What follows belongs to an exercise in optimizing a design on an open flow for small area; a production flow would make more cautious choices.
RTL that was checked went through simulation tests only; none was proved equivalent to the original.
Some runs may be left out. An edit can pass the tests and still lose a function that they never use.
Only the layout flow was run in run 1; the RTL was not checked for function there.
Power is estimated from default activity; no workload was simulated.

==> run_1/power_grid.png <==
Pins as bars on the die edge. Tap cells in grey.
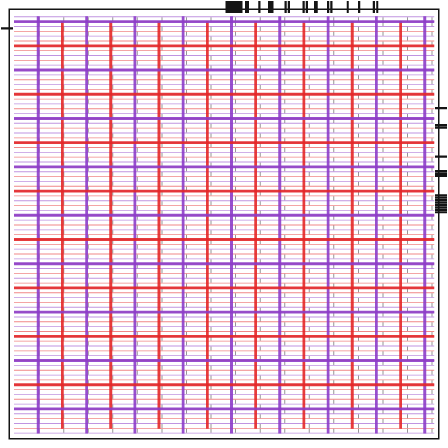
==> run_1/placement_by_type.png <==
Scale bar: 50 µm. Fill, decap, tap and diode cells in grey.
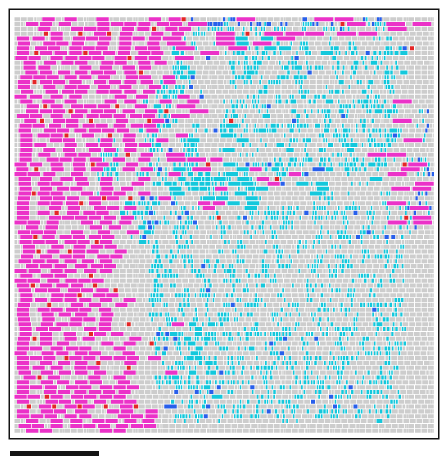
==> run_1/clk_routes.png <==
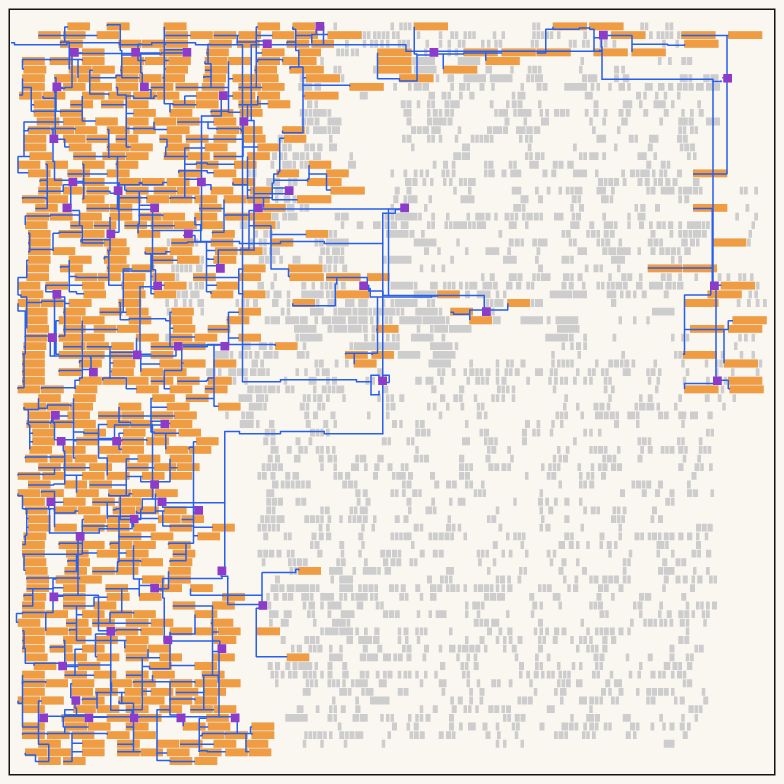
==> run_1/wires.png <==
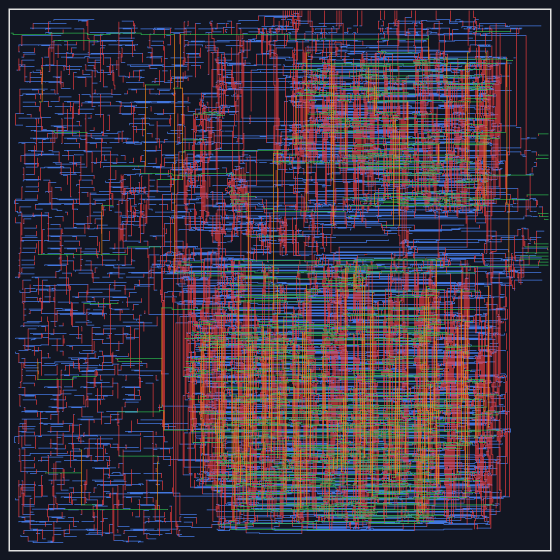
$ cat flow/config.mk
export PLATFORM = sky130hd
export DESIGN_NAME = snn_wrapper
export DESIGN_NICKNAME = snn_wrapper
export VERILOG_FILES = /design/flow/design.v
export SDC_FILE = /design/flow/constraint.sdc
export NUM_CORES = 4
export LEC_CHECK = 0
export ABC_AREA = 1
export CAP_MARGIN = 20
export CORE_MARGIN = 2
export CORE_UTILIZATION = 40
export PLACE_DENSITY = 0.6
export SLEW_MARGIN = 20
export SYNTH_MEMORY_MAX_BITS = 16384
$ cat flow/constraint.sdc
create_clock -name core_clock -period 10.0 [get_ports {clk}]
set_input_delay 2.0000 -clock core_clock [delete_from_list [all_inputs] [get_ports {clk}]]
set_output_delay 2.0000 -clock core_clock [all_outputs]
set_load 0.01 [all_outputs]
$ cat flow/flow/run.sh
#!/bin/bash
# Standard layout, with a smaller port buffer and a clock tree without dummy loads.
set -euo pipefail
bash standard.sh \
  "BUFFER_PORTS_ARGS=-buffer_cell sky130_fd_sc_hd__buf_1" \
  "CTS_ARGS=-sink_clustering_enable -repair_clock_nets -dont_use_dummy_load -buf_list sky130_fd_sc_hd__clkbuf_4 -sink_clustering_size 12 -sink_clustering_max_diameter 60" \
  finish > flow_make.log 2>&1
$ cat flow/standard.sh
#!/bin/bash
# synth_recipe.tcl (not shown) runs the flow's synth.tcl, then flattens the netlist and writes it again
# the make line also repeats each setting of config.mk as NAME=value (left out here)
make -C /OpenROAD-flow-scripts/flow DESIGN_CONFIG=/design/flow/config.mk WORK_HOME=/design/flow/orfs CLKGATE_MAP_FILE= SYNTH_SCRIPT=/design/flow/synth_recipe.tcl "${@:-finish}"
$ cat flow/design.v
module snn_csa_o(
    input  [30:0] b,
    input  [4:0] c,
    output [5:0] s
);
    wire w1 = b[0] ^ b[1] ^ b[2];
    wire w2 = (b[0] & (b[1] | b[2])) | (b[1] & b[2]);
    wire w3 = b[3] ^ b[4] ^ b[5];
    wire w4 = (b[3] & (b[4] | b[5])) | (b[4] & b[5]);
    wire w5 = b[6] ^ b[7] ^ b[8];
    wire w6 = (b[6] & (b[7] | b[8])) | (b[7] & b[8]);
    wire w7 = b[9] ^ b[10] ^ b[11];
    wire w8 = (b[9] & (b[10] | b[11])) | (b[10] & b[11]);
    wire w9 = b[12] ^ b[13] ^ b[14];
    wire w10 = (b[12] & (b[13] | b[14])) | (b[13] & b[14]);
    wire w11 = b[15] ^ b[16] ^ b[17];
    wire w12 = (b[15] & (b[16] | b[17])) | (b[16] & b[17]);
    wire w13 = b[18] ^ b[19] ^ b[20];
    wire w14 = (b[18] & (b[19] | b[20])) | (b[19] & b[20]);
    wire w15 = b[21] ^ b[22] ^ b[23];
    wire w16 = (b[21] & (b[22] | b[23])) | (b[22] & b[23]);
    wire w17 = b[24] ^ b[25] ^ b[26];
    wire w18 = (b[24] & (b[25] | b[26])) | (b[25] & b[26]);
    wire w19 = b[27] ^ b[28] ^ b[29];
    wire w20 = (b[27] & (b[28] | b[29])) | (b[28] & b[29]);
    wire w21 = b[30] ^ c[0] ^ w1;
    wire w22 = (b[30] & (c[0] | w1)) | (c[0] & w1);
    wire w23 = w3 ^ w5 ^ w7;
    wire w24 = (w3 & (w5 | w7)) | (w5 & w7);
    wire w25 = w9 ^ w11 ^ w13;
    wire w26 = (w9 & (w11 | w13)) | (w11 & w13);
    wire w27 = w15 ^ w17 ^ w19;
    wire w28 = (w15 & (w17 | w19)) | (w17 & w19);
    wire w29 = w21 ^ w23 ^ w25;
    wire w30 = (w21 & (w23 | w25)) | (w23 & w25);
    wire w31 = w27 ^ w29;
    wire w32 = w27 & w29;
    assign s[0] = w31;
    wire w33 = c[1] ^ w2 ^ w4;
    wire w34 = (c[1] & (w2 | w4)) | (w2 & w4);
    wire w35 = w6 ^ w8 ^ w10;
    wire w36 = (w6 & (w8 | w10)) | (w8 & w10);
    wire w37 = w12 ^ w14 ^ w16;
    wire w38 = (w12 & (w14 | w16)) | (w14 & w16);
    wire w39 = w18 ^ w20 ^ w22;
    wire w40 = (w18 & (w20 | w22)) | (w20 & w22);
    wire w41 = w24 ^ w26 ^ w28;
    wire w42 = (w24 & (w26 | w28)) | (w26 & w28);
    wire w43 = w30 ^ w32 ^ w33;
    wire w44 = (w30 & (w32 | w33)) | (w32 & w33);
    wire w45 = w35 ^ w37 ^ w39;
    wire w46 = (w35 & (w37 | w39)) | (w37 & w39);
    wire w47 = w41 ^ w43 ^ w45;
    wire w48 = (w41 & (w43 | w45)) | (w43 & w45);
    assign s[1] = w47;
    wire w49 = c[2] ^ w34 ^ w36;
    wire w50 = (c[2] & (w34 | w36)) | (w34 & w36);
    wire w51 = w38 ^ w40 ^ w42;
    wire w52 = (w38 & (w40 | w42)) | (w40 & w42);
    wire w53 = w44 ^ w46 ^ w48;
    wire w54 = (w44 & (w46 | w48)) | (w46 & w48);
    wire w55 = w49 ^ w51 ^ w53;
    wire w56 = (w49 & (w51 | w53)) | (w51 & w53);
    assign s[2] = w55;
    wire w57 = c[3] ^ w50 ^ w52;
    wire w58 = (c[3] & (w50 | w52)) | (w50 & w52);
    wire w59 = w54 ^ w56 ^ w57;
    wire w60 = (w54 & (w56 | w57)) | (w56 & w57);
    assign s[3] = w59;
    wire w61 = c[4] ^ w58 ^ w60;
    wire w62 = (c[4] & (w58 | w60)) | (w58 & w60);
    assign s[4] = w61;
    assign s[5] = w62;
endmodule
module snn_ring #(
    parameter N    = 30,   
    parameter W    = 15,   
    parameter JB   = 5,
    parameter IB   = 4,
    parameter ANY  = 0,    
    parameter ARM0 = 0     
) (
    input               clk,
    input               rst,
    input               fresh,
    input               start,      
    input               wbit,       
    output reg [JB-1:0] j,
    output reg [IB-1:0] i,
    output              u,          
    output              ud,         
    output              p,          
    output reg          rd,
    output reg          wr,
    output              done,       
    output              wdone       
);
    localparam L = N * W;
    reg [L-5:0] F;         
    reg [3:0]   dl;        
    reg         armed;
    reg [1:0]   wc;        
    wire bnd  = (i == W - 1);
    wire last = ANY ? (wc == N - 1) : (j == N - 1);
    assign u  = (fresh && rd) ? (i == 12) : F[0];
    assign ud = dl[3];
    generate
        if (W == 15) begin : g15
            assign p = !fresh && !F[11] && F[10];               
        end else begin : g16
            assign p = !fresh && !F[12] && (F[11] || F[10]);    
        end
    endgenerate
    assign done  = rd && bnd && last;
    assign wdone = wr && !rd && (i == 3);
    always @(posedge clk) begin
        F  <= {wr ? wbit : ud, F[L-5:1]};
        dl <= {dl[2:0], u};
        if (rst) begin
            i     <= 0;
            j     <= 0;
            rd    <= 1'b0;
            wr    <= 1'b0;
            armed <= ARM0;
            wc    <= 2'd0;
        end else begin
            i <= bnd ? {IB{1'b0}} : i + 1'b1;
            if (bnd) j <= (j == N - 1) ? {JB{1'b0}} : j + 1'b1;
            if (i == 3) wr <= rd;
            if (start) armed <= 1'b1;
            if (bnd) begin
                if (ANY) begin
                    if (rd) begin
                        wc <= wc + 1'b1;
                        if (last) rd <= 1'b0;
                    end else if (armed) begin
                        rd    <= 1'b1;
                        armed <= 1'b0;
                        wc    <= 2'd0;
                    end
                end else if (j == N - 1) begin
                    rd <= armed;
                    if (armed) armed <= 1'b0;
                end
            end
        end
    end
endmodule
module snn_rom_h(
    input [4:0] j,
    input [3:0] i,
    output reg [8:0] d
);
    always @* begin
        case ({j, i})
        9'd0: d = 9'h083;
        9'd1: d = 9'h1ce;
        9'd2: d = 9'h021;
        9'd3: d = 9'h109;
        9'd4: d = 9'h0ea;
        9'd5: d = 9'h10c;
        9'd6: d = 9'h0ea;
        9'd7: d = 9'h0c2;
        9'd8: d = 9'h07b;
        9'd9: d = 9'h1c5;
        9'd10: d = 9'h09f;
        9'd11: d = 9'h160;
        9'd12: d = 9'h0d5;
        9'd13: d = 9'h015;
        9'd14: d = 9'h015;
        9'd16: d = 9'h176;
        9'd17: d = 9'h0c9;
        9'd18: d = 9'h01a;
        9'd19: d = 9'h1eb;
        9'd20: d = 9'h0b3;
        9'd21: d = 9'h068;
        9'd22: d = 9'h0a4;
        9'd23: d = 9'h1b9;
        9'd24: d = 9'h0b7;
        9'd25: d = 9'h01e;
        9'd26: d = 9'h03e;
        9'd27: d = 9'h0fd;
        9'd28: d = 9'h1dc;
        9'd29: d = 9'h05d;
        9'd30: d = 9'h05c;
        9'd32: d = 9'h0c4;
        9'd33: d = 9'h1d9;
        9'd34: d = 9'h0db;
        9'd35: d = 9'h120;
        9'd36: d = 9'h012;
        9'd37: d = 9'h1e1;
        9'd38: d = 9'h174;
        9'd39: d = 9'h1fd;
        9'd40: d = 9'h194;
        9'd41: d = 9'h03d;
        9'd42: d = 9'h1e6;
        9'd43: d = 9'h0e6;
        9'd44: d = 9'h192;
        9'd45: d = 9'h082;
        9'd46: d = 9'h082;
        9'd48: d = 9'h14e;
        9'd49: d = 9'h06d;
        9'd50: d = 9'h091;
        9'd51: d = 9'h044;
        9'd52: d = 9'h1c4;
        9'd53: d = 9'h0b2;
        9'd54: d = 9'h090;
        9'd55: d = 9'h187;
        9'd56: d = 9'h1fe;
        9'd57: d = 9'h14e;
        9'd58: d = 9'h1b5;
        9'd59: d = 9'h1df;
        9'd60: d = 9'h0c0;
        9'd61: d = 9'h0d1;
        9'd62: d = 9'h0c1;
        9'd64: d = 9'h123;
        9'd65: d = 9'h154;
        9'd66: d = 9'h17f;
        9'd67: d = 9'h17b;
        9'd68: d = 9'h187;
        9'd69: d = 9'h125;
        9'd70: d = 9'h02d;
        9'd71: d = 9'h15b;
        9'd72: d = 9'h065;
        9'd73: d = 9'h175;
        9'd74: d = 9'h05c;
        9'd75: d = 9'h005;
        9'd76: d = 9'h16f;
        9'd77: d = 9'h036;
        9'd78: d = 9'h026;
        9'd80: d = 9'h1b7;
        9'd81: d = 9'h0be;
        9'd82: d = 9'h1c1;
        9'd83: d = 9'h1b9;
        9'd84: d = 9'h092;
        9'd85: d = 9'h1c8;
        9'd86: d = 9'h1c2;
        9'd87: d = 9'h02d;
        9'd88: d = 9'h07a;
        9'd89: d = 9'h1f2;
        9'd90: d = 9'h12d;
        9'd91: d = 9'h0ef;
        9'd92: d = 9'h063;
        9'd93: d = 9'h016;
        9'd94: d = 9'h006;
        9'd96: d = 9'h1a0;
        9'd97: d = 9'h1d5;
        9'd98: d = 9'h166;
        9'd99: d = 9'h141;
        9'd100: d = 9'h148;
        9'd101: d = 9'h0bf;
        9'd102: d = 9'h1fe;
        9'd103: d = 9'h17a;
        9'd104: d = 9'h13e;
        9'd105: d = 9'h1e1;
        9'd106: d = 9'h1ca;
        9'd107: d = 9'h0cf;
        9'd108: d = 9'h00e;
        9'd109: d = 9'h07a;
        9'd110: d = 9'h00a;
        9'd112: d = 9'h12b;
        9'd113: d = 9'h125;
        9'd114: d = 9'h1e4;
        9'd115: d = 9'h1f8;
        9'd116: d = 9'h052;
        9'd117: d = 9'h04d;
        9'd118: d = 9'h179;
        9'd119: d = 9'h173;
        9'd120: d = 9'h14a;
        9'd121: d = 9'h152;
        9'd122: d = 9'h159;
        9'd123: d = 9'h142;
        9'd124: d = 9'h0bb;
        9'd125: d = 9'h0c1;
        9'd126: d = 9'h0c1;
        9'd128: d = 9'h026;
        9'd129: d = 9'h0dc;
        9'd130: d = 9'h153;
        9'd131: d = 9'h00a;
        9'd132: d = 9'h159;
        9'd133: d = 9'h009;
        9'd134: d = 9'h09d;
        9'd135: d = 9'h13e;
        9'd136: d = 9'h043;
        9'd137: d = 9'h13a;
        9'd138: d = 9'h0f7;
        9'd139: d = 9'h1ed;
        9'd140: d = 9'h05b;
        9'd141: d = 9'h0c6;
        9'd142: d = 9'h042;
        9'd144: d = 9'h0ab;
        9'd145: d = 9'h191;
        9'd146: d = 9'h04f;
        9'd147: d = 9'h17a;
        9'd148: d = 9'h18c;
        9'd149: d = 9'h1aa;
        9'd150: d = 9'h1c3;
        9'd151: d = 9'h11d;
        9'd152: d = 9'h0ff;
        9'd153: d = 9'h15b;
        9'd154: d = 9'h16f;
        9'd155: d = 9'h09d;
        9'd156: d = 9'h03d;
        9'd157: d = 9'h0da;
        9'd158: d = 9'h018;
        9'd160: d = 9'h1cb;
        9'd161: d = 9'h034;
        9'd162: d = 9'h16a;
        9'd163: d = 9'h0cd;
        9'd164: d = 9'h0b9;
        9'd165: d = 9'h00d;
        9'd166: d = 9'h17d;
        9'd167: d = 9'h1e9;
        9'd168: d = 9'h060;
        9'd169: d = 9'h048;
        9'd170: d = 9'h138;
        9'd171: d = 9'h19d;
        9'd172: d = 9'h04f;
        9'd173: d = 9'h081;
        9'd174: d = 9'h001;
        9'd176: d = 9'h026;
        9'd177: d = 9'h088;
        9'd178: d = 9'h19f;
        9'd179: d = 9'h1a8;
        9'd180: d = 9'h180;
        9'd181: d = 9'h172;
        9'd182: d = 9'h17c;
        9'd183: d = 9'h068;
        9'd184: d = 9'h12a;
        9'd185: d = 9'h065;
        9'd186: d = 9'h0a6;
        9'd187: d = 9'h06c;
        9'd188: d = 9'h141;
        9'd189: d = 9'h047;
        9'd190: d = 9'h041;
        9'd192: d = 9'h18b;
        9'd193: d = 9'h0f8;
        9'd194: d = 9'h0a0;
        9'd195: d = 9'h199;
        9'd196: d = 9'h1e0;
        9'd197: d = 9'h1b9;
        9'd198: d = 9'h110;
        9'd199: d = 9'h141;
        9'd200: d = 9'h033;
        9'd201: d = 9'h1ab;
        9'd202: d = 9'h0bc;
        9'd203: d = 9'h155;
        9'd204: d = 9'h041;
        9'd205: d = 9'h029;
        9'd206: d = 9'h001;
        9'd208: d = 9'h050;
        9'd209: d = 9'h0a4;
        9'd210: d = 9'h103;
        9'd211: d = 9'h181;
        9'd212: d = 9'h06a;
        9'd213: d = 9'h062;
        9'd214: d = 9'h1e6;
        9'd215: d = 9'h187;
        9'd216: d = 9'h077;
        9'd217: d = 9'h1b5;
        9'd218: d = 9'h14b;
        9'd219: d = 9'h1d0;
        9'd220: d = 9'h036;
        9'd221: d = 9'h030;
        9'd222: d = 9'h030;
        9'd224: d = 9'h099;
        9'd225: d = 9'h14c;
        9'd226: d = 9'h072;
        9'd227: d = 9'h0f5;
        9'd228: d = 9'h134;
        9'd229: d = 9'h1fa;
        9'd230: d = 9'h188;
        9'd231: d = 9'h047;
        9'd232: d = 9'h156;
        9'd233: d = 9'h1bc;
        9'd234: d = 9'h15f;
        9'd235: d = 9'h1e5;
        9'd236: d = 9'h0b9;
        9'd237: d = 9'h08e;
        9'd238: d = 9'h08c;
        9'd240: d = 9'h0e7;
        9'd241: d = 9'h0bd;
        9'd242: d = 9'h0eb;
        9'd243: d = 9'h059;
        9'd244: d = 9'h1b8;
        9'd245: d = 9'h16f;
        9'd246: d = 9'h162;
        9'd247: d = 9'h08a;
        9'd248: d = 9'h0ad;
        9'd249: d = 9'h132;
        9'd250: d = 9'h06e;
        9'd251: d = 9'h17d;
        9'd252: d = 9'h141;
        9'd253: d = 9'h0ef;
        9'd254: d = 9'h061;
        9'd256: d = 9'h1fc;
        9'd257: d = 9'h082;
        9'd258: d = 9'h0fa;
        9'd259: d = 9'h176;
        9'd260: d = 9'h1f8;
        9'd261: d = 9'h1c5;
        9'd262: d = 9'h0d0;
        9'd263: d = 9'h146;
        9'd264: d = 9'h013;
        9'd265: d = 9'h152;
        9'd266: d = 9'h112;
        9'd267: d = 9'h072;
        9'd268: d = 9'h092;
        9'd269: d = 9'h075;
        9'd270: d = 9'h010;
        9'd272: d = 9'h1f3;
        9'd273: d = 9'h02e;
        9'd274: d = 9'h1c5;
        9'd275: d = 9'h042;
        9'd276: d = 9'h0e6;
        9'd277: d = 9'h016;
        9'd278: d = 9'h199;
        9'd279: d = 9'h077;
        9'd280: d = 9'h0ba;
        9'd281: d = 9'h1b9;
        9'd282: d = 9'h0e2;
        9'd283: d = 9'h1f8;
        9'd284: d = 9'h0a7;
        9'd285: d = 9'h0f7;
        9'd286: d = 9'h0e7;
        9'd288: d = 9'h1a9;
        9'd289: d = 9'h07a;
        9'd290: d = 9'h1d6;
        9'd291: d = 9'h075;
        9'd292: d = 9'h1da;
        9'd293: d = 9'h0e2;
        9'd294: d = 9'h054;
        9'd295: d = 9'h1d6;
        9'd296: d = 9'h0b2;
        9'd297: d = 9'h09e;
        9'd298: d = 9'h044;
        9'd299: d = 9'h1a0;
        9'd300: d = 9'h0e1;
        9'd301: d = 9'h0ab;
        9'd302: d = 9'h0a1;
        9'd304: d = 9'h020;
        9'd305: d = 9'h0c5;
        9'd306: d = 9'h0af;
        9'd307: d = 9'h082;
        9'd308: d = 9'h18e;
        9'd309: d = 9'h184;
        9'd310: d = 9'h09d;
        9'd311: d = 9'h1ed;
        9'd312: d = 9'h081;
        9'd313: d = 9'h1f4;
        9'd314: d = 9'h0bd;
        9'd315: d = 9'h1b1;
        9'd316: d = 9'h06a;
        9'd317: d = 9'h013;
        9'd318: d = 9'h002;
        9'd320: d = 9'h05d;
        9'd321: d = 9'h1d2;
        9'd322: d = 9'h16f;
        9'd323: d = 9'h05e;
        9'd324: d = 9'h102;
        9'd325: d = 9'h0ec;
        9'd326: d = 9'h112;
        9'd327: d = 9'h03e;
        9'd328: d = 9'h0f9;
        9'd329: d = 9'h0a6;
        9'd330: d = 9'h1f7;
        9'd331: d = 9'h1e8;
        9'd332: d = 9'h133;
        9'd333: d = 9'h011;
        9'd334: d = 9'h011;
        9'd336: d = 9'h1c7;
        9'd337: d = 9'h1f8;
        9'd338: d = 9'h079;
        9'd339: d = 9'h17e;
        9'd340: d = 9'h039;
        9'd341: d = 9'h038;
        9'd342: d = 9'h057;
        9'd343: d = 9'h10e;
        9'd344: d = 9'h0bf;
        9'd345: d = 9'h1c6;
        9'd346: d = 9'h10d;
        9'd347: d = 9'h0ba;
        9'd348: d = 9'h070;
        9'd349: d = 9'h058;
        9'd350: d = 9'h058;
        9'd352: d = 9'h09c;
        9'd353: d = 9'h02c;
        9'd354: d = 9'h069;
        9'd355: d = 9'h022;
        9'd356: d = 9'h1d5;
        9'd357: d = 9'h179;
        9'd358: d = 9'h0f4;
        9'd359: d = 9'h1ff;
        9'd360: d = 9'h0f8;
        9'd361: d = 9'h194;
        9'd362: d = 9'h045;
        9'd363: d = 9'h14e;
        9'd364: d = 9'h08e;
        9'd365: d = 9'h0e4;
        9'd366: d = 9'h0c4;
        9'd368: d = 9'h00c;
        9'd369: d = 9'h1ce;
        9'd370: d = 9'h1a0;
        9'd371: d = 9'h024;
        9'd372: d = 9'h1fc;
        9'd373: d = 9'h025;
        9'd374: d = 9'h041;
        9'd375: d = 9'h02b;
        9'd376: d = 9'h147;
        9'd377: d = 9'h0b9;
        9'd378: d = 9'h15d;
        9'd379: d = 9'h15b;
        9'd380: d = 9'h020;
        9'd381: d = 9'h0ed;
        9'd382: d = 9'h061;
        9'd384: d = 9'h1c6;
        9'd385: d = 9'h190;
        9'd386: d = 9'h179;
        9'd387: d = 9'h0c2;
        9'd388: d = 9'h03c;
        9'd389: d = 9'h14b;
        9'd390: d = 9'h076;
        9'd391: d = 9'h0a5;
        9'd392: d = 9'h1f5;
        9'd393: d = 9'h16c;
        9'd394: d = 9'h0a6;
        9'd395: d = 9'h19d;
        9'd396: d = 9'h0fe;
        9'd397: d = 9'h0a4;
        9'd398: d = 9'h0a4;
        9'd400: d = 9'h0fe;
        9'd401: d = 9'h048;
        9'd402: d = 9'h09d;
        9'd403: d = 9'h0cd;
        9'd404: d = 9'h0ab;
        9'd405: d = 9'h098;
        9'd406: d = 9'h1e1;
        9'd407: d = 9'h10c;
        9'd408: d = 9'h16f;
        9'd409: d = 9'h049;
        9'd410: d = 9'h195;
        9'd411: d = 9'h08d;
        9'd412: d = 9'h1f9;
        9'd413: d = 9'h010;
        9'd414: d = 9'h010;
        9'd416: d = 9'h186;
        9'd417: d = 9'h1c1;
        9'd418: d = 9'h07a;
        9'd419: d = 9'h0c2;
        9'd420: d = 9'h088;
        9'd421: d = 9'h059;
        9'd422: d = 9'h0b7;
        9'd423: d = 9'h02c;
        9'd424: d = 9'h035;
        9'd425: d = 9'h129;
        9'd426: d = 9'h07d;
        9'd427: d = 9'h19c;
        9'd428: d = 9'h122;
        9'd429: d = 9'h07d;
        9'd430: d = 9'h030;
        9'd432: d = 9'h059;
        9'd433: d = 9'h0c1;
        9'd434: d = 9'h07f;
        9'd435: d = 9'h0c6;
        9'd436: d = 9'h14b;
        9'd437: d = 9'h1c4;
        9'd438: d = 9'h12f;
        9'd439: d = 9'h107;
        9'd440: d = 9'h0ed;
        9'd441: d = 9'h082;
        9'd442: d = 9'h096;
        9'd443: d = 9'h13d;
        9'd444: d = 9'h173;
        9'd445: d = 9'h07c;
        9'd446: d = 9'h074;
        9'd448: d = 9'h1e9;
        9'd449: d = 9'h033;
        9'd450: d = 9'h010;
        9'd451: d = 9'h0a0;
        9'd452: d = 9'h0cc;
        9'd453: d = 9'h0ab;
        9'd454: d = 9'h041;
        9'd455: d = 9'h014;
        9'd456: d = 9'h130;
        9'd457: d = 9'h1fa;
        9'd458: d = 9'h018;
        9'd459: d = 9'h104;
        9'd460: d = 9'h09f;
        9'd461: d = 9'h0a5;
        9'd462: d = 9'h085;
        9'd464: d = 9'h1cc;
        9'd465: d = 9'h0cb;
        9'd466: d = 9'h1f3;
        9'd467: d = 9'h14a;
        9'd468: d = 9'h008;
        9'd469: d = 9'h0eb;
        9'd470: d = 9'h1a0;
        9'd471: d = 9'h01b;
        9'd472: d = 9'h128;
        9'd473: d = 9'h0b3;
        9'd474: d = 9'h0cc;
        9'd475: d = 9'h1eb;
        9'd476: d = 9'h053;
        9'd477: d = 9'h0a5;
        9'd478: d = 9'h001;
        default: d = 9'h0;
        endcase
    end
endmodule
module snn_rom_o(
    input [1:0] j,
    input [3:0] i,
    output reg [30:0] d
);
    always @* begin
        case ({j, i})
        6'd0: d = 31'h712cf436;
        6'd1: d = 31'h64815345;
        6'd2: d = 31'h775e2a3c;
        6'd3: d = 31'h23fee131;
        6'd4: d = 31'h7f3d39a8;
        6'd5: d = 31'h72eca1f2;
        6'd6: d = 31'h69f5ceaf;
        6'd7: d = 31'h30f0714d;
        6'd8: d = 31'h266bd760;
        6'd9: d = 31'h1e232b85;
        6'd10: d = 31'h4dbf4cbc;
        6'd11: d = 31'h2235466f;
        6'd12: d = 31'h6540afa6;
        6'd13: d = 31'h3f1b3ee7;
        6'd14: d = 31'h270a0e26;
        6'd15: d = 31'h270a0e26;
        6'd16: d = 31'h4a06ddb9;
        6'd17: d = 31'h19a9134b;
        6'd18: d = 31'h6d050c82;
        6'd19: d = 31'h0295f85c;
        6'd20: d = 31'h65eb5086;
        6'd21: d = 31'h38391be6;
        6'd22: d = 31'h0347ff27;
        6'd23: d = 31'h01bfaeae;
        6'd24: d = 31'h63f73225;
        6'd25: d = 31'h4319c43b;
        6'd26: d = 31'h3bfb7b0c;
        6'd27: d = 31'h699dcd99;
        6'd28: d = 31'h39f8e3b6;
        6'd29: d = 31'h32f2bebf;
        6'd30: d = 31'h30b28693;
        6'd31: d = 31'h30b28693;
        6'd32: d = 31'h3a92d76a;
        6'd33: d = 31'h36a232e9;
        6'd34: d = 31'h033915b1;
        6'd35: d = 31'h1e5fa1c4;
        6'd36: d = 31'h39cc4669;
        6'd37: d = 31'h451d91bf;
        6'd38: d = 31'h3fe10746;
        6'd39: d = 31'h38a93f7b;
        6'd40: d = 31'h6cd5fecc;
        6'd41: d = 31'h28caa655;
        6'd42: d = 31'h274e4493;
        6'd43: d = 31'h3f641ddb;
        6'd44: d = 31'h4991f20d;
        6'd45: d = 31'h29b9eb83;
        6'd46: d = 31'h0901e303;
        6'd47: d = 31'h0901e303;
        6'd48: d = 31'h60b2d603;
        6'd49: d = 31'h5014217e;
        6'd50: d = 31'h7b523628;
        6'd51: d = 31'h4a54149a;
        6'd52: d = 31'h75065ec6;
        6'd53: d = 31'h5801603e;
        6'd54: d = 31'h290b7d41;
        6'd55: d = 31'h530a49f7;
        6'd56: d = 31'h0b68e533;
        6'd57: d = 31'h69766e31;
        6'd58: d = 31'h3daeab4e;
        6'd59: d = 31'h555a0c73;
        6'd60: d = 31'h3e85eb04;
        6'd61: d = 31'h37ffdb9d;
        6'd62: d = 31'h169e4804;
        6'd63: d = 31'h169e4804;
        default: d = 31'h0;
        endcase
    end
endmodule
`timescale 1ns / 1ps
module snn_wrapper(
        input clk,
        input rst,
        input [7:0] i_input_neurons,
        output [3:0] o_output_spike,
        output [29:0] o_hidden_spike
    );
    reg [9:0] tcnt;
    reg       tick_d;
    wire      tick = (tcnt == 10'h3ac);
    always @(posedge clk) begin
        if (rst || tick)
            tcnt <= 10'h001;
        else
            tcnt <= {tcnt[8:0], tcnt[9] ^ tcnt[6]};
        if (rst)
            tick_d <= 1'b0;
        else
            tick_d <= tick;
    end
    reg  [7:0]  in_s;      
    reg  [29:0] hs;        
    reg  [3:0]  os;        
    reg         fresh;     
    always @(posedge clk)
        if (tick) in_s <= i_input_neurons;
    assign o_hidden_spike = hs & {30{tick_d}};
    assign o_output_spike = os & {4{tick_d}};
    wire        wbit;
    wire [1:0]  oj;
    wire [3:0]  oi;
    wire        ou, oud, op, ord, owr, owdone;
    snn_ring #(.N(4), .W(16), .JB(2), .IB(4), .ANY(1), .ARM0(1)) u_oring (
        .clk(clk), .rst(rst), .fresh(fresh), .start(tick_d), .wbit(wbit),
        .j(oj), .i(oi), .u(ou), .ud(oud), .p(op), .rd(ord), .wr(owr),
        .done(), .wdone(owdone)
    );
    wire [4:0]  hj;
    wire [3:0]  hi;
    wire        hu, hud, hp, hrd, hwr, hdone;
    snn_ring #(.N(30), .W(15), .JB(5), .IB(4), .ANY(0), .ARM0(0)) u_hring (
        .clk(clk), .rst(rst), .fresh(fresh), .start(owdone), .wbit(wbit),
        .j(hj), .i(hi), .u(hu), .ud(hud), .p(hp), .rd(hrd), .wr(hwr),
        .done(hdone), .wdone()
    );
    wire        om   = ord || owr;           
    wire [3:0]  i    = om ? oi : hi;
    wire        u    = om ? ou : hu;
    wire        ud   = om ? oud : hud;
    wire        bnd  = om ? (oi == 4'd15) : (hi == 4'd14);
    wire        zi   = om ? (oi == 4'd0) : (hi == 4'd1);    
    wire [30:0] orom;
    wire [8:0]  hrom;
    snn_rom_o u_rom_o (.j(oj), .i(oi), .d(orom));
    snn_rom_h u_rom_h (.j(hj), .i(hi), .d(hrom));
    wire [29:0] og = hs & orom[29:0] & {30{om && !fresh}};
    wire [7:0]  hg = in_s & hrom[7:0] & {8{!om && !fresh}};
    wire [30:0] cb = {om ? orom[30] : hrom[8], og[29:8], og[7:0] | hg};
    reg  [4:0]  creg;      
    reg         breg;      
    reg         yreg;      
    reg  [3:0]  dh;        
    reg         preg;      
    wire [4:0]  cin = (i == 4'd0) ? 5'd0 : creg;
    wire [5:0]  sum;                     
    snn_csa_o u_sum (.b(cb), .c(cin), .s(sum));
    wire        xb  = sum[0];
    wire [1:0]  ds  = xb + !u + ((i == 4'd0) ? 1'b1 : breg);
    wire [6:0]  dhi = {2'b00, creg} - (({1'b0, sum} + 1'b1) >> 1) + u - 1'b1 + ds[1];
    wire        dd  = (i < 4'd4) ? dh[i[1:0]] : ds[0];
    wire [1:0]  ys  = ud + dd + ((i == 4'd4) ? 1'b0 : yreg);
    assign wbit = preg ? zi : ys[0];
    always @(posedge clk) begin
        creg <= sum[5:1];
        breg <= ds[1];
        yreg <= ys[1];
        if (bnd) dh <= dhi[3:0];
        if (i == 4'd3) preg <= om ? op : hp;
        if (ord && oi == 4'd3) os[oj] <= op;
        if (hrd && hi == 4'd3) hs <= {hp, hs[29:1]};    
        if (rst)
            fresh <= 1'b1;
        else if (hdone)
            fresh <= 1'b0;
    end
endmodule
==> impl_results.md, run 1 <==
* Sw frac at 26.7%
* Synthesized area at roughly 22,000 µm²
* Commonest non-fill, non-tap cell in the layout: nand2_1
* Global-route wire length before repair at around 130,000 µm
* Sequential share of the synthesized area at about 56%
* Max-cap violations at 0
* Sequential Power Share at 63.4%
* Area occupied by multi-input gates at 8400 µm²
* Post-CTS sizing at 0
* Worst Path Required at 10.61 ns
* Vias per inst at 5.67
* Hold Fails Final Rpt at 0
* Largest family of logic cells by synthesized area: simple AND/OR/NAND/NOR gates
* Layout area overhead at 6.81%
* Die H at 240 µm
* Filler cells at 5,612
* Routed wire length at between 80,000 and 90,000 µm
* Layout non-clock buf frac at 2.85%
* Initial drt markers at 2,671
* Number of CTS-inserted buffers at 60
* Fin nets at around 2,700
* Post-synth top area share at 49.8%
* Biggest Area Class: flip-flops and latches
* Synth Net Count at 2,682
* Hold Crit Class: reg -> reg
* Setup bufs post-CTS at 0
* Max stage delay on crit path at 0.72 ns
* P per Cell Area at 161 nW/µm²
* Outcome: no timing/DRC/antenna violations
* Commonest cells after routing, fill and taps aside: 655 x nand2_1, 554 x dfxtp_1, 303 x nand3_1
* Skew-Pair Late Insertion Delay at 0.85 ns
* Routed length per instance at 25.5 µm
* Post-Synth Adder-Cell Area at 5.62%
* Post-Layout Cell Count at 3,400
* Worst Skew at 0.214 ns
* Cells after Synth at 2,592
* Overflow after GRT at 0
* Core ar. at ~55,000 µm²
* Worst-Margin Slew at 1.06 ns
* Non-clk bufs at 109
* CP most frequent cell: fa_1
* I/O pins at 44
* Internal at 0.00282 W
* Crit-path slowest cell: nand2_1
* Vias in the first global route at approximately 19,000
* Layout clock area frac at 1.89%
* Number of sequential cells at 603
* Multi-input gates at 1,645
* Post-detailed-route count of antenna-violating nets at 0
* TritonRoute pass-1 iters at 6
* Critical Path AT at 9.86 ns
-- power_grid.png (at the start) --
Key: VSS = purple; VDD = red
17 straps on met5. 17 straps on met4. 44 signal pins sit on the boundary. 748 tap cells. 87 met1 rails follow the rows.

-- placement_by_type.png (at the start) --
Key: clock drivers = red [cells 60, share of their area 2.0%]; sequential cells = magenta [cells 603, share of their area 55%]; combinational and other logic = cyan [cells 1,874, share of their area 40%]; remaining buffers and delay cells = blue [cells 109, share of their area 3.0%]

-- clk_routes.png (at the start) --
Key: flip-flops = orange [count 603]; clock drivers = purple [count 60]; clock wires = blue [length 5,710 µm]
There are 61 routed clock nets.

-- wires.png (at the start) --
Key: metal 2 = red [wire length 34.0 mm]; metal 3 = green [wire length 10,300 µm]; metal 1 = blue [wire length 37.4 mm]; metal 4 = orange [wire length 5,020 µm]

-- run 1: registers in the layout, indices dropped and copies added, names as in the netlist, 2 cells and up --
register and count:
u_hring.F 446, u_oring.F 60, hs 30, tcnt 10, in_s 8, creg 5, u_hring.j 5, dh 4
os 4, u_hring.dl 4, u_hring.i 4, u_oring.dl 4, u_oring.i 4, u_oring.j 2, u_oring.wc 2
-- run 1: synth_stat cells, types with 17 or more instances --
| cell | n |
|---|---|
| a21oi_1 | 100 |
| buf_1 | 17 |
| buf_2 | 31 |
| clkbuf_1 | 46 |
| dfxtp_1 | 556 |
| edfxtp_1 | 47 |
| fa_1 | 34 |
| ha_1 | 46 |
| inv_1 | 220 |
| nand2_1 | 655 |
| nand3_1 | 303 |
| nand4_1 | 29 |
| nor2_1 | 215 |
| nor3_1 | 31 |
| o21ai_0 | 101 |
-- run 1: power groups by stage --
stage               registers, W  clock network (W)  logic [W]
finish                   0.00244           0.000929   0.000481
global route             0.00244            0.00108   0.000501
CTS                      0.00244           0.000992   0.000451
detailed placement       0.00249                  0   0.000449
global placement         0.00249                  0   0.000469
floorplan                0.00249                  0   0.000264
-- run 1: through the flow --
stage	util [%]	hold slack, ns	worst slack, ns	cell area (µm²)
2_1_floorplan	-	0.310	2.34	22400
3_3_place_gp	42.4	0.310	0.817	23400
3_5_place_dp	42.4	0.312	0.747	23400
4_1_cts	43.2	0.173	0.963	23900
5_1_grt	43.3	0.192	0.505	23900
6_report	43.3	0.195	0.744	23900
-- run 1: routing by layer --
metal | track usage [%] | up-vias | routed length [µm] | share of wire, %
met1 | 42.9 | 9213 | 37400 | 43
met2 | 41.1 | 1281 | 34000 | 39
met5 | 0 | - | 0 | 0
met3 | 8.15 | 295 | 10300 | 12
li1 | - | 8493 | - | -
met4 | 15.7 | 0 | 5020 | 5.8
-- run 1: worst paths after layout --
path                               startpoint            end  slack [ns]  depth (start not counted)
worst max-delay path             u_hring.i[1]          dh[3]        0.74                         34
worst min-delay path            u_hring.F[91]  u_hring.F[90]        0.20                          0
worst max register to register   u_hring.i[1]          dh[3]        0.74                         34
worst min register to register  u_hring.F[91]  u_hring.F[90]        0.20                          0
-- run 1: critical path, delay by kind of cell, from the launching register on --
family                     cells  cell delay, ns
adders and majority gates     12            5.06
and+or+nand+nor               11            2.08
buffers and inverters          7            0.76
DFF                            1            0.71
xor gates and xnor gates       3            0.39
AOI/OAI and AO/OA              1            0.19
==> run 2: changes to the inputs <==
--- a/flow/design.v
+++ b/flow/design.v
@@ -168,6 +168,7 @@
         9'd12: d = 9'h0d5;
         9'd13: d = 9'h015;
         9'd14: d = 9'h015;
+        9'd15: d = 9'h015;
         9'd16: d = 9'h176;
         9'd17: d = 9'h0c9;
         9'd18: d = 9'h01a;
@@ -183,6 +184,7 @@
         9'd28: d = 9'h1dc;
         9'd29: d = 9'h05d;
         9'd30: d = 9'h05c;
+        9'd31: d = 9'h05c;
         9'd32: d = 9'h0c4;
         9'd33: d = 9'h1d9;
         9'd34: d = 9'h0db;
@@ -198,6 +200,7 @@
         9'd44: d = 9'h192;
         9'd45: d = 9'h082;
         9'd46: d = 9'h082;
+        9'd47: d = 9'h082;
         9'd48: d = 9'h14e;
         9'd49: d = 9'h06d;
         9'd50: d = 9'h091;
@@ -213,6 +216,7 @@
         9'd60: d = 9'h0c0;
         9'd61: d = 9'h0d1;
         9'd62: d = 9'h0c1;
+        9'd63: d = 9'h0c1;
         9'd64: d = 9'h123;
         9'd65: d = 9'h154;
         9'd66: d = 9'h17f;
@@ -228,6 +232,7 @@
         9'd76: d = 9'h16f;
         9'd77: d = 9'h036;
         9'd78: d = 9'h026;
+        9'd79: d = 9'h026;
         9'd80: d = 9'h1b7;
         9'd81: d = 9'h0be;
         9'd82: d = 9'h1c1;
@@ -243,6 +248,7 @@
         9'd92: d = 9'h063;
         9'd93: d = 9'h016;
         9'd94: d = 9'h006;
+        9'd95: d = 9'h006;
         9'd96: d = 9'h1a0;
         9'd97: d = 9'h1d5;
         9'd98: d = 9'h166;
@@ -258,6 +264,7 @@
         9'd108: d = 9'h00e;
         9'd109: d = 9'h07a;
         9'd110: d = 9'h00a;
+        9'd111: d = 9'h00a;
         9'd112: d = 9'h12b;
         9'd113: d = 9'h125;
         9'd114: d = 9'h1e4;
@@ -273,6 +280,7 @@
         9'd124: d = 9'h0bb;
         9'd125: d = 9'h0c1;
         9'd126: d = 9'h0c1;
+        9'd127: d = 9'h0c1;
         9'd128: d = 9'h026;
         9'd129: d = 9'h0dc;
         9'd130: d = 9'h153;
@@ -288,6 +296,7 @@
         9'd140: d = 9'h05b;
         9'd141: d = 9'h0c6;
         9'd142: d = 9'h042;
+        9'd143: d = 9'h042;
         9'd144: d = 9'h0ab;
         9'd145: d = 9'h191;
         9'd146: d = 9'h04f;
@@ -303,6 +312,7 @@
         9'd156: d = 9'h03d;
         9'd157: d = 9'h0da;
         9'd158: d = 9'h018;
+        9'd159: d = 9'h018;
         9'd160: d = 9'h1cb;
         9'd161: d = 9'h034;
         9'd162: d = 9'h16a;
@@ -318,6 +328,7 @@
         9'd172: d = 9'h04f;
         9'd173: d = 9'h081;
         9'd174: d = 9'h001;
+        9'd175: d = 9'h001;
         9'd176: d = 9'h026;
         9'd177: d = 9'h088;
         9'd178: d = 9'h19f;
@@ -333,6 +344,7 @@
         9'd188: d = 9'h141;
         9'd189: d = 9'h047;
         9'd190: d = 9'h041;
+        9'd191: d = 9'h041;
         9'd192: d = 9'h18b;
         9'd193: d = 9'h0f8;
         9'd194: d = 9'h0a0;
@@ -348,6 +360,7 @@
         9'd204: d = 9'h041;
         9'd205: d = 9'h029;
         9'd206: d = 9'h001;
+        9'd207: d = 9'h001;
         9'd208: d = 9'h050;
         9'd209: d = 9'h0a4;
         9'd210: d = 9'h103;
@@ -363,6 +376,7 @@
         9'd220: d = 9'h036;
         9'd221: d = 9'h030;
         9'd222: d = 9'h030;
+        9'd223: d = 9'h030;
         9'd224: d = 9'h099;
         9'd225: d = 9'h14c;
         9'd226: d = 9'h072;
@@ -378,6 +392,7 @@
         9'd236: d = 9'h0b9;
         9'd237: d = 9'h08e;
         9'd238: d = 9'h08c;
+        9'd239: d = 9'h08c;
         9'd240: d = 9'h0e7;
         9'd241: d = 9'h0bd;
         9'd242: d = 9'h0eb;
@@ -393,6 +408,7 @@
         9'd252: d = 9'h141;
         9'd253: d = 9'h0ef;
         9'd254: d = 9'h061;
+        9'd255: d = 9'h061;
         9'd256: d = 9'h1fc;
         9'd257: d = 9'h082;
         9'd258: d = 9'h0fa;
@@ -408,6 +424,7 @@
         9'd268: d = 9'h092;
         9'd269: d = 9'h075;
         9'd270: d = 9'h010;
+        9'd271: d = 9'h010;
         9'd272: d = 9'h1f3;
         9'd273: d = 9'h02e;
         9'd274: d = 9'h1c5;
@@ -423,6 +440,7 @@
         9'd284: d = 9'h0a7;
         9'd285: d = 9'h0f7;
         9'd286: d = 9'h0e7;
+        9'd287: d = 9'h0e7;
         9'd288: d = 9'h1a9;
         9'd289: d = 9'h07a;
         9'd290: d = 9'h1d6;
@@ -438,6 +456,7 @@
         9'd300: d = 9'h0e1;
         9'd301: d = 9'h0ab;
         9'd302: d = 9'h0a1;
+        9'd303: d = 9'h0a1;
         9'd304: d = 9'h020;
         9'd305: d = 9'h0c5;
         9'd306: d = 9'h0af;
@@ -453,6 +472,7 @@
         9'd316: d = 9'h06a;
         9'd317: d = 9'h013;
         9'd318: d = 9'h002;
+        9'd319: d = 9'h002;
         9'd320: d = 9'h05d;
         9'd321: d = 9'h1d2;
         9'd322: d = 9'h16f;
@@ -468,6 +488,7 @@
         9'd332: d = 9'h133;
         9'd333: d = 9'h011;
         9'd334: d = 9'h011;
+        9'd335: d = 9'h011;
         9'd336: d = 9'h1c7;
         9'd337: d = 9'h1f8;
         9'd338: d = 9'h079;
@@ -483,6 +504,7 @@
         9'd348: d = 9'h070;
         9'd349: d = 9'h058;
         9'd350: d = 9'h058;
+        9'd351: d = 9'h058;
         9'd352: d = 9'h09c;
         9'd353: d = 9'h02c;
         9'd354: d = 9'h069;
@@ -498,6 +520,7 @@
         9'd364: d = 9'h08e;
         9'd365: d = 9'h0e4;
         9'd366: d = 9'h0c4;
+        9'd367: d = 9'h0c4;
         9'd368: d = 9'h00c;
         9'd369: d = 9'h1ce;
         9'd370: d = 9'h1a0;
@@ -513,6 +536,7 @@
         9'd380: d = 9'h020;
         9'd381: d = 9'h0ed;
         9'd382: d = 9'h061;
+        9'd383: d = 9'h061;
         9'd384: d = 9'h1c6;
         9'd385: d = 9'h190;
         9'd386: d = 9'h179;
@@ -528,6 +552,7 @@
         9'd396: d = 9'h0fe;
         9'd397: d = 9'h0a4;
         9'd398: d = 9'h0a4;
+        9'd399: d = 9'h0a4;
         9'd400: d = 9'h0fe;
         9'd401: d = 9'h048;
         9'd402: d = 9'h09d;
@@ -543,6 +568,7 @@
         9'd412: d = 9'h1f9;
         9'd413: d = 9'h010;
         9'd414: d = 9'h010;
+        9'd415: d = 9'h010;
         9'd416: d = 9'h186;
         9'd417: d = 9'h1c1;
         9'd418: d = 9'h07a;
@@ -558,6 +584,7 @@
         9'd428: d = 9'h122;
         9'd429: d = 9'h07d;
         9'd430: d = 9'h030;
+        9'd431: d = 9'h030;
         9'd432: d = 9'h059;
         9'd433: d = 9'h0c1;
         9'd434: d = 9'h07f;
@@ -573,6 +600,7 @@
         9'd444: d = 9'h173;
         9'd445: d = 9'h07c;
         9'd446: d = 9'h074;
+        9'd447: d = 9'h074;
         9'd448: d = 9'h1e9;
         9'd449: d = 9'h033;
         9'd450: d = 9'h010;
@@ -588,6 +616,7 @@
         9'd460: d = 9'h09f;
         9'd461: d = 9'h0a5;
         9'd462: d = 9'h085;
+        9'd463: d = 9'h085;
         9'd464: d = 9'h1cc;
         9'd465: d = 9'h0cb;
         9'd466: d = 9'h1f3;
@@ -603,6 +632,39 @@
         9'd476: d = 9'h053;
         9'd477: d = 9'h0a5;
         9'd478: d = 9'h001;
+        9'd479: d = 9'h001;
+        9'd480: d = 9'h099;
+        9'd481: d = 9'h14c;
+        9'd482: d = 9'h072;
+        9'd483: d = 9'h0f5;
+        9'd484: d = 9'h134;
+        9'd485: d = 9'h1fa;
+        9'd486: d = 9'h188;
+        9'd487: d = 9'h047;
+        9'd488: d = 9'h156;
+        9'd489: d = 9'h1bc;
+        9'd490: d = 9'h15f;
+        9'd491: d = 9'h1e5;
+        9'd492: d = 9'h0b9;
+        9'd493: d = 9'h08e;
+        9'd494: d = 9'h08c;
+        9'd495: d = 9'h08c;
+        9'd496: d = 9'h0e7;
+        9'd497: d = 9'h0bd;
+        9'd498: d = 9'h0eb;
+        9'd499: d = 9'h059;
+        9'd500: d = 9'h1b8;
+        9'd501: d = 9'h16f;
+        9'd502: d = 9'h162;
+        9'd503: d = 9'h08a;
+        9'd504: d = 9'h0ad;
+        9'd505: d = 9'h132;
+        9'd506: d = 9'h06e;
+        9'd507: d = 9'h17d;
+        9'd508: d = 9'h141;
+        9'd509: d = 9'h0ef;
+        9'd510: d = 9'h061;
+        9'd511: d = 9'h061;
         default: d = 9'h0;
         endcase
     end
==> flow/flow/run.sh (replaced) <==
#!/bin/bash
# Standard layout, with a smaller port buffer and a clock tree without dummy loads.
set -euo pipefail
bash standard.sh \
  "BUFFER_PORTS_ARGS=-buffer_cell sky130_fd_sc_hd__buf_1" \
  "CTS_ARGS=-sink_clustering_enable -repair_clock_nets -dont_use_dummy_load -buf_list sky130_fd_sc_hd__clkbuf_4 -sink_clustering_size 10 -sink_clustering_max_diameter 40" \
  finish > flow_make.log 2>&1
--- a/flow/config.mk
+++ b/flow/config.mk
@@ -6,9 +6,9 @@
 export NUM_CORES = 4
 export LEC_CHECK = 0
 export ABC_AREA = 1
-export CAP_MARGIN = 20
+export CAP_MARGIN = 10
 export CORE_MARGIN = 2
 export CORE_UTILIZATION = 40
 export PLACE_DENSITY = 0.6
-export SLEW_MARGIN = 20
+export SLEW_MARGIN = 10
 export SYNTH_MEMORY_MAX_BITS = 16384
==> run_2/congestion.png <==
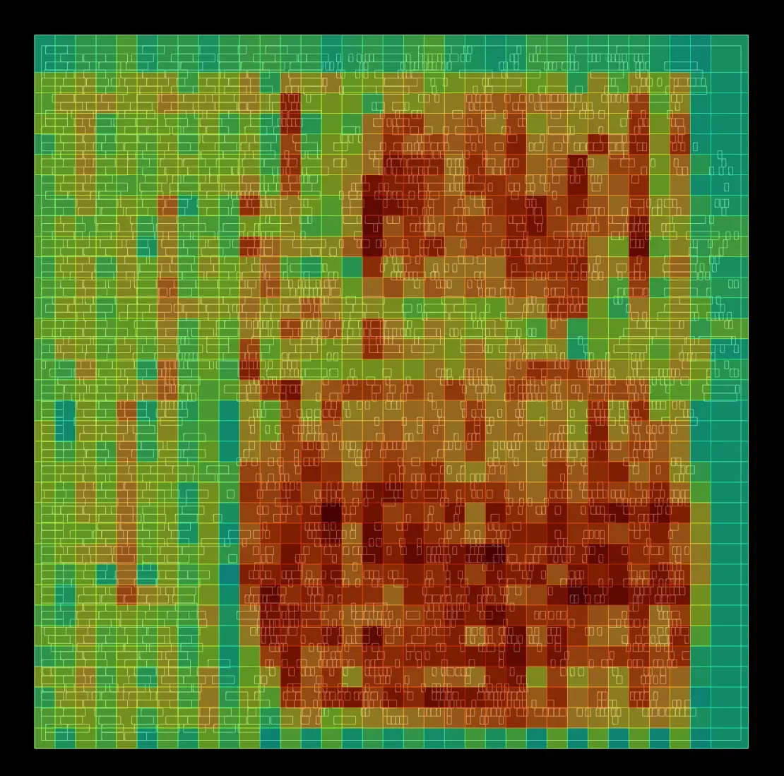
routed length per instance: 25.7 µm
final core utilization: 44.1%

==> run_2/clk_routes.png <==
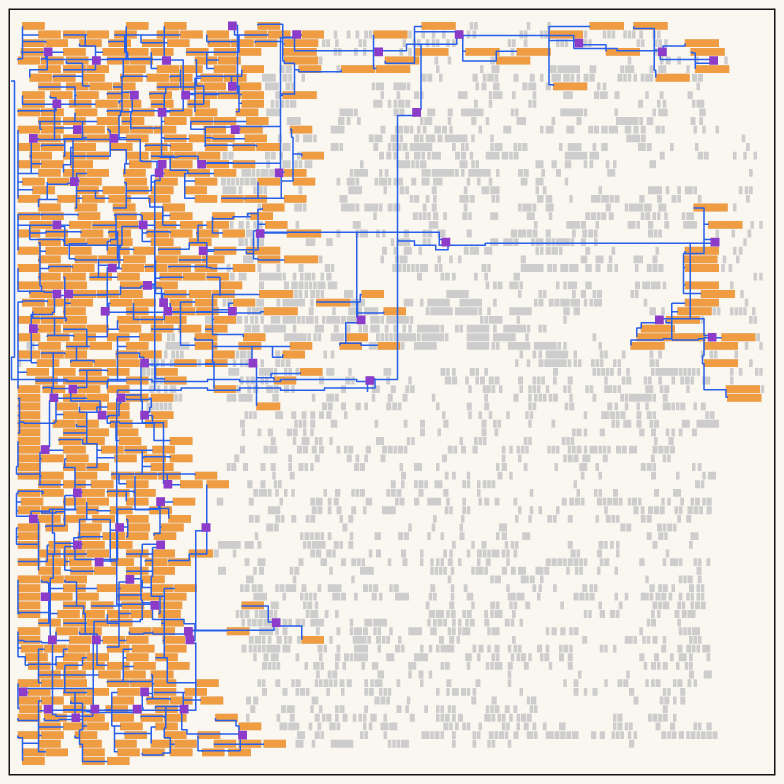
Key: clock wires = blue [length 5,830 µm]; flip-flops = orange [count 603]; clock drivers = purple [count 77]
There are 78 routed clock nets.

==> run 2 against run 1 <==
Net effect:
- cell area increased by 1.8%
- sequential power about the same
- area after synthesis decreased by 0.15%
- utilization increased by 0.86 points
- non-clock buffer count increased by 38
- register-to-register slack got worse by 0.02 ns
- sequential cell count unchanged
- critical path depth increased by 3
- power increased by 3.1%
- final cell count increased by 1.5%
- wire length increased by 2.4%
==> impl_results.md, run 2 <==
* Max stage delay on crit path at about 0.77 ns
* Synthesized area at 22,300 µm²
* Routed wire length at about 90,000 µm
* Worst-Margin Slew at ~1.3 ns
* Post-synth top area share at 49.8%
* Outcome: no timing/DRC/antenna violations
* Most common cell in the netlist: nand2_1
* I/O pins at 44
* Number of CTS-inserted buffers at 77
* Cells after Synth at 2,593
* Max reg flops at 446
* Largest family of logic cells by synthesized area: simple AND/OR/NAND/NOR gates
* Fin nets at 2,794
* P per Cell Area at 163 nW/µm²
* Commonest non-fill, non-tap cell in the layout: nand2_1
* Layout area overhead at 8.88%
* Worst Path Required at 10.52 ns
* Global-route wire length before repair at 128,000 µm
* Vias per inst at around 5.6
* Reg with most FFs: u_hring.F
* Worst Skew at 0.101 ns
* Crit-path slowest cell: dfxtp_1
* Post-Synth Adder-Cell Area at 5.74%
* Post-synth top cells: 653 x nand2_1, 556 x dfxtp_1, 298 x nand3_1
* Post-detailed-route count of antenna-violating nets at 0
* Initial drt markers at approximately 2,700
* Die H at 240 µm
* Sequential share of the synthesized area at 56.2%
* TritonRoute pass-1 iters at 6
* Synth Net Count at 2,685
* Setup bufs post-CTS at 0
* Post-CTS sizing at 0
==> run_2/wires.png <==
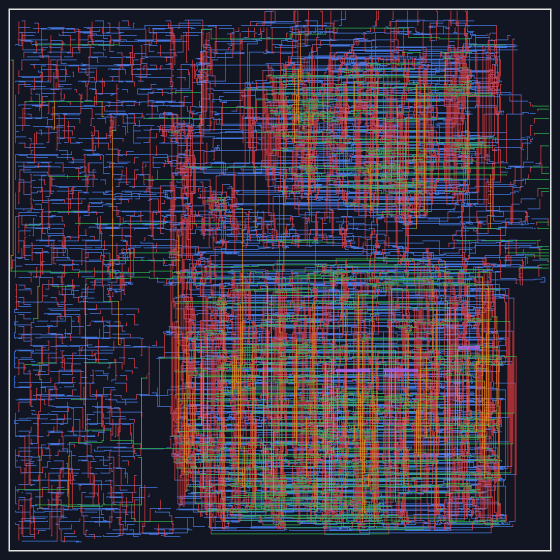
Key: metal 1 = blue [wire length 38.1 mm]; metal 2 = red [wire length 34.2 mm]; metal 5 = purple [wire length 35.9 µm]; metal 4 = orange [wire length 5,080 µm]; metal 3 = green [wire length 11,400 µm]

==> run 2: cell count changes in the layout (fill, tap and decap cells not counted), moves of 6 or more <==
cell      delta
o311ai_0     -8
o21ai_0      -6
o211ai_1     +8
buf_4       +35
clkbuf_4    +17
o31ai_1      -6
nor2_1       +6
inv_1       +14
o21ai_1      -6
==> run 2: cell type report <==
type                    count  area, µm²
inverters                 243        913
clock buffers              77        578
flip-flops and latches    603      12500
diodes                      3       7.51
well taps                 748        936
multi-input cells        1630       8330
repair buffers            147       1000
fillers                  5555      30800
==> run 2: kinds of logic (layout without fill, tap and decap cells) <==
logic type      count (synthesis)  in the layout
fa+ha+maj                      82             82
compound gates                286            286
buf+inv                       360            467
xor+xnor                        9              9
simple gates                 1251           1251
other cells                     0              3
flops                         603            603
mux                             2              2
==> run 2: where the power goes <==
part / leakage, nW / internal (W) / switching [W]
logic: 5.66 / 0.000124 / 0.000374
clock network: 0.354 / 0.000354 / 0.000681
registers: 4.90 / 0.00243 / 0.00000590
==> run 2: worst paths after layout <==
kind / start / to / slack, ns / cells past startpoint
hold / removal: u_hring.F[408] / u_hring.F[407] / 0.23 / 0
setup reg to reg: u_hring.i[1] / dh[3] / 0.72 / 37
setup / recovery: u_hring.i[1] / dh[3] / 0.72 / 37
hold reg to reg: u_hring.F[408] / u_hring.F[407] / 0.23 / 0
==> run 2: worst max-delay path: cells and delay by family (launching register included) <==
family          cells  cell delay, ns
fa+ha+maj          12            4.91
compound gates      1            0.21
flops               1            0.77
simple gates       12            1.80
xor+xnor            3            0.52
buf+inv             9            0.89
==> run 2: routing by layer <==
metal | vias to the layer above | part of all wire (%) | GRT usage [%]
li1 | 8593 | - | -
met1 | 9119 | 43 | 43.4
met2 | 1366 | 38 | 41.3
met3 | 295 | 13 | 10.9
met4 | 6 | 5.7 | 16.1
met5 | - | 0.039 | 0
==> run 2: per-stage QoR <==
| step | worst slack (ns) | utilization, % | cell area, µm² | hold WS (ns) | cells |
|---|---|---|---|---|---|
| after detailed placement | 0.894 | 43.1 | 23700 | 0.312 | 3371 |
| final | 0.725 | 44.1 | 24300 | 0.227 | 3451 |
| after global placement | 0.933 | 43.1 | 23700 | 0.310 | 3371 |
| after CTS | 0.938 | 44.1 | 24300 | 0.226 | 3448 |
| after global routing | 0.415 | 44.1 | 24300 | 0.226 | 3449 |
| after floorplan | 2.14 | - | 22300 | 0.310 | 2593 |
==> run 3: changes to the inputs <==
==> flow/flow/run.sh (replaced) <==
#!/bin/bash
# Standard layout, with a smaller port buffer and a clock tree without dummy loads.
set -euo pipefail
bash standard.sh \
  "BUFFER_PORTS_ARGS=-buffer_cell sky130_fd_sc_hd__buf_1" \
  "CTS_ARGS=-sink_clustering_enable -repair_clock_nets -dont_use_dummy_load -buf_list sky130_fd_sc_hd__clkbuf_8 -sink_clustering_size 20 -sink_clustering_max_diameter 60" \
  finish > flow_make.log 2>&1
--- a/flow/config.mk
+++ b/flow/config.mk
@@ -5,10 +5,9 @@
 export SDC_FILE = /design/flow/constraint.sdc
 export NUM_CORES = 4
 export LEC_CHECK = 0
-export ABC_AREA = 1
-export CAP_MARGIN = 10
+export CAP_MARGIN = 20
 export CORE_MARGIN = 2
 export CORE_UTILIZATION = 40
 export PLACE_DENSITY = 0.6
-export SLEW_MARGIN = 10
+export SLEW_MARGIN = 20
 export SYNTH_MEMORY_MAX_BITS = 16384
==> run_3/power_grid.png <==
Pins as bars on the die edge. Tap cells in grey.
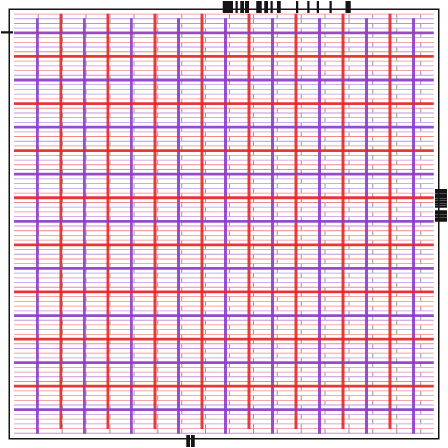
Key: VSS = purple; VDD = red
44 signal pins sit on the boundary. 17 straps on met5.

==> run_3/wires.png <==
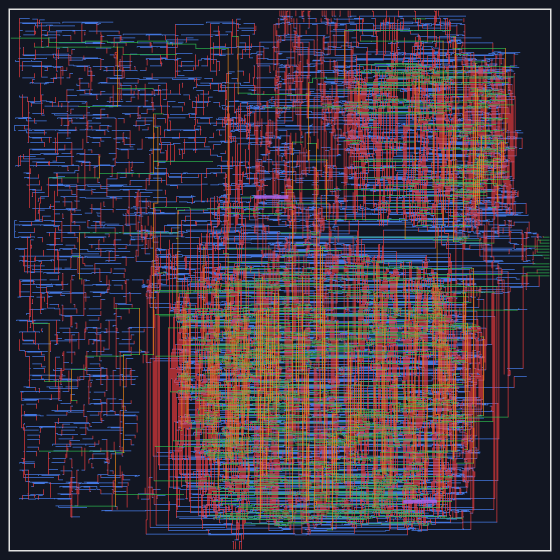
Key: metal 1 = blue [wire length 38.5 mm]; metal 3 = green [wire length 11,500 µm]; metal 4 = orange [wire length 5,790 µm]; metal 2 = red [wire length 37.2 mm]; metal 5 = purple [wire length 27.6 µm]

==> run 3 against run 2 <==
Net effect:
- first-iteration DRC count rose by 13%
- hold slack improved by 0.056 ns
- cell area rose by 5.0%
- clock-buffer cell count fell by 36
- area after synthesis rose by 5.9%
- global-route usage fell by 0.67 points
- sequential share of layout area fell by 2.4 points
==> impl_results.md, run 3 <==
* Global-route wire length before repair at between 100,000 and 150,000 µm
* P per Cell Area at 160 nW/µm²
* Worst reg-to-reg setup slack at 0.55 ns
* Worst Skew at a little over 0.08 ns
* CP most frequent cell: fa_1
* Cells after Synth at 2,368
* Sequential Power Share at 60.0%
* CTS tree: built
* P_comb at 0.000588 W
* Number of CTS-inserted buffers at 41
* Commonest cells after routing, fill and taps aside: 547 x dfxtp_1, 171 x a21oi_1, 145 x nand2_1
* Max-cap violations at 0
* Sequential share of the synthesized area at 53.0%
* TritonRoute pass-1 iters at 6
* WP buf/inv at 8
* Post-synth top area share at 47.1%
* Commonest non-fill, non-tap cell in the layout: dfxtp_1
* Post-CTS sizing at 0
* Critical Path AT at 9.82 ns
* Max reg flops at 446
* Fin worst setup slack at 0.546 ns
* Clock power share at 25.6%
* Seq group at 0.00245 W
* Kind of cell adding the most delay to the critical path: adder cells
* Post-synth top cells: 556 x dfxtp_1, 171 x a21oi_1, 145 x nand2_1
* Die H at 247 µm
* Reg with most FFs: u_hring.F
* Initial drt markers at roughly 3,000
* Fin nets at around 2,500
* Skew-Pair Late Insertion Delay at between 0.6 and 0.7 ns
* Vias in the first global route at 19,000
* Worst Path Required at 10.36 ns
* Worst-Margin Slew at 1.08 ns
* Routed wire length at 93,100 µm
* Pre-CTS setup slack at approximately 1.2 ns
* Hold Fails Final Rpt at 0
* Fin area at roughly 26,000 µm²
* I/O pins at 44
* Setup bufs post-CTS at 0
* Overflow after GRT at 0
* DP Area at 25,000 µm²
* Vias per inst at 6.37
* Outcome: no timing/DRC/antenna violations
* Synth Net Count at 2,460
* Post-detailed-route count of antenna-violating nets at 0
* Internal at 0.00299 W
* Max stage delay on crit path at 0.93 ns
* Hold Crit Class: reg -> reg
* Synthesized area at between 20,000 and 25,000 µm²
* Sw power at 0.00109 W
==> run_3/congestion.png <==
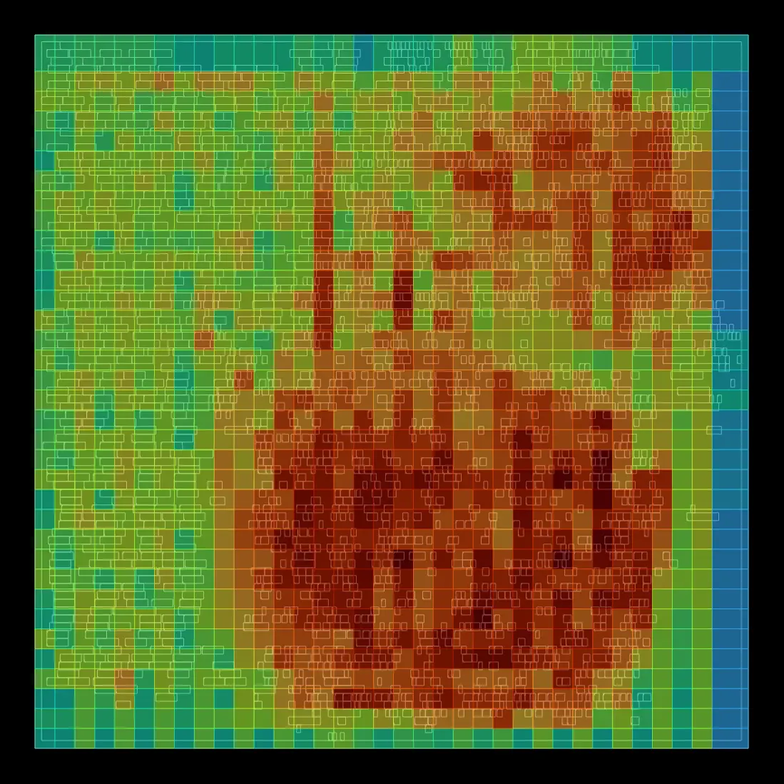
routed length per instance: 29.5 µm
met1 usage: 41.7%
final core utilization: 43.5%
grt met3 use: 9.98%

==> run 3: cell types whose count changed in the layout (fill, tap and decap cells not counted), moves of 50 or more <==
cell / delta
inv_1: -164
a21oi_1: +74
and2_1: +55
nand3_1: -249
nand2_1: -508
nand2b_1: +50
nor2_1: -98
clkbuf_4: -77
nor2b_1: +51
==> run 3: through the flow <==
stage	hold WS, ns	instances
3_5_place_dp	0.312	3105
6_report	0.283	3152
5_1_grt	0.272	3146
4_1_cts	0.274	3146
2_1_floorplan	0.310	2368
3_3_place_gp	0.311	3105
==> run 3: worst paths after layout <==
| check | from | end | cells past startpoint |
|---|---|---|---|
| max | u_hring.i[3] | dh[3] | 28 |
| min | u_hring.F[421] | u_hring.F[420] | 0 |
| max reg2reg | u_hring.i[3] | dh[3] | 28 |
| min reg2reg | u_hring.F[421] | u_hring.F[420] | 0 |
==> run 3: cell type report <==
cell class / instances / area [µm²]
timing repair buffer: 173 / 1200
fill: 5714 / 33100
inverter: 75 / 282
tap: 773 / 967
clock buffer: 41 / 564
sequential: 603 / 12600
antenna: 6 / 15.0
multi-input combinational: 1481 / 9950
==> run 3: per-layer routing <==
| metal | part of all wire, % | global-route usage (%) | vias to the layer above | routed length, µm |
|---|---|---|---|---|
| met5 | 0.029 | 0 | - | 27 |
| met4 | 6.2 | 15.2 | 4 | 5790 |
| met3 | 12 | 9.98 | 421 | 11500 |
| met2 | 40 | 42.0 | 1517 | 37200 |
| met1 | 41 | 41.7 | 9638 | 38500 |
| li1 | - | - | 8501 | - |
==> run 3: logic make-up (layout without fill, tap and decap cells) <==
group | Yosys count | after routing | synth area share, %
buffers and inverters | 284 | 289 | 5.05
AND/OR/NAND/NOR | 644 | 644 | 14.0
flip-flops | 603 | 603 | 53.0
XOR/XNOR | 13 | 13 | 0.482
other | 0 | 6 | 0
adder cells (fa/ha/maj) | 82 | 82 | 5.42
AO/OA/AOI/OAI | 715 | 715 | 20.5
multiplexers | 27 | 27 | 1.49
==> run 3: worst reg2reg max path, delay by kind of cell, from the launching register on <==
family	cells	cell delay (ns)
flip-flops	1	0.90
AND/OR/NAND/NOR	3	0.85
XOR/XNOR	2	0.26
buffers and inverters	8	1.01
adder cells (fa/ha/maj)	11	4.23
AO/OA/AOI/OAI	4	1.94
==> run 4: changes to the inputs <==
--- a/flow/config.mk
+++ b/flow/config.mk
@@ -5,9 +5,11 @@
 export SDC_FILE = /design/flow/constraint.sdc
 export NUM_CORES = 4
 export LEC_CHECK = 0
+export ABC_AREA = 1
 export CAP_MARGIN = 20
 export CORE_MARGIN = 2
 export CORE_UTILIZATION = 40
+export GPL_TIMING_DRIVEN = 0
 export PLACE_DENSITY = 0.6
 export SLEW_MARGIN = 20
 export SYNTH_MEMORY_MAX_BITS = 16384
==> run_4/congestion.png <==
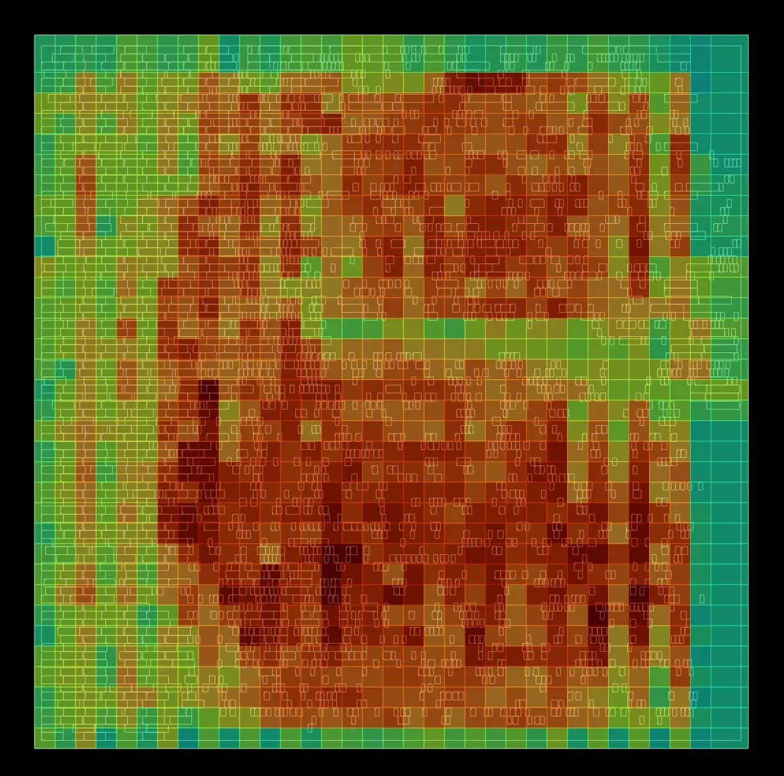
met1 usage: 53.8%
final core utilization: 43.8%
met2 Resource Use GR: 55.3%
GRT Total Usage: 39.1%
GRT busiest layer: met2

==> run_4/clk_routes.png <==
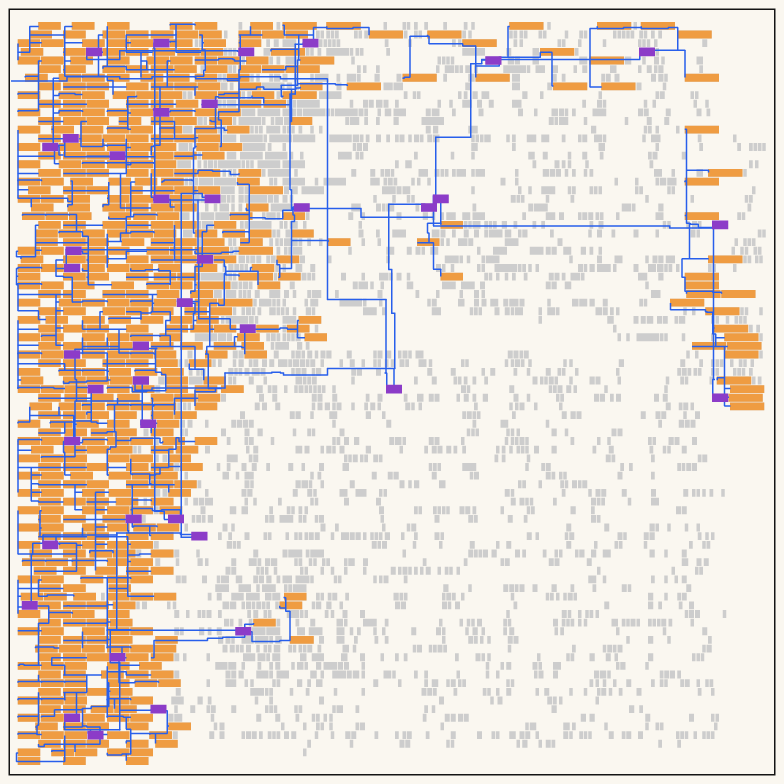
Key: clock wires = blue [length 5,530 µm]; flip-flops = orange [count 603]; clock drivers = purple [count 40]
There are 41 routed clock nets.

==> run 4 against run 3 <==
Net effect:
- the layout now fails its checks (negative setup slack)
- global-route usage is 8.9 points higher
- utilization is 0.27 points higher
- non-clock buffer count is 8 lower
- final cell count is 8.9% higher
- critical endpoint unchanged
- largest cell class unchanged
==> impl_results.md, run 4 <==
* Worst reg-to-reg setup slack at -0.01 ns
* Clock power share at 26.1%
* WP buf/inv at 12
* Sequential share of the synthesized area at 56.2%
* P per Cell Area at approximately 170 nW/µm²
* Most common cell in the netlist: nand2_1
* Reg with most FFs: u_hring.F
* Count of final setup violators at 1
* TritonRoute pass-1 iters at 7
* Hold Fails Final Rpt at 0
* Dpl cells at 3,385
* Sw power at 0.00110 W
* Post-synth top area share at 49.8%
* Commonest non-fill, non-tap cell in the layout: nand2_1
* Critical Path AT at 10.46 ns
* Max-cap violations at 0
* Synth Net Count at 2,685
* DP Area at 23,500 µm²
* SO Viols: negative setup slack
* Cells after Synth at approximately 2,600
* Reg2reg start: u_hring.i[1]
* Filler cells at 5,405
* Combinational Power Share at about an eighth
* Layout area overhead at 8.04%
* Skew-Pair Late Insertion Delay at 0.68 ns
* Max stage delay on crit path at 0.62 ns
* Initial drt markers at 3,171
* Worst-Margin Slew at 1.22 ns
* Worst hold path startpoint: u_oring.F[57]
* Sw frac at 27.5%
* Initial antenna violation count at 3
* Fin worst setup slack at -0.0134 ns
* Largest registers: u_hring.F: 446 flops, u_oring.F: 60 flops, hs: 30 flops
* Post-Layout Cell Count at roughly 3,400
* Commonest cells after routing, fill and taps aside: 645 x nand2_1, 555 x dfxtp_1, 297 x nand3_1
* Crit. Startpoint: u_hring.i[1]
* Die H at 240 µm
* CP most frequent cell: inv_1
* Global-route wire length before repair at 154,000 µm
* Post-synth top cells: 653 x nand2_1, 556 x dfxtp_1, 298 x nand3_1
* Core ar. at 55,100 µm²
* Kind of cell adding the most delay to the critical path: adder cells
* Worst Path Required at 10.45 ns
* Area leader, netlist: dfxtp_1
* Worst Skew at 0.122 ns
* Sequential Power Share at 60.9%
* CTS tree: built
* Outcome: finished with violations
* Hold Crit Class: reg -> reg
* Overflow after GRT at 0
* Max reg flops at about 450
* Vias in the first global route at 19,500
* Routed wire length at 113,000 µm
* Internal at a little under 0.003 W
==> run_4/wires.png <==
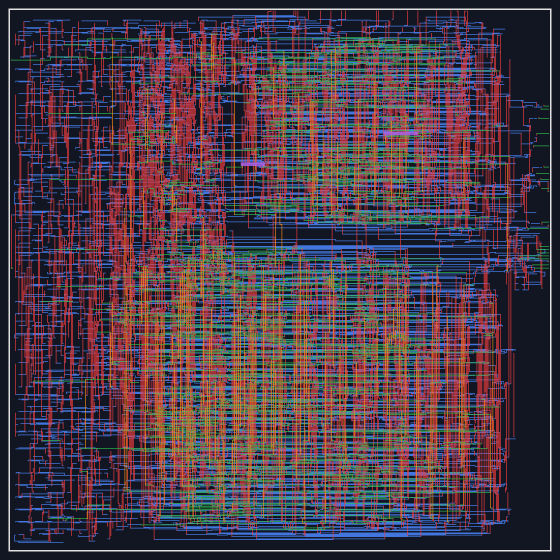
Key: metal 4 = orange [wire length 6,180 µm]; metal 1 = blue [wire length 46.9 mm]; metal 2 = red [wire length 45.2 mm]; metal 3 = green [wire length 14,300 µm]; metal 5 = purple [wire length 23.0 µm]

[run 4: cell types whose count changed after synthesis, sizes merged, moves of 54 or more]
cell and change:
nand2 +518, nand3 +250, inv +168, nor2 +103, clkbuf -77, a21oi -75
and2 -57, nor2b -54
[run 4: repair_timing]
action | in CTS | in global routing
endpoints found under the setup margin | 1 | 1
hold buffers | 0 | 0
gates resized for setup | 8 | 13
buffers inserted | 4 | 0
[run 4: final timing paths]
path	endpoint	depth (start not counted)
hold / removal	u_oring.F[56]	0
setup / recovery	dh[3]	39
setup reg to reg	dh[3]	39
hold reg to reg	u_oring.F[56]	0
[run 4: routing by layer]
layer  GRT usage [%]  vias to the layer above  wire length, µm
met5               0                        -               23
met4            17.6                        4             6180
met3            13.1                      342            14300
met2            55.3                     1544            45200
met1            53.8                     9798            46900
li1                -                     8532                -
[run 4: layout make-up]
type / instances / area [µm²] / area share [%]
sequential: 603 / 12500 / 52.0
multi-input combinational: 1630 / 8380 / 34.7
tap: 748 / 936 / 3.88
inverter: 243 / 916 / 3.80
buffer: 117 / 573 / 2.38
clock buffer: 40 / 551 / 2.28
timing repair buffer: 48 / 219 / 0.908
antenna: 2 / 5.00 / 0.0207
[run 4: through the flow]
stage	power, W	worst slack, ns	hold WS (ns)
after CTS	0.00398	0.00888	0.232
after global routing	0.00410	0.0114	0.247
final	0.00401	-0.0134	0.251
after floorplan	0.00275	2.14	0.310
after detailed placement	0.00297	-0.445	0.312
after global placement	0.00298	-0.308	0.311
[run 4: kinds of logic (layout without fill, tap and decap cells)]
| logic type | count (synthesis) | after routing | share of synthesized area [%] |
|---|---|---|---|
| compound gates | 286 | 286 | 7.52 |
| xor+xnor | 9 | 9 | 0.353 |
| fa+ha+maj | 82 | 82 | 5.74 |
| buf+inv | 360 | 448 | 6.63 |
| flops | 603 | 603 | 56.2 |
| mux | 2 | 2 | 0.0897 |
| other cells | 0 | 2 | 0 |
| simple gates | 1251 | 1251 | 23.5 |
[run 4: power groups by stage]
stage	combinational [W]	sequential, W	clock [W]
floorplan	0.000257	0.00249	0
CTS	0.000479	0.00244	0.00106
global placement	0.000487	0.00249	0
global route	0.000529	0.00244	0.00113
finish	0.000520	0.00244	0.00105
detailed placement	0.000471	0.00250	0
==> run 5: changes to the inputs <==
--- a/flow/config.mk
+++ b/flow/config.mk
@@ -9,7 +9,6 @@
 export CAP_MARGIN = 20
 export CORE_MARGIN = 2
 export CORE_UTILIZATION = 40
-export GPL_TIMING_DRIVEN = 0
 export PLACE_DENSITY = 0.6
 export SLEW_MARGIN = 20
 export SYNTH_MEMORY_MAX_BITS = 16384
==> run_5/congestion.png <==
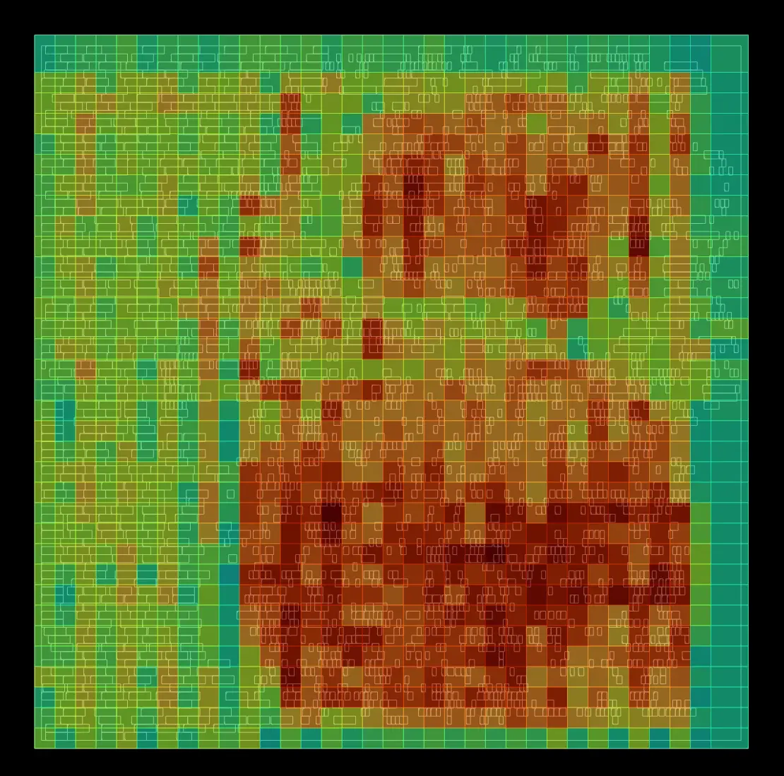
met1 usage: 43.8%
routed length per instance: 25.9 µm
final core utilization: 44.1%

==> run_5/wires.png <==
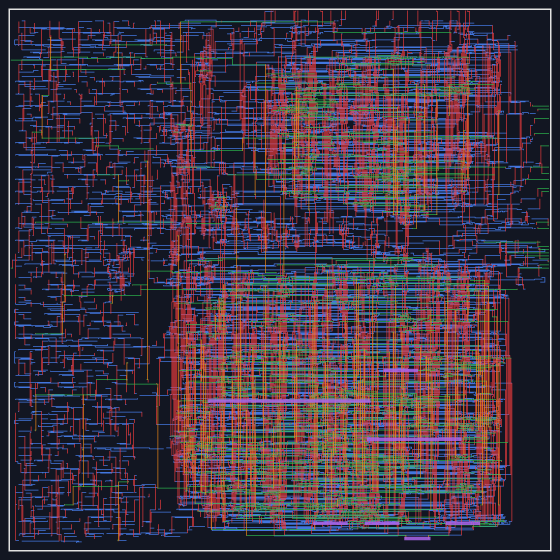
Key: metal 3 = green [wire length 10,600 µm]; metal 4 = orange [wire length 5,150 µm]; metal 1 = blue [wire length 38.4 mm]; metal 2 = red [wire length 34.3 mm]; metal 5 = purple [wire length 177 µm]

==> run 5 against run 4 <==
Net effect:
- the run now finishes clean
- clock skew increased by 0.0063 ns
- highest routed layer unchanged
- synthesized cell count is the same
- critical path depth shrank 2
- sequential power about the same
- die area did not move
- critical path type unchanged
==> impl_results.md, run 5 <==
* Critical Path AT at 9.67 ns
* Post-CTS Hold Fix Bufs at 0
* Die H at 240 µm
* Post-detailed-route count of antenna-violating nets at 0
* Sequential share of the synthesized area at 56.2%
* Count of final setup violators at 0
* Post-CTS sizing at 0
* Hold Crit Class: reg -> reg
* Dpl cells at around 3,400
* P per Cell Area at 163 nW/µm²
* Initial drt markers at 2,600
* Crit-path slowest cell: dfxtp_1
* Initial antenna violation count at 6
* Global-route wire length before repair at 128,000 µm
* Core ar. at roughly 55,000 µm²
* Area leader, netlist: dfxtp_1
* TritonRoute pass-1 iters at 6
* Largest registers: u_hring.F: 446 flops, u_oring.F: 60 flops, hs: 30 flops
* Reg2reg start: u_hring.i[1]
* Max-cap violations at 0
* Sw power at ~0.0010 W
* Routed wire length at 88,500 µm
* Commonest non-fill, non-tap cell in the layout: nand2_1
* I/O pins at 44
* Most common cell in the netlist: nand2_1
* Number of CTS-inserted buffers at 41
* Sequential Power Share at 61.4%
* Hold WS at 0.287 ns
* Outcome: no timing/DRC/antenna violations
* Cells after Synth at 2,593
* Post-synth top cells: 653 x nand2_1, 556 x dfxtp_1, 298 x nand3_1
* Fin worst setup slack at 0.658 ns
* Setup bufs post-CTS at 0
* Max stage delay on crit path at 0.79 ns
* Synth Net Count at 2,685
==> run_5/power_grid.png <==
Pins as bars on the die edge. Tap cells in grey.
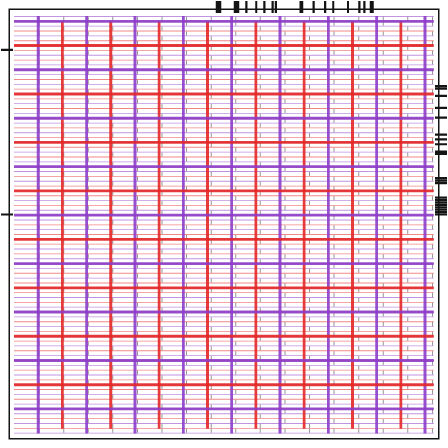
Key: VSS = purple; VDD = red
The core has 86 rows. 17 straps on met5. 17 straps on met4. 44 signal pins sit on the boundary. 87 met1 rails follow the rows.

run 5: area by class of cell:
class / count / area (µm²)
repair buffers: 147 / 1000
diodes: 1 / 2.50
flip-flops and latches: 603 / 12500
clock buffers: 41 / 564
well taps: 748 / 936
multi-input cells: 1630 / 8330
inverters: 243 / 913
fillers: 5540 / 30800
run 5: cell families after synthesis:
group	share of synthesized area, %
DFF	56.2
buffers and inverters	6.63
muxes	0.0897
AOI/OAI and AO/OA	7.52
and+or+nand+nor	23.5
xor gates and xnor gates	0.353
adders and majority gates	5.74
run 5: metal layers:
| metal | global-route usage [%] | routed length, µm | vias up |
|---|---|---|---|
| li1 | - | - | 8481 |
| met1 | 43.8 | 38400 | 9068 |
| met2 | 41.5 | 34300 | 1227 |
| met3 | 9.44 | 10600 | 312 |
| met4 | 15.6 | 5150 | 14 |
| met5 | 0 | 176 | - |
run 5: worst paths after layout:
kind	slack (ns)	endpoint	depth (start not counted)
hold reg to reg	0.29	u_oring.F[56]	0
setup / recovery	0.66	dh[3]	37
hold / removal	0.29	u_oring.F[56]	0
setup reg to reg	0.66	dh[3]	37
run 5: power groups by stage:
stage	combinational [W]	sequential [W]	clock, W
4_1_cts	0.000467	0.00244	0.00108
3_3_place_gp	0.000486	0.00249	0
6_report	0.000498	0.00244	0.00104
3_5_place_dp	0.000465	0.00249	0
2_1_floorplan	0.000257	0.00249	0
5_1_grt	0.000515	0.00244	0.00117
run 5: critical path, delay by kind of cell, from the launching register on:
family | cells | cell delay, ns
AND/OR/NAND/NOR | 12 | 1.77
XOR/XNOR | 3 | 0.52
buffers and inverters | 9 | 0.89
flip-flops | 1 | 0.79
AO/OA/AOI/OAI | 1 | 0.21
adder cells (fa/ha/maj) | 12 | 4.92
run 5: metrics by stage:
step,instance area (µm²),power [W]
3_5_place_dp,23700,0.00296
6_report,24300,0.00397
5_1_grt,24300,0.00412
2_1_floorplan,22300,0.00275
3_3_place_gp,23700,0.00298
4_1_cts,24300,0.00399
==> run 6: changes to the inputs <==
==> flow/flow/run.sh (replaced) <==
#!/bin/bash
# Standard synthesis; its combinational logic re-mapped for area (flow/reabc.tcl);
# then the standard layout, with a small port buffer and a clock tree without
# dummy loads.  Each tool's output goes to a log file of its own here.
set -euo pipefail
R=orfs/results/$FLOW_PLATFORM/snn_wrapper/base
bash standard.sh synth > flow_synth.log 2>&1
cp $R/1_2_yosys.v flow_std_synth.v
KEEP="sky130_fd_sc_hd__dfxtp_1 sky130_fd_sc_hd__edfxtp_1 sky130_fd_sc_hd__fa_1 sky130_fd_sc_hd__ha_1"
YOSYS=$(command -v yosys || echo "$FLOW_HOME/../tools/install/yosys/bin/yosys")
LIB=$FLOW_HOME/platforms/$FLOW_PLATFORM/lib/sky130_fd_sc_hd__tt_025C_1v80.lib \
NETLIST=$R/1_2_yosys.v TOP=$FLOW_TOP KEEP_CELLS="$KEEP" ABC_SCRIPT=flow/area.abc \
  "$YOSYS" -c flow/reabc.tcl > flow_reabc.log 2>&1
rm -f $R/1_synth.odb $R/1_synth.sdc
bash standard.sh \
  "BUFFER_PORTS_ARGS=-buffer_cell sky130_fd_sc_hd__buf_1" \
  "CTS_ARGS=-sink_clustering_enable -repair_clock_nets -dont_use_dummy_load -buf_list sky130_fd_sc_hd__clkbuf_8 -sink_clustering_size 20 -sink_clustering_max_diameter 60" \
  finish > flow_make.log 2>&1
==> flow/flow/area.abc (new file) <==
&get -n
&st
&dch -f
&nf -R 1000 -p -F 8 -A 4
&put
==> flow/flow/reabc.tcl (new file) <==
# Re-map the combinational logic of the standard synthesis netlist with an
# area-oriented ABC script.  Flip-flops (and the full/half adder cells) are
# kept as they are, instance for instance, so the registers keep the
# standard synthesis's names and cell types.
set lib $::env(LIB)
set net $::env(NETLIST)
yosys read_liberty -ignore_miss_func $lib
yosys setattr -mod -set blackbox 1 {*}$::env(KEEP_CELLS)
yosys read_verilog $net
yosys hierarchy -top $::env(TOP)
yosys flatten
yosys opt_clean
yosys abc -liberty $lib -dont_use sky130_fd_sc_hd__lpflow_* -dont_use sky130_fd_sc_hd__probe* -script $::env(ABC_SCRIPT)
yosys opt_clean -purge
yosys hilomap -singleton -hicell sky130_fd_sc_hd__conb_1 HI -locell sky130_fd_sc_hd__conb_1 LO
yosys splitnets
yosys opt_clean -purge
yosys stat -liberty $lib
yosys write_verilog -noattr -noexpr -nohex -nodec $net
==> run_6/congestion.png <==
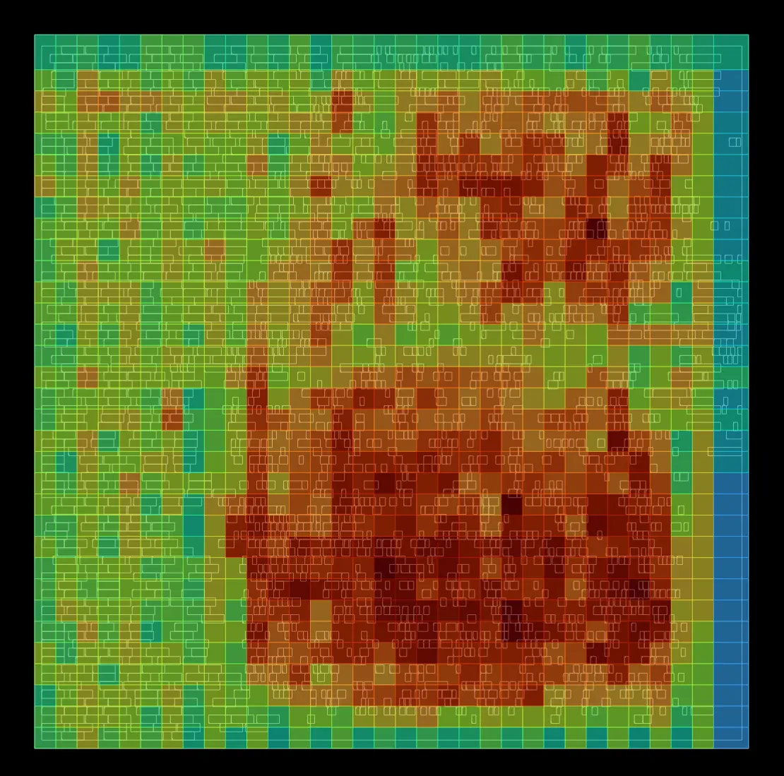
met1 usage: 45.7%
final core utilization: 48.0%
met2 Resource Use GR: 43.0%
GRT busiest layer: met1

==> run_6/power_grid.png <==
Pins as bars on the die edge. Tap cells in grey.
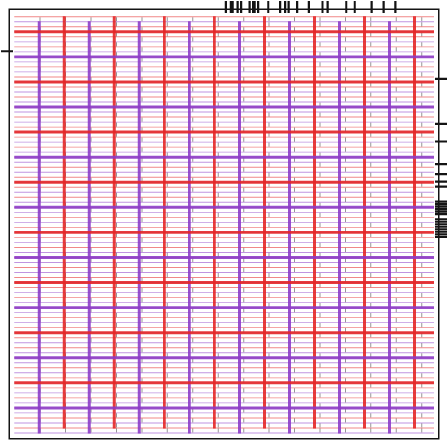
Key: VSS = purple; VDD = red
The core has 83 rows. 16 straps on met5. 16 straps on met4.

==> run 6 against run 5 <==
Net effect:
- still clean
- clock power about the same
- non-clock buffer count is 181 higher
- clock skew shrank 0.0055 ns
- global-route usage rose by 1.6 points
- synthesized cell count decreased by 22%
- fmax grew 1.0%
- sequential cell count stayed put
- critical path depth decreased by 1
- utilization up 3.9 points
- critical path type unchanged
==> impl_results.md, run 6 <==
* Sw power at between 0.001 and 0.0015 W
* Kind of cell adding the most delay to the critical path: adder cells
* Outcome: no timing/DRC/antenna violations
* Fin nets at 2,478
* Max reg flops at roughly 450
* P per Cell Area at 165 nW/µm²
* Register area at 12,600 µm²
* Core ar. at 51,400 µm²
* Clock power share at 25.9%
* Critical Path End: dh[3]
* Max-cap violations at 0
* WP buf/inv at 12
* Vias in the first global route at between 15,000 and 20,000
* Count of final setup violators at 0
* Reg with most FFs: u_hring.F
* Commonest cells after routing, fill and taps aside: 550 x dfxtp_1, 279 x buf_4, 217 x nand2_1
* Filler cells at 4,852
* CTS tree: built
* Largest registers: u_hring.F: 446 flops, u_oring.F: 60 flops, hs: 30 flops
* Vias per inst at 6.02
* Routed wire length at 88,000 µm
* TritonRoute pass-1 iters at 6
* Post-detailed-route count of antenna-violating nets at 0
* Worst path depth at 36
* Initial drt markers at 2,545
* Synthesized area at 20,800 µm²
* Worst reg-to-reg setup slack at 0.75 ns
* R2r worst-path depth at 36
* Sequential Power Share at 59.8%
* I/O pins at between 40 and 50
* Cells after Synth at 2,014
* Post-Layout Cell Count at slightly above 3,000
* Crit-path slowest cell: fa_1
* Hold Crit Class: reg -> reg
* Layout area overhead at 18.4%
* Reg2reg start: u_hring.i[0]
* Dpl cells at 3,022
* Worst Hold Depth at 0
* Overflow after GRT at 0
* Post-CTS sizing at 0
* Post-CTS Hold Fix Bufs at 0
* Die H at 232 µm
* Area occupied by multi-input gates at 8030 µm²
* Critical Path AT at 9.66 ns
* Number of CTS-inserted buffers at 42
* Combinational Power Share at 14.3%
* Sw frac at between 20% and 30%
* GRT Total Usage at between 30% and 40%
* Initial antenna violation count at 2
* Worst-Margin Slew at 1.00 ns
* Internal at between 0.003 and 0.004 W
* Worst Path Required at 10.41 ns
==> run_6/placement_by_type.png <==
Scale bar: 50 µm. Fill, decap, tap and diode cells in grey.
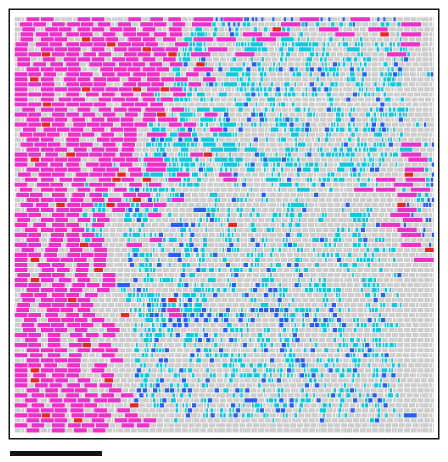
Key: combinational and other logic = cyan [cells 1,411, share of their area 35%]; clock drivers = red [cells 42, share of their area 2.4%]; remaining buffers and delay cells = blue [cells 328, share of their area 10%]; sequential cells = magenta [cells 603, share of their area 53%]

[run 6: metrics by stage]
stage	total power, W	worst slack (ns)	cell area (µm²)	hold slack [ns]	util [%]
final	0.00407	0.752	24600	0.290	48.0
after global placement	0.00305	0.697	24100	0.310	46.8
after global routing	0.00421	0.550	24600	0.294	47.9
after detailed placement	0.00303	0.798	24100	0.312	46.8
after CTS	0.00408	0.897	24600	0.288	47.9
after floorplan	0.00273	0.129	20800	0.310	-
[run 6: worst min-delay path by stage]
stage,to,from
6_report,u_hring.F[430],u_hring.F[431]
5_1_grt,u_hring.F[430],u_hring.F[431]
4_1_cts,u_hring.F[124],u_hring.F[125]
3_5_place_dp,u_hring.F[145],u_hring.F[146]
3_3_place_gp,u_oring.F[1],u_oring.F[2]
2_1_floorplan,u_hring.F[0],u_hring.F[1]
[run 6: final cells by class]
| cell class | count | area share, % |
|---|---|---|
| sequential | 603 | 50.9 |
| antenna | 1 | 0.0102 |
| clock buffer | 42 | 2.35 |
| multi-input combinational | 1342 | 32.6 |
| inverter | 69 | 1.05 |
| timing repair buffer | 328 | 9.64 |
| tap | 680 | 3.45 |
[run 6: metal layers]
| layer | wire, µm | global-route usage [%] | vias to the layer above |
|---|---|---|---|
| met5 | 13 | 0 | - |
| met4 | 5170 | 16.2 | 2 |
| met3 | 11200 | 11.7 | 333 |
| met2 | 34000 | 43.0 | 1283 |
| met1 | 37700 | 45.7 | 8841 |
| li1 | - | - | 7989 |
[run 6: power groups by stage]
stage          clock network, W  logic [W]  registers [W]
3_5_place_dp                  0   0.000540        0.00249
4_1_cts                 0.00110   0.000543        0.00244
3_3_place_gp                  0   0.000561        0.00249
2_1_floorplan                 0   0.000226        0.00250
5_1_grt                 0.00118   0.000591        0.00244
6_report                0.00105   0.000584        0.00244
[run 6: worst reg2reg max path, delay by kind of cell, from the launching register on]
family / cells / cell delay (ns)
fa+ha+maj: 12 / 4.76
simple gates: 2 / 0.25
buf+inv: 12 / 1.62
flops: 1 / 0.33
compound gates: 7 / 1.72
xor+xnor: 3 / 0.42
==> run 7: changes to the inputs <==
==> flow/flow/run.sh (replaced) <==
#!/bin/bash
# Standard synthesis; its combinational logic re-mapped for area (flow/reabc.tcl);
# then the standard layout, with a small port buffer and a clock tree without
# dummy loads.  Each tool's output goes to a log file of its own here.
set -euo pipefail
R=orfs/results/$FLOW_PLATFORM/snn_wrapper/base
bash standard.sh synth > flow_synth.log 2>&1
cp $R/1_2_yosys.v flow_std_synth.v
KEEP="sky130_fd_sc_hd__df* sky130_fd_sc_hd__edf* sky130_fd_sc_hd__sdf* sky130_fd_sc_hd__sedf* sky130_fd_sc_hd__dl*"
YOSYS=$(command -v yosys || echo "$FLOW_HOME/../tools/install/yosys/bin/yosys")
LIB=$FLOW_HOME/platforms/$FLOW_PLATFORM/lib/sky130_fd_sc_hd__tt_025C_1v80.lib \
NETLIST=$R/1_2_yosys.v TOP=$FLOW_TOP KEEP_CELLS="$KEEP" ABC_SCRIPT=flow/area.abc \
  "$YOSYS" -c flow/reabc.tcl > flow_reabc.log 2>&1
rm -f $R/1_synth.odb $R/1_synth.sdc
bash standard.sh \
  "BUFFER_PORTS_ARGS=-buffer_cell sky130_fd_sc_hd__buf_1" \
  "CTS_ARGS=-sink_clustering_enable -repair_clock_nets -dont_use_dummy_load -buf_list sky130_fd_sc_hd__clkbuf_8 -sink_clustering_size 16 -sink_clustering_max_diameter 50" \
  finish > flow_make.log 2>&1
==> flow/flow/area.abc (replaced) <==
&get -n
&st
&dch -f
&nf -R 1000 -p -F 8 -A 4 -C 32
&put
--- a/flow/flow/reabc.tcl
+++ b/flow/flow/reabc.tcl
@@ -1,5 +1,5 @@
 # Re-map the combinational logic of the standard synthesis netlist with an
-# area-oriented ABC script.  Flip-flops (and the full/half adder cells) are
+# area-oriented ABC script.  Flip-flops and latches (KEEP_CELLS) are
 # kept as they are, instance for instance, so the registers keep the
 # standard synthesis's names and cell types.
 set lib $::env(LIB)
--- a/flow/config.mk
+++ b/flow/config.mk
@@ -9,6 +9,7 @@
 export CAP_MARGIN = 20
 export CORE_MARGIN = 2
 export CORE_UTILIZATION = 40
+export GPL_TIMING_DRIVEN = 0
 export PLACE_DENSITY = 0.6
 export SLEW_MARGIN = 20
 export SYNTH_MEMORY_MAX_BITS = 16384
==> run_7/congestion.png <==
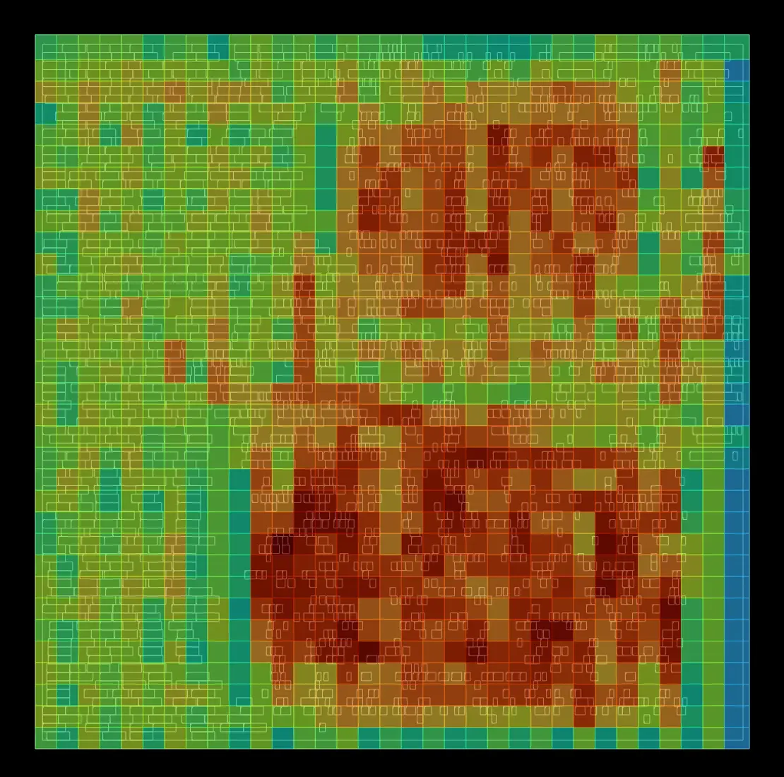
GRT Total Usage: 29.0%
grt met3 use: 9.71%

==> run_7/wires.png <==
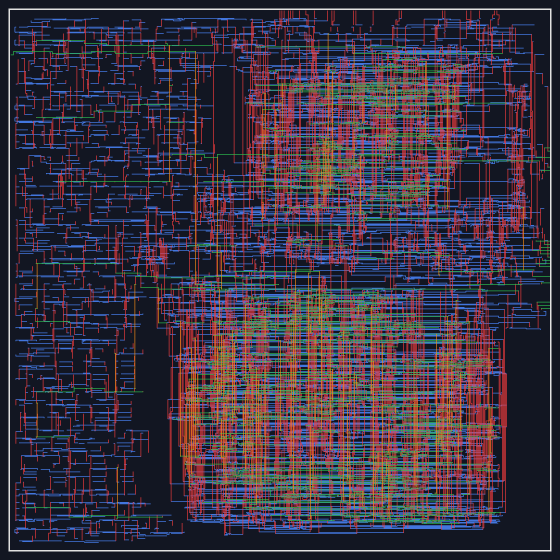
Key: metal 3 = green [wire length 9,410 µm]; metal 1 = blue [wire length 34.6 mm]; metal 2 = red [wire length 29.9 mm]; metal 4 = orange [wire length 3,540 µm]

==> run 7 against run 6 <==
Net effect:
- final cell count decreased by 10%
- clock power increased by 9.5%
- setup slack got worse by 0.32 ns
- sequential share of layout area increased by 5.5 points
- largest power group unchanged
==> impl_results.md, run 7 <==
* GRT busiest layer: met1
* Critical Path AT at between 9 and 10 ns
* Global-route wire length before repair at 113,000 µm
* Vias per inst at ~6
* CP most frequent cell: xnor2_1
* Routed length per instance at 28.1 µm
* Worst Path Required at around 10 ns
* Initial antenna violation count at 1
* Internal at 0.00298 W
* Setup bufs post-CTS at 0
* Commonest cells after routing, fill and taps aside: 542 x dfxtp_1, 204 x nor2_1, 192 x nand2_1
* Number of CTS-inserted buffers at 53
* R2r worst-path depth at 31
* Synth Net Count at 1,984
* Initial drt markers at 2,362
* Layout area overhead at 10.3%
* Outcome: no timing/DRC/antenna violations
* Core ar. at 50,100 µm²
* Hold WS at 0.271 ns
* Overflow after GRT at 0
* Commonest non-fill, non-tap cell in the layout: dfxtp_1
* Worst Skew at 0.0785 ns
* Skew-Pair Late Insertion Delay at 0.64 ns
* Sw frac at a little under a quarter
* Post-CTS Hold Fix Bufs at 0
* Sequential Power Share at 62.6%
* Worst reg-to-reg setup slack at between 0.4 and 0.5 ns
* Worst Hold Depth at 0
* Hold Crit Class: reg -> reg
* Dpl cells at 2,702
* Largest registers: u_hring.F: 446 flops, u_oring.F: 60 flops, hs: 30 flops
* Routed wire length at 77,500 µm
* Max reg flops at 446
* Max stage delay on crit path at approximately 0.92 ns
* P per Cell Area at 175 nW/µm²
* Vias in the first global route at 16,300
==> run_7/power_grid.png <==
Pins as bars on the die edge. Tap cells in grey.
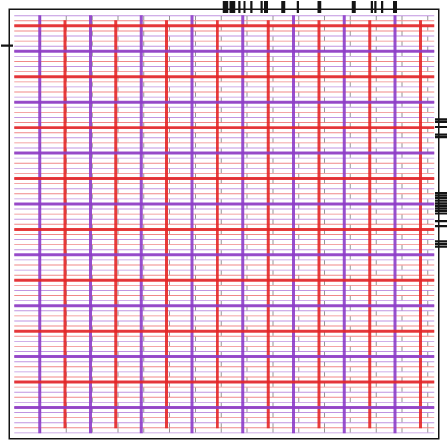
Key: VSS = purple; VDD = red
672 tap cells. 16 straps on met5. 16 straps on met4. 83 met1 rails follow the rows. The core has 82 rows.

==> run 7: changes by cell type in the layout (fill, tap and decap cells not counted), moves of 11 or more <==
cell / previous run / this run
buf_4: 279 / 2
nor2_1: 185 / 204
nand2_1: 217 / 192
o21ai_0: 196 / 147
clkinv_1: 69 / 17
maj3_1: 0 / 15
xnor2_1: 10 / 43
xor2_1: 3 / 15
ha_1: 48 / 0
fa_1: 34 / 0
nand2b_1: 6 / 29
nor3_1: 52 / 41
clkbuf_8: 42 / 53
==> run 7: routing by layer <==
metal,part of all wire (%),vias to the layer above
met1,45,8117
met2,39,1153
met3,12,244
met5,0,-
met4,4.6,0
li1,-,7415
==> run 7: worst paths after layout <==
path / startpoint / to
min reg2reg: u_hring.F[75] / u_hring.F[74]
min: u_hring.F[75] / u_hring.F[74]
max: u_hring.i[1] / dh[3]
max reg2reg: u_hring.i[1] / dh[3]
==> run 7: power by group through the flow <==
stage          Sequential, W  Combinational (W)  Clock, W
2_1_floorplan        0.00250           0.000157         0
3_3_place_gp         0.00251           0.000287         0
3_5_place_dp         0.00250           0.000285         0
4_1_cts              0.00245           0.000286   0.00120
5_1_grt              0.00245           0.000314   0.00130
6_report             0.00245           0.000307   0.00115
==> run 7: metrics by stage <==
stage          total power, W  cell area (µm²)
2_1_floorplan         0.00265            20200
5_1_grt               0.00406            22300
3_3_place_gp          0.00279            21200
3_5_place_dp          0.00279            21600
6_report              0.00391            22300
4_1_cts               0.00393            22300
==> run 7: cell type report <==
class	instances	area (µm²)
Fill cell	4901	27800
Sequential cell	603	12600
Multi-Input combinational cell	1352	7690
Tap cell	672	841
Clock buffer	53	729
Timing Repair Buffer	56	383
Inverter	19	73.8
Antenna cell	1	2.50
==> run 7: critical path: cells and delay by family (launching register included) <==
kind                     cells  cell delay (ns)
AO/OA/AOI/OAI                7             1.57
XOR/XNOR                    11             2.30
adder cells (fa/ha/maj)      1             0.38
flip-flops                   1             0.77
AND/OR/NAND/NOR             12             4.28
==> run 8: changes to the inputs <==
--- a/flow/design.v
+++ b/flow/design.v
@@ -806,22 +806,22 @@
     reg  [4:0]  creg;      
     reg         breg;      
     reg         yreg;      
-    reg  [3:0]  dh;        
+    reg  [2:0]  dh;        
     reg         preg;      
     wire [4:0]  cin = (i == 4'd0) ? 5'd0 : creg;
     wire [5:0]  sum;                     
     snn_csa_o u_sum (.b(cb), .c(cin), .s(sum));
     wire        xb  = sum[0];
     wire [1:0]  ds  = xb + !u + ((i == 4'd0) ? 1'b1 : breg);
-    wire [6:0]  dhi = {2'b00, creg} - (({1'b0, sum} + 1'b1) >> 1) + u - 1'b1 + ds[1];
-    wire        dd  = (i < 4'd4) ? dh[i[1:0]] : ds[0];
+    wire [2:0]  dhi = creg[2:0] - ((sum[3:0] + 1'b1) >> 1) + u - 1'b1 + ds[1];
+    wire        dd  = (i < 4'd4) ? dh[(i[1:0] == 2'd3) ? 2'd2 : i[1:0]] : ds[0];
     wire [1:0]  ys  = ud + dd + ((i == 4'd4) ? 1'b0 : yreg);
     assign wbit = preg ? zi : ys[0];
     always @(posedge clk) begin
         creg <= sum[5:1];
         breg <= ds[1];
         yreg <= ys[1];
-        if (bnd) dh <= dhi[3:0];
+        if (bnd) dh <= dhi;
         if (i == 4'd3) preg <= om ? op : hp;
         if (ord && oi == 4'd3) os[oj] <= op;
         if (hrd && hi == 4'd3) hs <= {hp, hs[29:1]};    
--- a/flow/config.mk
+++ b/flow/config.mk
@@ -11,5 +11,6 @@
 export CORE_UTILIZATION = 40
 export GPL_TIMING_DRIVEN = 0
 export PLACE_DENSITY = 0.6
+export SETUP_SLACK_MARGIN = 0.2
 export SLEW_MARGIN = 20
 export SYNTH_MEMORY_MAX_BITS = 16384
==> run_8/power_grid.png <==
Pins as bars on the die edge. Tap cells in grey.
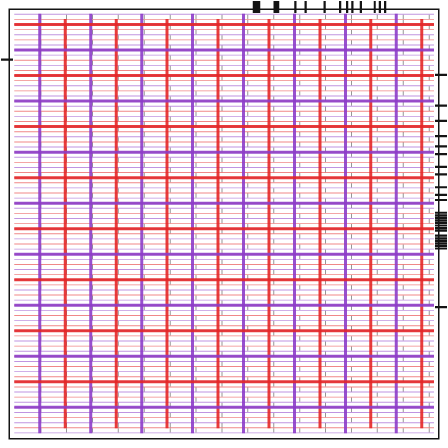
Key: VDD = red; VSS = purple
The core has 82 rows. 44 signal pins sit on the boundary. 16 straps on met5. 672 tap cells.

==> run_8/congestion.png <==
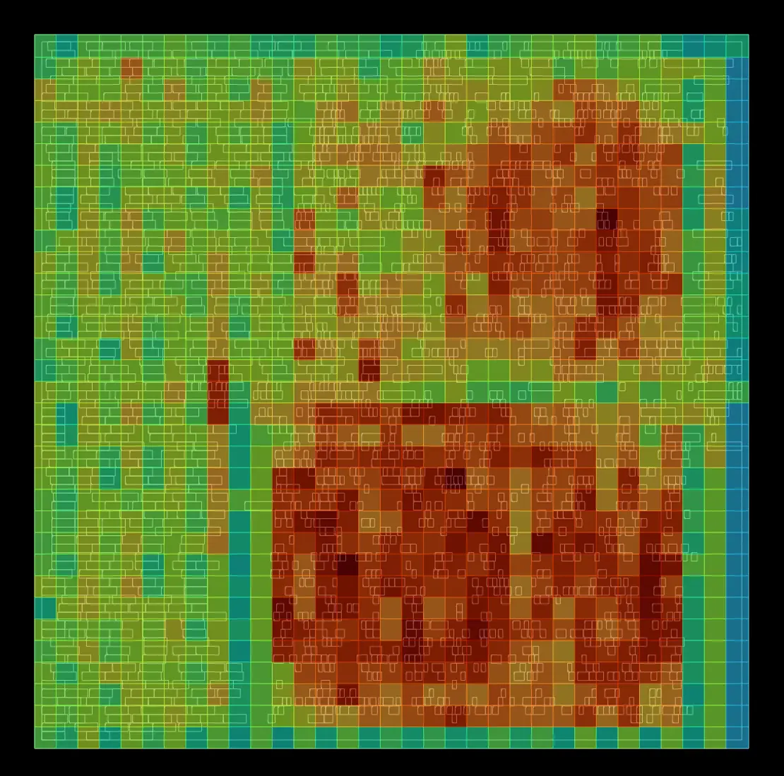
final core utilization: 44.6%
GRT Total Usage: 28.5%
routed length per instance: 27.6 µm
met2 Resource Use GR: 38.5%

==> run 8 against run 7 <==
Net effect:
- register-to-register slack gained 0.88 ns
- largest power group unchanged
- power fell by 0.41%
- still clean
- via count fell by 0.90%
- die area fell by 0.65%
==> impl_results.md, run 8 <==
* Outcome: no timing/DRC/antenna violations
* Worst-Margin Slew at approximately 1.3 ns
* Commonest non-fill, non-tap cell in the layout: dfxtp_1
* CTS tree: built
* Reg with most FFs: u_hring.F
* Tot Pwr at 0.00389 W
* Layout area overhead at 10.9%
* Kind of cell adding the most delay to the critical path: simple AND/OR/NAND/NOR gates
* Area occupied by multi-input gates at 7610 µm²
* Post-Layout Cell Count at 2,740
* Register area at between 10,000 and 15,000 µm²
* P per Cell Area at 175 nW/µm²
* Routed wire length at 75,700 µm
* Max-cap violations at 0
* Core ar. at 49,900 µm²
* Critical Path AT at 9.07 ns
* WP buf/inv at 0
* Commonest cells after routing, fill and taps aside: 543 x dfxtp_1, 187 x nand2_1, 186 x nor2_1
* Worst Path Required at 10.37 ns
* Post-CTS Hold Fix Bufs at 0
* Clock power share at 28.9%
* Max reg flops at between 400 and 500
* Max stage delay on crit path at 1.15 ns
* Vias per inst at 6.12
* # DRC at 0
* Vias in the first global route at 16,100
* Synthesized area at 20,100 µm²
* Overflow after GRT at 0
* Skew-Pair Late Insertion Delay at around 0.64 ns
* Die H at approximately 230 µm
* Post-CTS sizing at 0
* Post-detailed-route count of antenna-violating nets at 0
* TritonRoute pass-1 iters at 6
* Pins Over Slew Limit at 0
* Setup bufs post-CTS at 0
* Synth Net Count at roughly 2,000
* Sw frac at about 24%
* Worst Skew at 0.0872 ns
* Crit-path slowest cell: dfxtp_1
* Global-route wire length before repair at 111,000 µm
* Count of final setup violators at 0
* Combinational Power Share at 8.2%
* Sw power at between 0.0009 and 0.001 W
* Internal at 0.00295 W
* Initial antenna violation count at 2
* Filler cells at approximately 4,800
* Hold Fails Final Rpt at 0
* CTS clk-pin slew, worst paths at 0.09 ns
* I/O pins at 44
* Hold Crit Class: reg -> reg
* Cells after Synth at 1,955
* Largest registers: u_hring.F: 446 flops, u_oring.F: 60 flops, hs: 30 flops
* Initial drt markers at roughly 2,300
* Fin nets at between 2,000 and 2,500
* Pin count of the biggest net entering global routing at 63
* Number of CTS-inserted buffers at 50
* Sequential Power Share at 62.9%
* Antenna diodes at 0
* CP most frequent cell: nor2_1
==> run_8/placement_by_type.png <==
Scale bar: 50 µm. Fill, decap, tap and diode cells in grey.
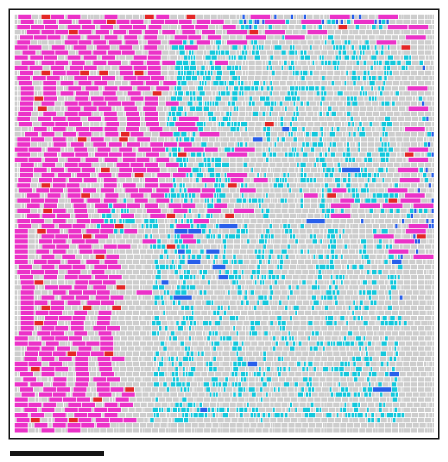
Key: clock drivers = red [cells 50, share of their area 3.2%]; sequential cells = magenta [cells 602, share of their area 59%]; combinational and other logic = cyan [cells 1,353, share of their area 36%]; remaining buffers and delay cells = blue [cells 63, share of their area 2.5%]

run 8: stage by stage:
step	area (µm²)	setup TNS, ns	utilization [%]	worst slack (ns)	hold slack, ns
2_1_floorplan	20100	0	-	1.98	0.310
3_3_place_gp	21100	-20.38	42.3	-2.38	0.310
3_5_place_dp	21600	0	43.3	1.71	0.312
4_1_cts	22300	0	44.6	1.74	0.250
5_1_grt	22300	0	44.6	1.07	0.278
6_report	22300	0	44.6	1.31	0.280
run 8: worst reg2reg max path, delay by kind of cell, from the launching register on:
kind	cells	cell delay [ns]
flip-flops	1	1.15
XOR/XNOR	10	2.00
AND/OR/NAND/NOR	16	3.75
AO/OA/AOI/OAI	5	1.61
run 8: path summary, 6_finish.rpt:
check,from,to,slack (ns),cells past startpoint
setup / recovery,u_hring.i[0],dh[2],1.31,31
hold / removal,u_oring.F[59],u_oring.F[58],0.28,0
setup reg to reg,u_hring.i[0],dh[2],1.31,31
hold reg to reg,u_oring.F[59],u_oring.F[58],0.28,0
run 8: layout make-up:
cell class	count	area share, %
sequential	602	56.3
multi-input combinational	1338	34.2
tap	672	3.78
clock buffer	50	3.09
timing repair buffer	63	2.36
inverter	15	0.264
run 8: power by group through the flow:
stage | sequential (W) | clock (W) | combinational [W]
final | 0.00245 | 0.00112 | 0.000319
after global routing | 0.00245 | 0.00127 | 0.000326
after CTS | 0.00245 | 0.00117 | 0.000299
after detailed placement | 0.00250 | 0 | 0.000298
after global placement | 0.00250 | 0 | 0.000299
after floorplan | 0.00249 | 0 | 0.000167
run 8: metal layers:
metal / vias up / routed length (µm) / track usage (%)
li1: 7412 / - / -
met1: 8037 / 32500 / 40.0
met2: 1080 / 29600 / 38.5
met3: 241 / 9640 / 9.71
met4: 6 / 3870 / 14.2
met5: - / 122 / 1.38
==> run 9: changes to the inputs <==
--- a/flow/config.mk
+++ b/flow/config.mk
@@ -11,6 +11,5 @@
 export CORE_UTILIZATION = 40
 export GPL_TIMING_DRIVEN = 0
 export PLACE_DENSITY = 0.6
-export SETUP_SLACK_MARGIN = 0.2
 export SLEW_MARGIN = 20
 export SYNTH_MEMORY_MAX_BITS = 16384
==> run_9/wires.png <==
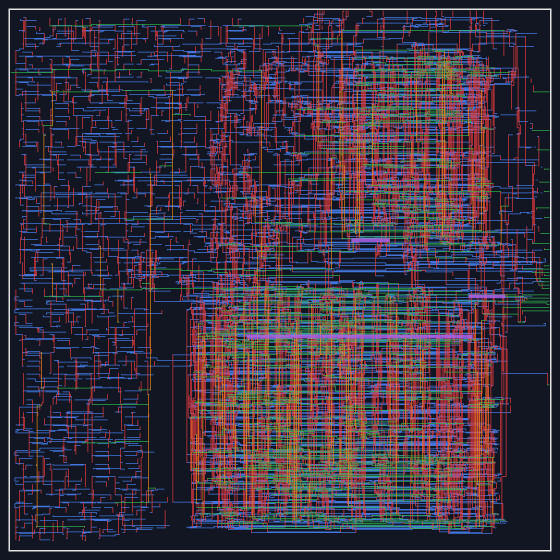
Key: metal 1 = blue [wire length 32.5 mm]; metal 5 = purple [wire length 122 µm]; metal 3 = green [wire length 9,640 µm]; metal 2 = red [wire length 29.6 mm]; metal 4 = orange [wire length 3,870 µm]

==> run 9 against run 8 <==
Net effect:
- cell area unchanged
- final cell count unchanged
- first-iteration DRC count unchanged
- sequential share of layout area unchanged
- power unchanged
- register-to-register slack about the same
- utilization unchanged
- largest cell class unchanged
- largest power group unchanged
- highest routed layer unchanged
==> impl_results.md, run 9 <==
* Worst hold path startpoint: u_oring.F[59]
* CTS clk-pin slew, worst paths at roughly 0.09 ns
* Synthesized area at between 20,000 and 25,000 µm²
* Routed wire length at 75,700 µm
* Post-detailed-route count of antenna-violating nets at 0
* Commonest non-fill, non-tap cell in the layout: dfxtp_1
* Core ar. at 49,900 µm²
* Largest registers: u_hring.F: 446 flops, u_oring.F: 60 flops, hs: 30 flops
* Pins Over Slew Limit at 0
* Max reg flops at 446
* Crit. Startpoint: u_hring.i[0]
* P per Cell Area at 175 nW/µm²
* Post-CTS sizing at 0
* Setup TNS at 0 ns
* Crit-path slowest cell: dfxtp_1
* Reg2reg start: u_hring.i[0]
* Vias per inst at approximately 6
* Fin worst setup slack at 1.31 ns
* Count of final setup violators at 0
* Tot Pwr at 0.00389 W
* I/O pins at 44
* Outcome: no timing/DRC/antenna violations
* # DRC at 0
* Global-route wire length before repair at approximately 110,000 µm
* Post-Layout Cell Count at 2,740
* CP most frequent cell: nor2_1
* Filler cells at roughly 4,800
* Antenna diodes at 0
* CTS tree: built
==> run_9/clk_routes.png <==
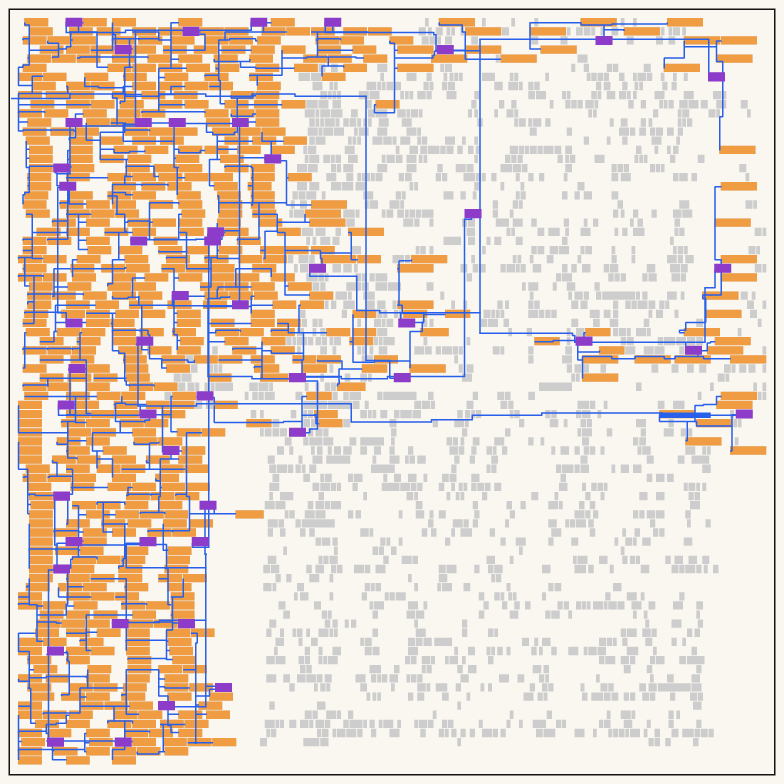
Key: clock drivers = purple [count 50]; clock wires = blue [length 5,660 µm]; flip-flops = orange [count 602]
There are 51 routed clock nets.

-- run 9: layout make-up --
type                       count  area [µm²]  share of cell area, %
clock buffer                  50         688                   3.09
inverter                      15        58.8                  0.264
multi-input combinational   1338        7610                   34.2
sequential                   602       12500                   56.3
tap                          672         841                   3.78
timing repair buffer          63         526                   2.36
-- run 9: power groups by stage --
stage	Sequential, W	Combinational, W	Clock [W]
detailed placement	0.00250	0.000298	0
global placement	0.00250	0.000299	0
global route	0.00245	0.000326	0.00127
CTS	0.00245	0.000299	0.00117
finish	0.00245	0.000319	0.00112
floorplan	0.00249	0.000167	0
-- run 9: metal layers --
layer  vias to the layer above  wire (µm)  track usage (%)
li1                       7412          -                -
met1                      8037      32500             40.0
met2                      1080      29600             38.5
met3                       241       9640             9.71
met4                         6       3870             14.2
met5                         -        122             1.38
-- run 9: final timing paths --
path	slack (ns)	to
setup reg to reg	1.31	dh[2]
hold reg to reg	0.28	u_oring.F[58]
setup / recovery	1.31	dh[2]
hold / removal	0.28	u_oring.F[58]
-- run 9: critical path, delay by kind of cell, from the launching register on --
family | cells | cell delay (ns)
flip-flops | 1 | 1.15
XOR/XNOR | 10 | 1.99
AO/OA/AOI/OAI | 5 | 1.60
AND/OR/NAND/NOR | 16 | 3.72
-- run 9: stage by stage --
| stage | hold slack, ns | area (µm²) |
|---|---|---|
| floorplan | 0.310 | 20100 |
| global placement | 0.310 | 21100 |
| detailed placement | 0.312 | 21600 |
| CTS | 0.250 | 22300 |
| global route | 0.278 | 22300 |
| finish | 0.280 | 22300 |

==> layout pictures side by side <==
Clock network drawn from the DEF.
Plate I
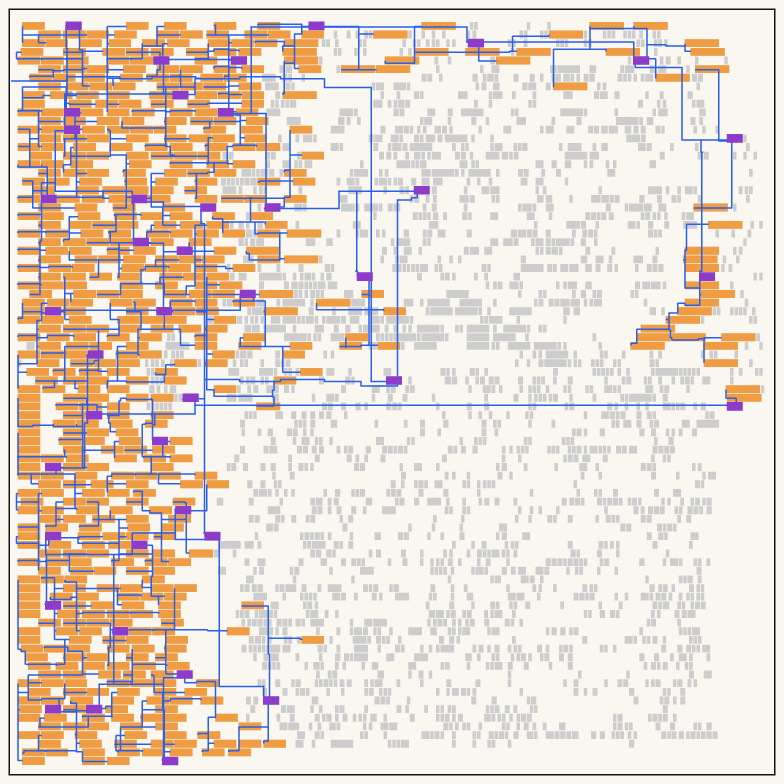
Plate II
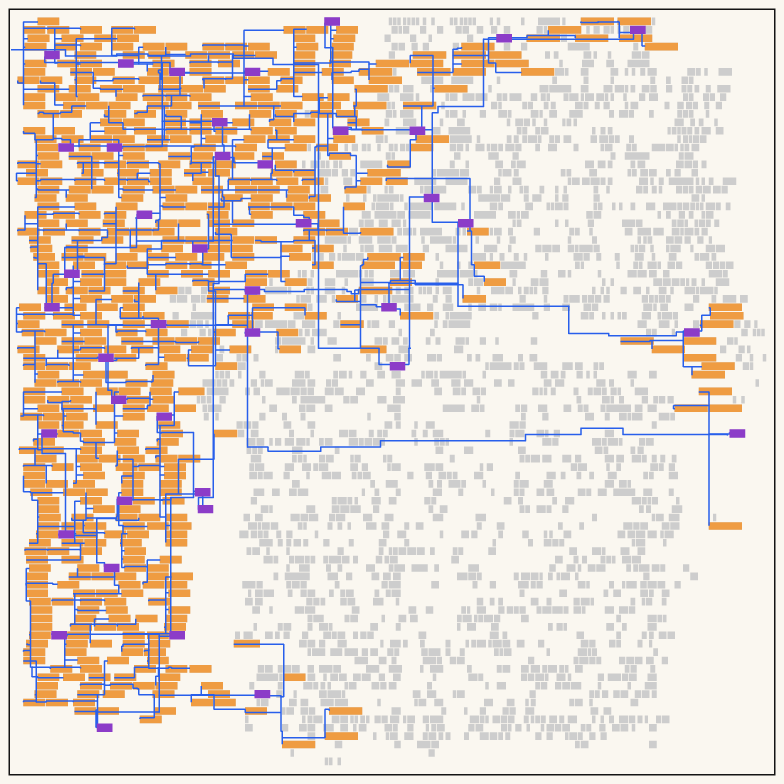
For run 5, see Plate I.
For run 3, see Plate II.


==> notes/layouts.md <==
Pictures saved along the way, in no particular order.

Cells coloured by class.
Scale bar: 50 µm. Fill, decap, tap and diode cells in grey.
(a)
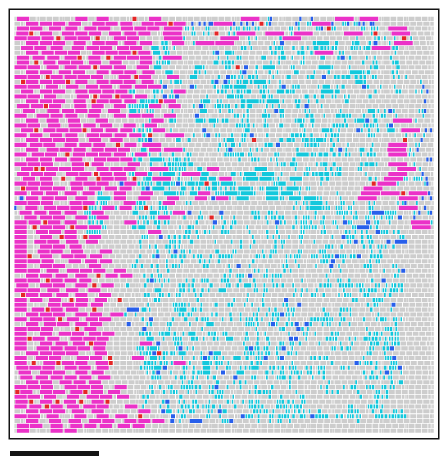
(b)
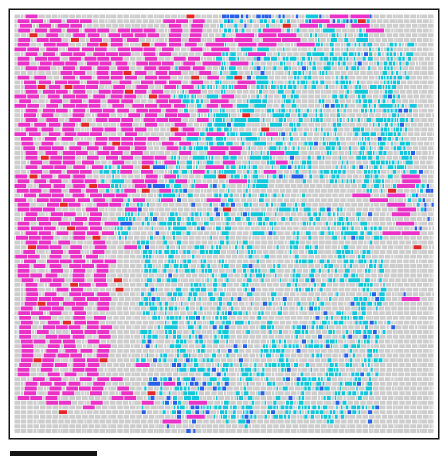
For run 2, see (a).
For run 3, see (b).

==> static timing again, ports no longer ideal <==
No port has a modelled driver above. Below, the same layouts with a new extraction and two added sets of constraints.
Step 1 assumes that a clkbuf_16 drives the clock port and a buf_2 every other input.
Step 2 moves the port delays by t, midway between the first and last clock arrival at a register: inputs arrive t later, outputs are due t later. That takes back most of the time a late clock gives input paths.
Three values: no drivers, after step 1, after step 2; two values: the first two.
| run | t, ns | setup WS [ns] | hold slack, ns | worst register clock-pin slew, ns | worst slew at a driven data input, ns |
|---|---|---|---|---|---|
| run 1 | 0.786 | 0.744 / 0.744 / 0.744 | 0.195 / 0.195 / 0.195 | 0.12 / 0.12 | 0.04 |
| run 2 | 0.771 | 0.725 / 0.725 / 0.725 | 0.227 / 0.227 / 0.227 | 0.11 / 0.11 | 0.04 |
| run 3 | 0.647 | 0.546 / 0.546 / 0.546 | 0.283 / 0.283 / 0.283 | 0.11 / 0.11 | 0.06 |
| run 4 | 0.677 | -0.013 / -0.013 / -0.013 | 0.251 / 0.251 / 0.251 | 0.12 / 0.12 | 0.09 |
| run 5 | 0.628 | 0.658 / 0.658 / 0.658 | 0.287 / 0.287 / 0.287 | 0.12 / 0.12 | 0.04 |
| run 6 | 0.643 | 0.752 / 0.752 / 0.752 | 0.290 / 0.290 / 0.290 | 0.11 / 0.11 | 0.05 |
| run 7 | 0.646 | 0.428 / 0.428 / 0.428 | 0.271 / 0.271 / 0.271 | 0.09 / 0.09 | 0.04 |
| run 8 | 0.651 | 1.306 / 1.306 / 1.306 | 0.280 / 0.280 / 0.280 | 0.10 / 0.10 | 0.04 |
| run 9 | 0.651 | 1.306 / 1.306 / 1.306 | 0.280 / 0.280 / 0.280 | 0.10 / 0.10 | 0.04 |
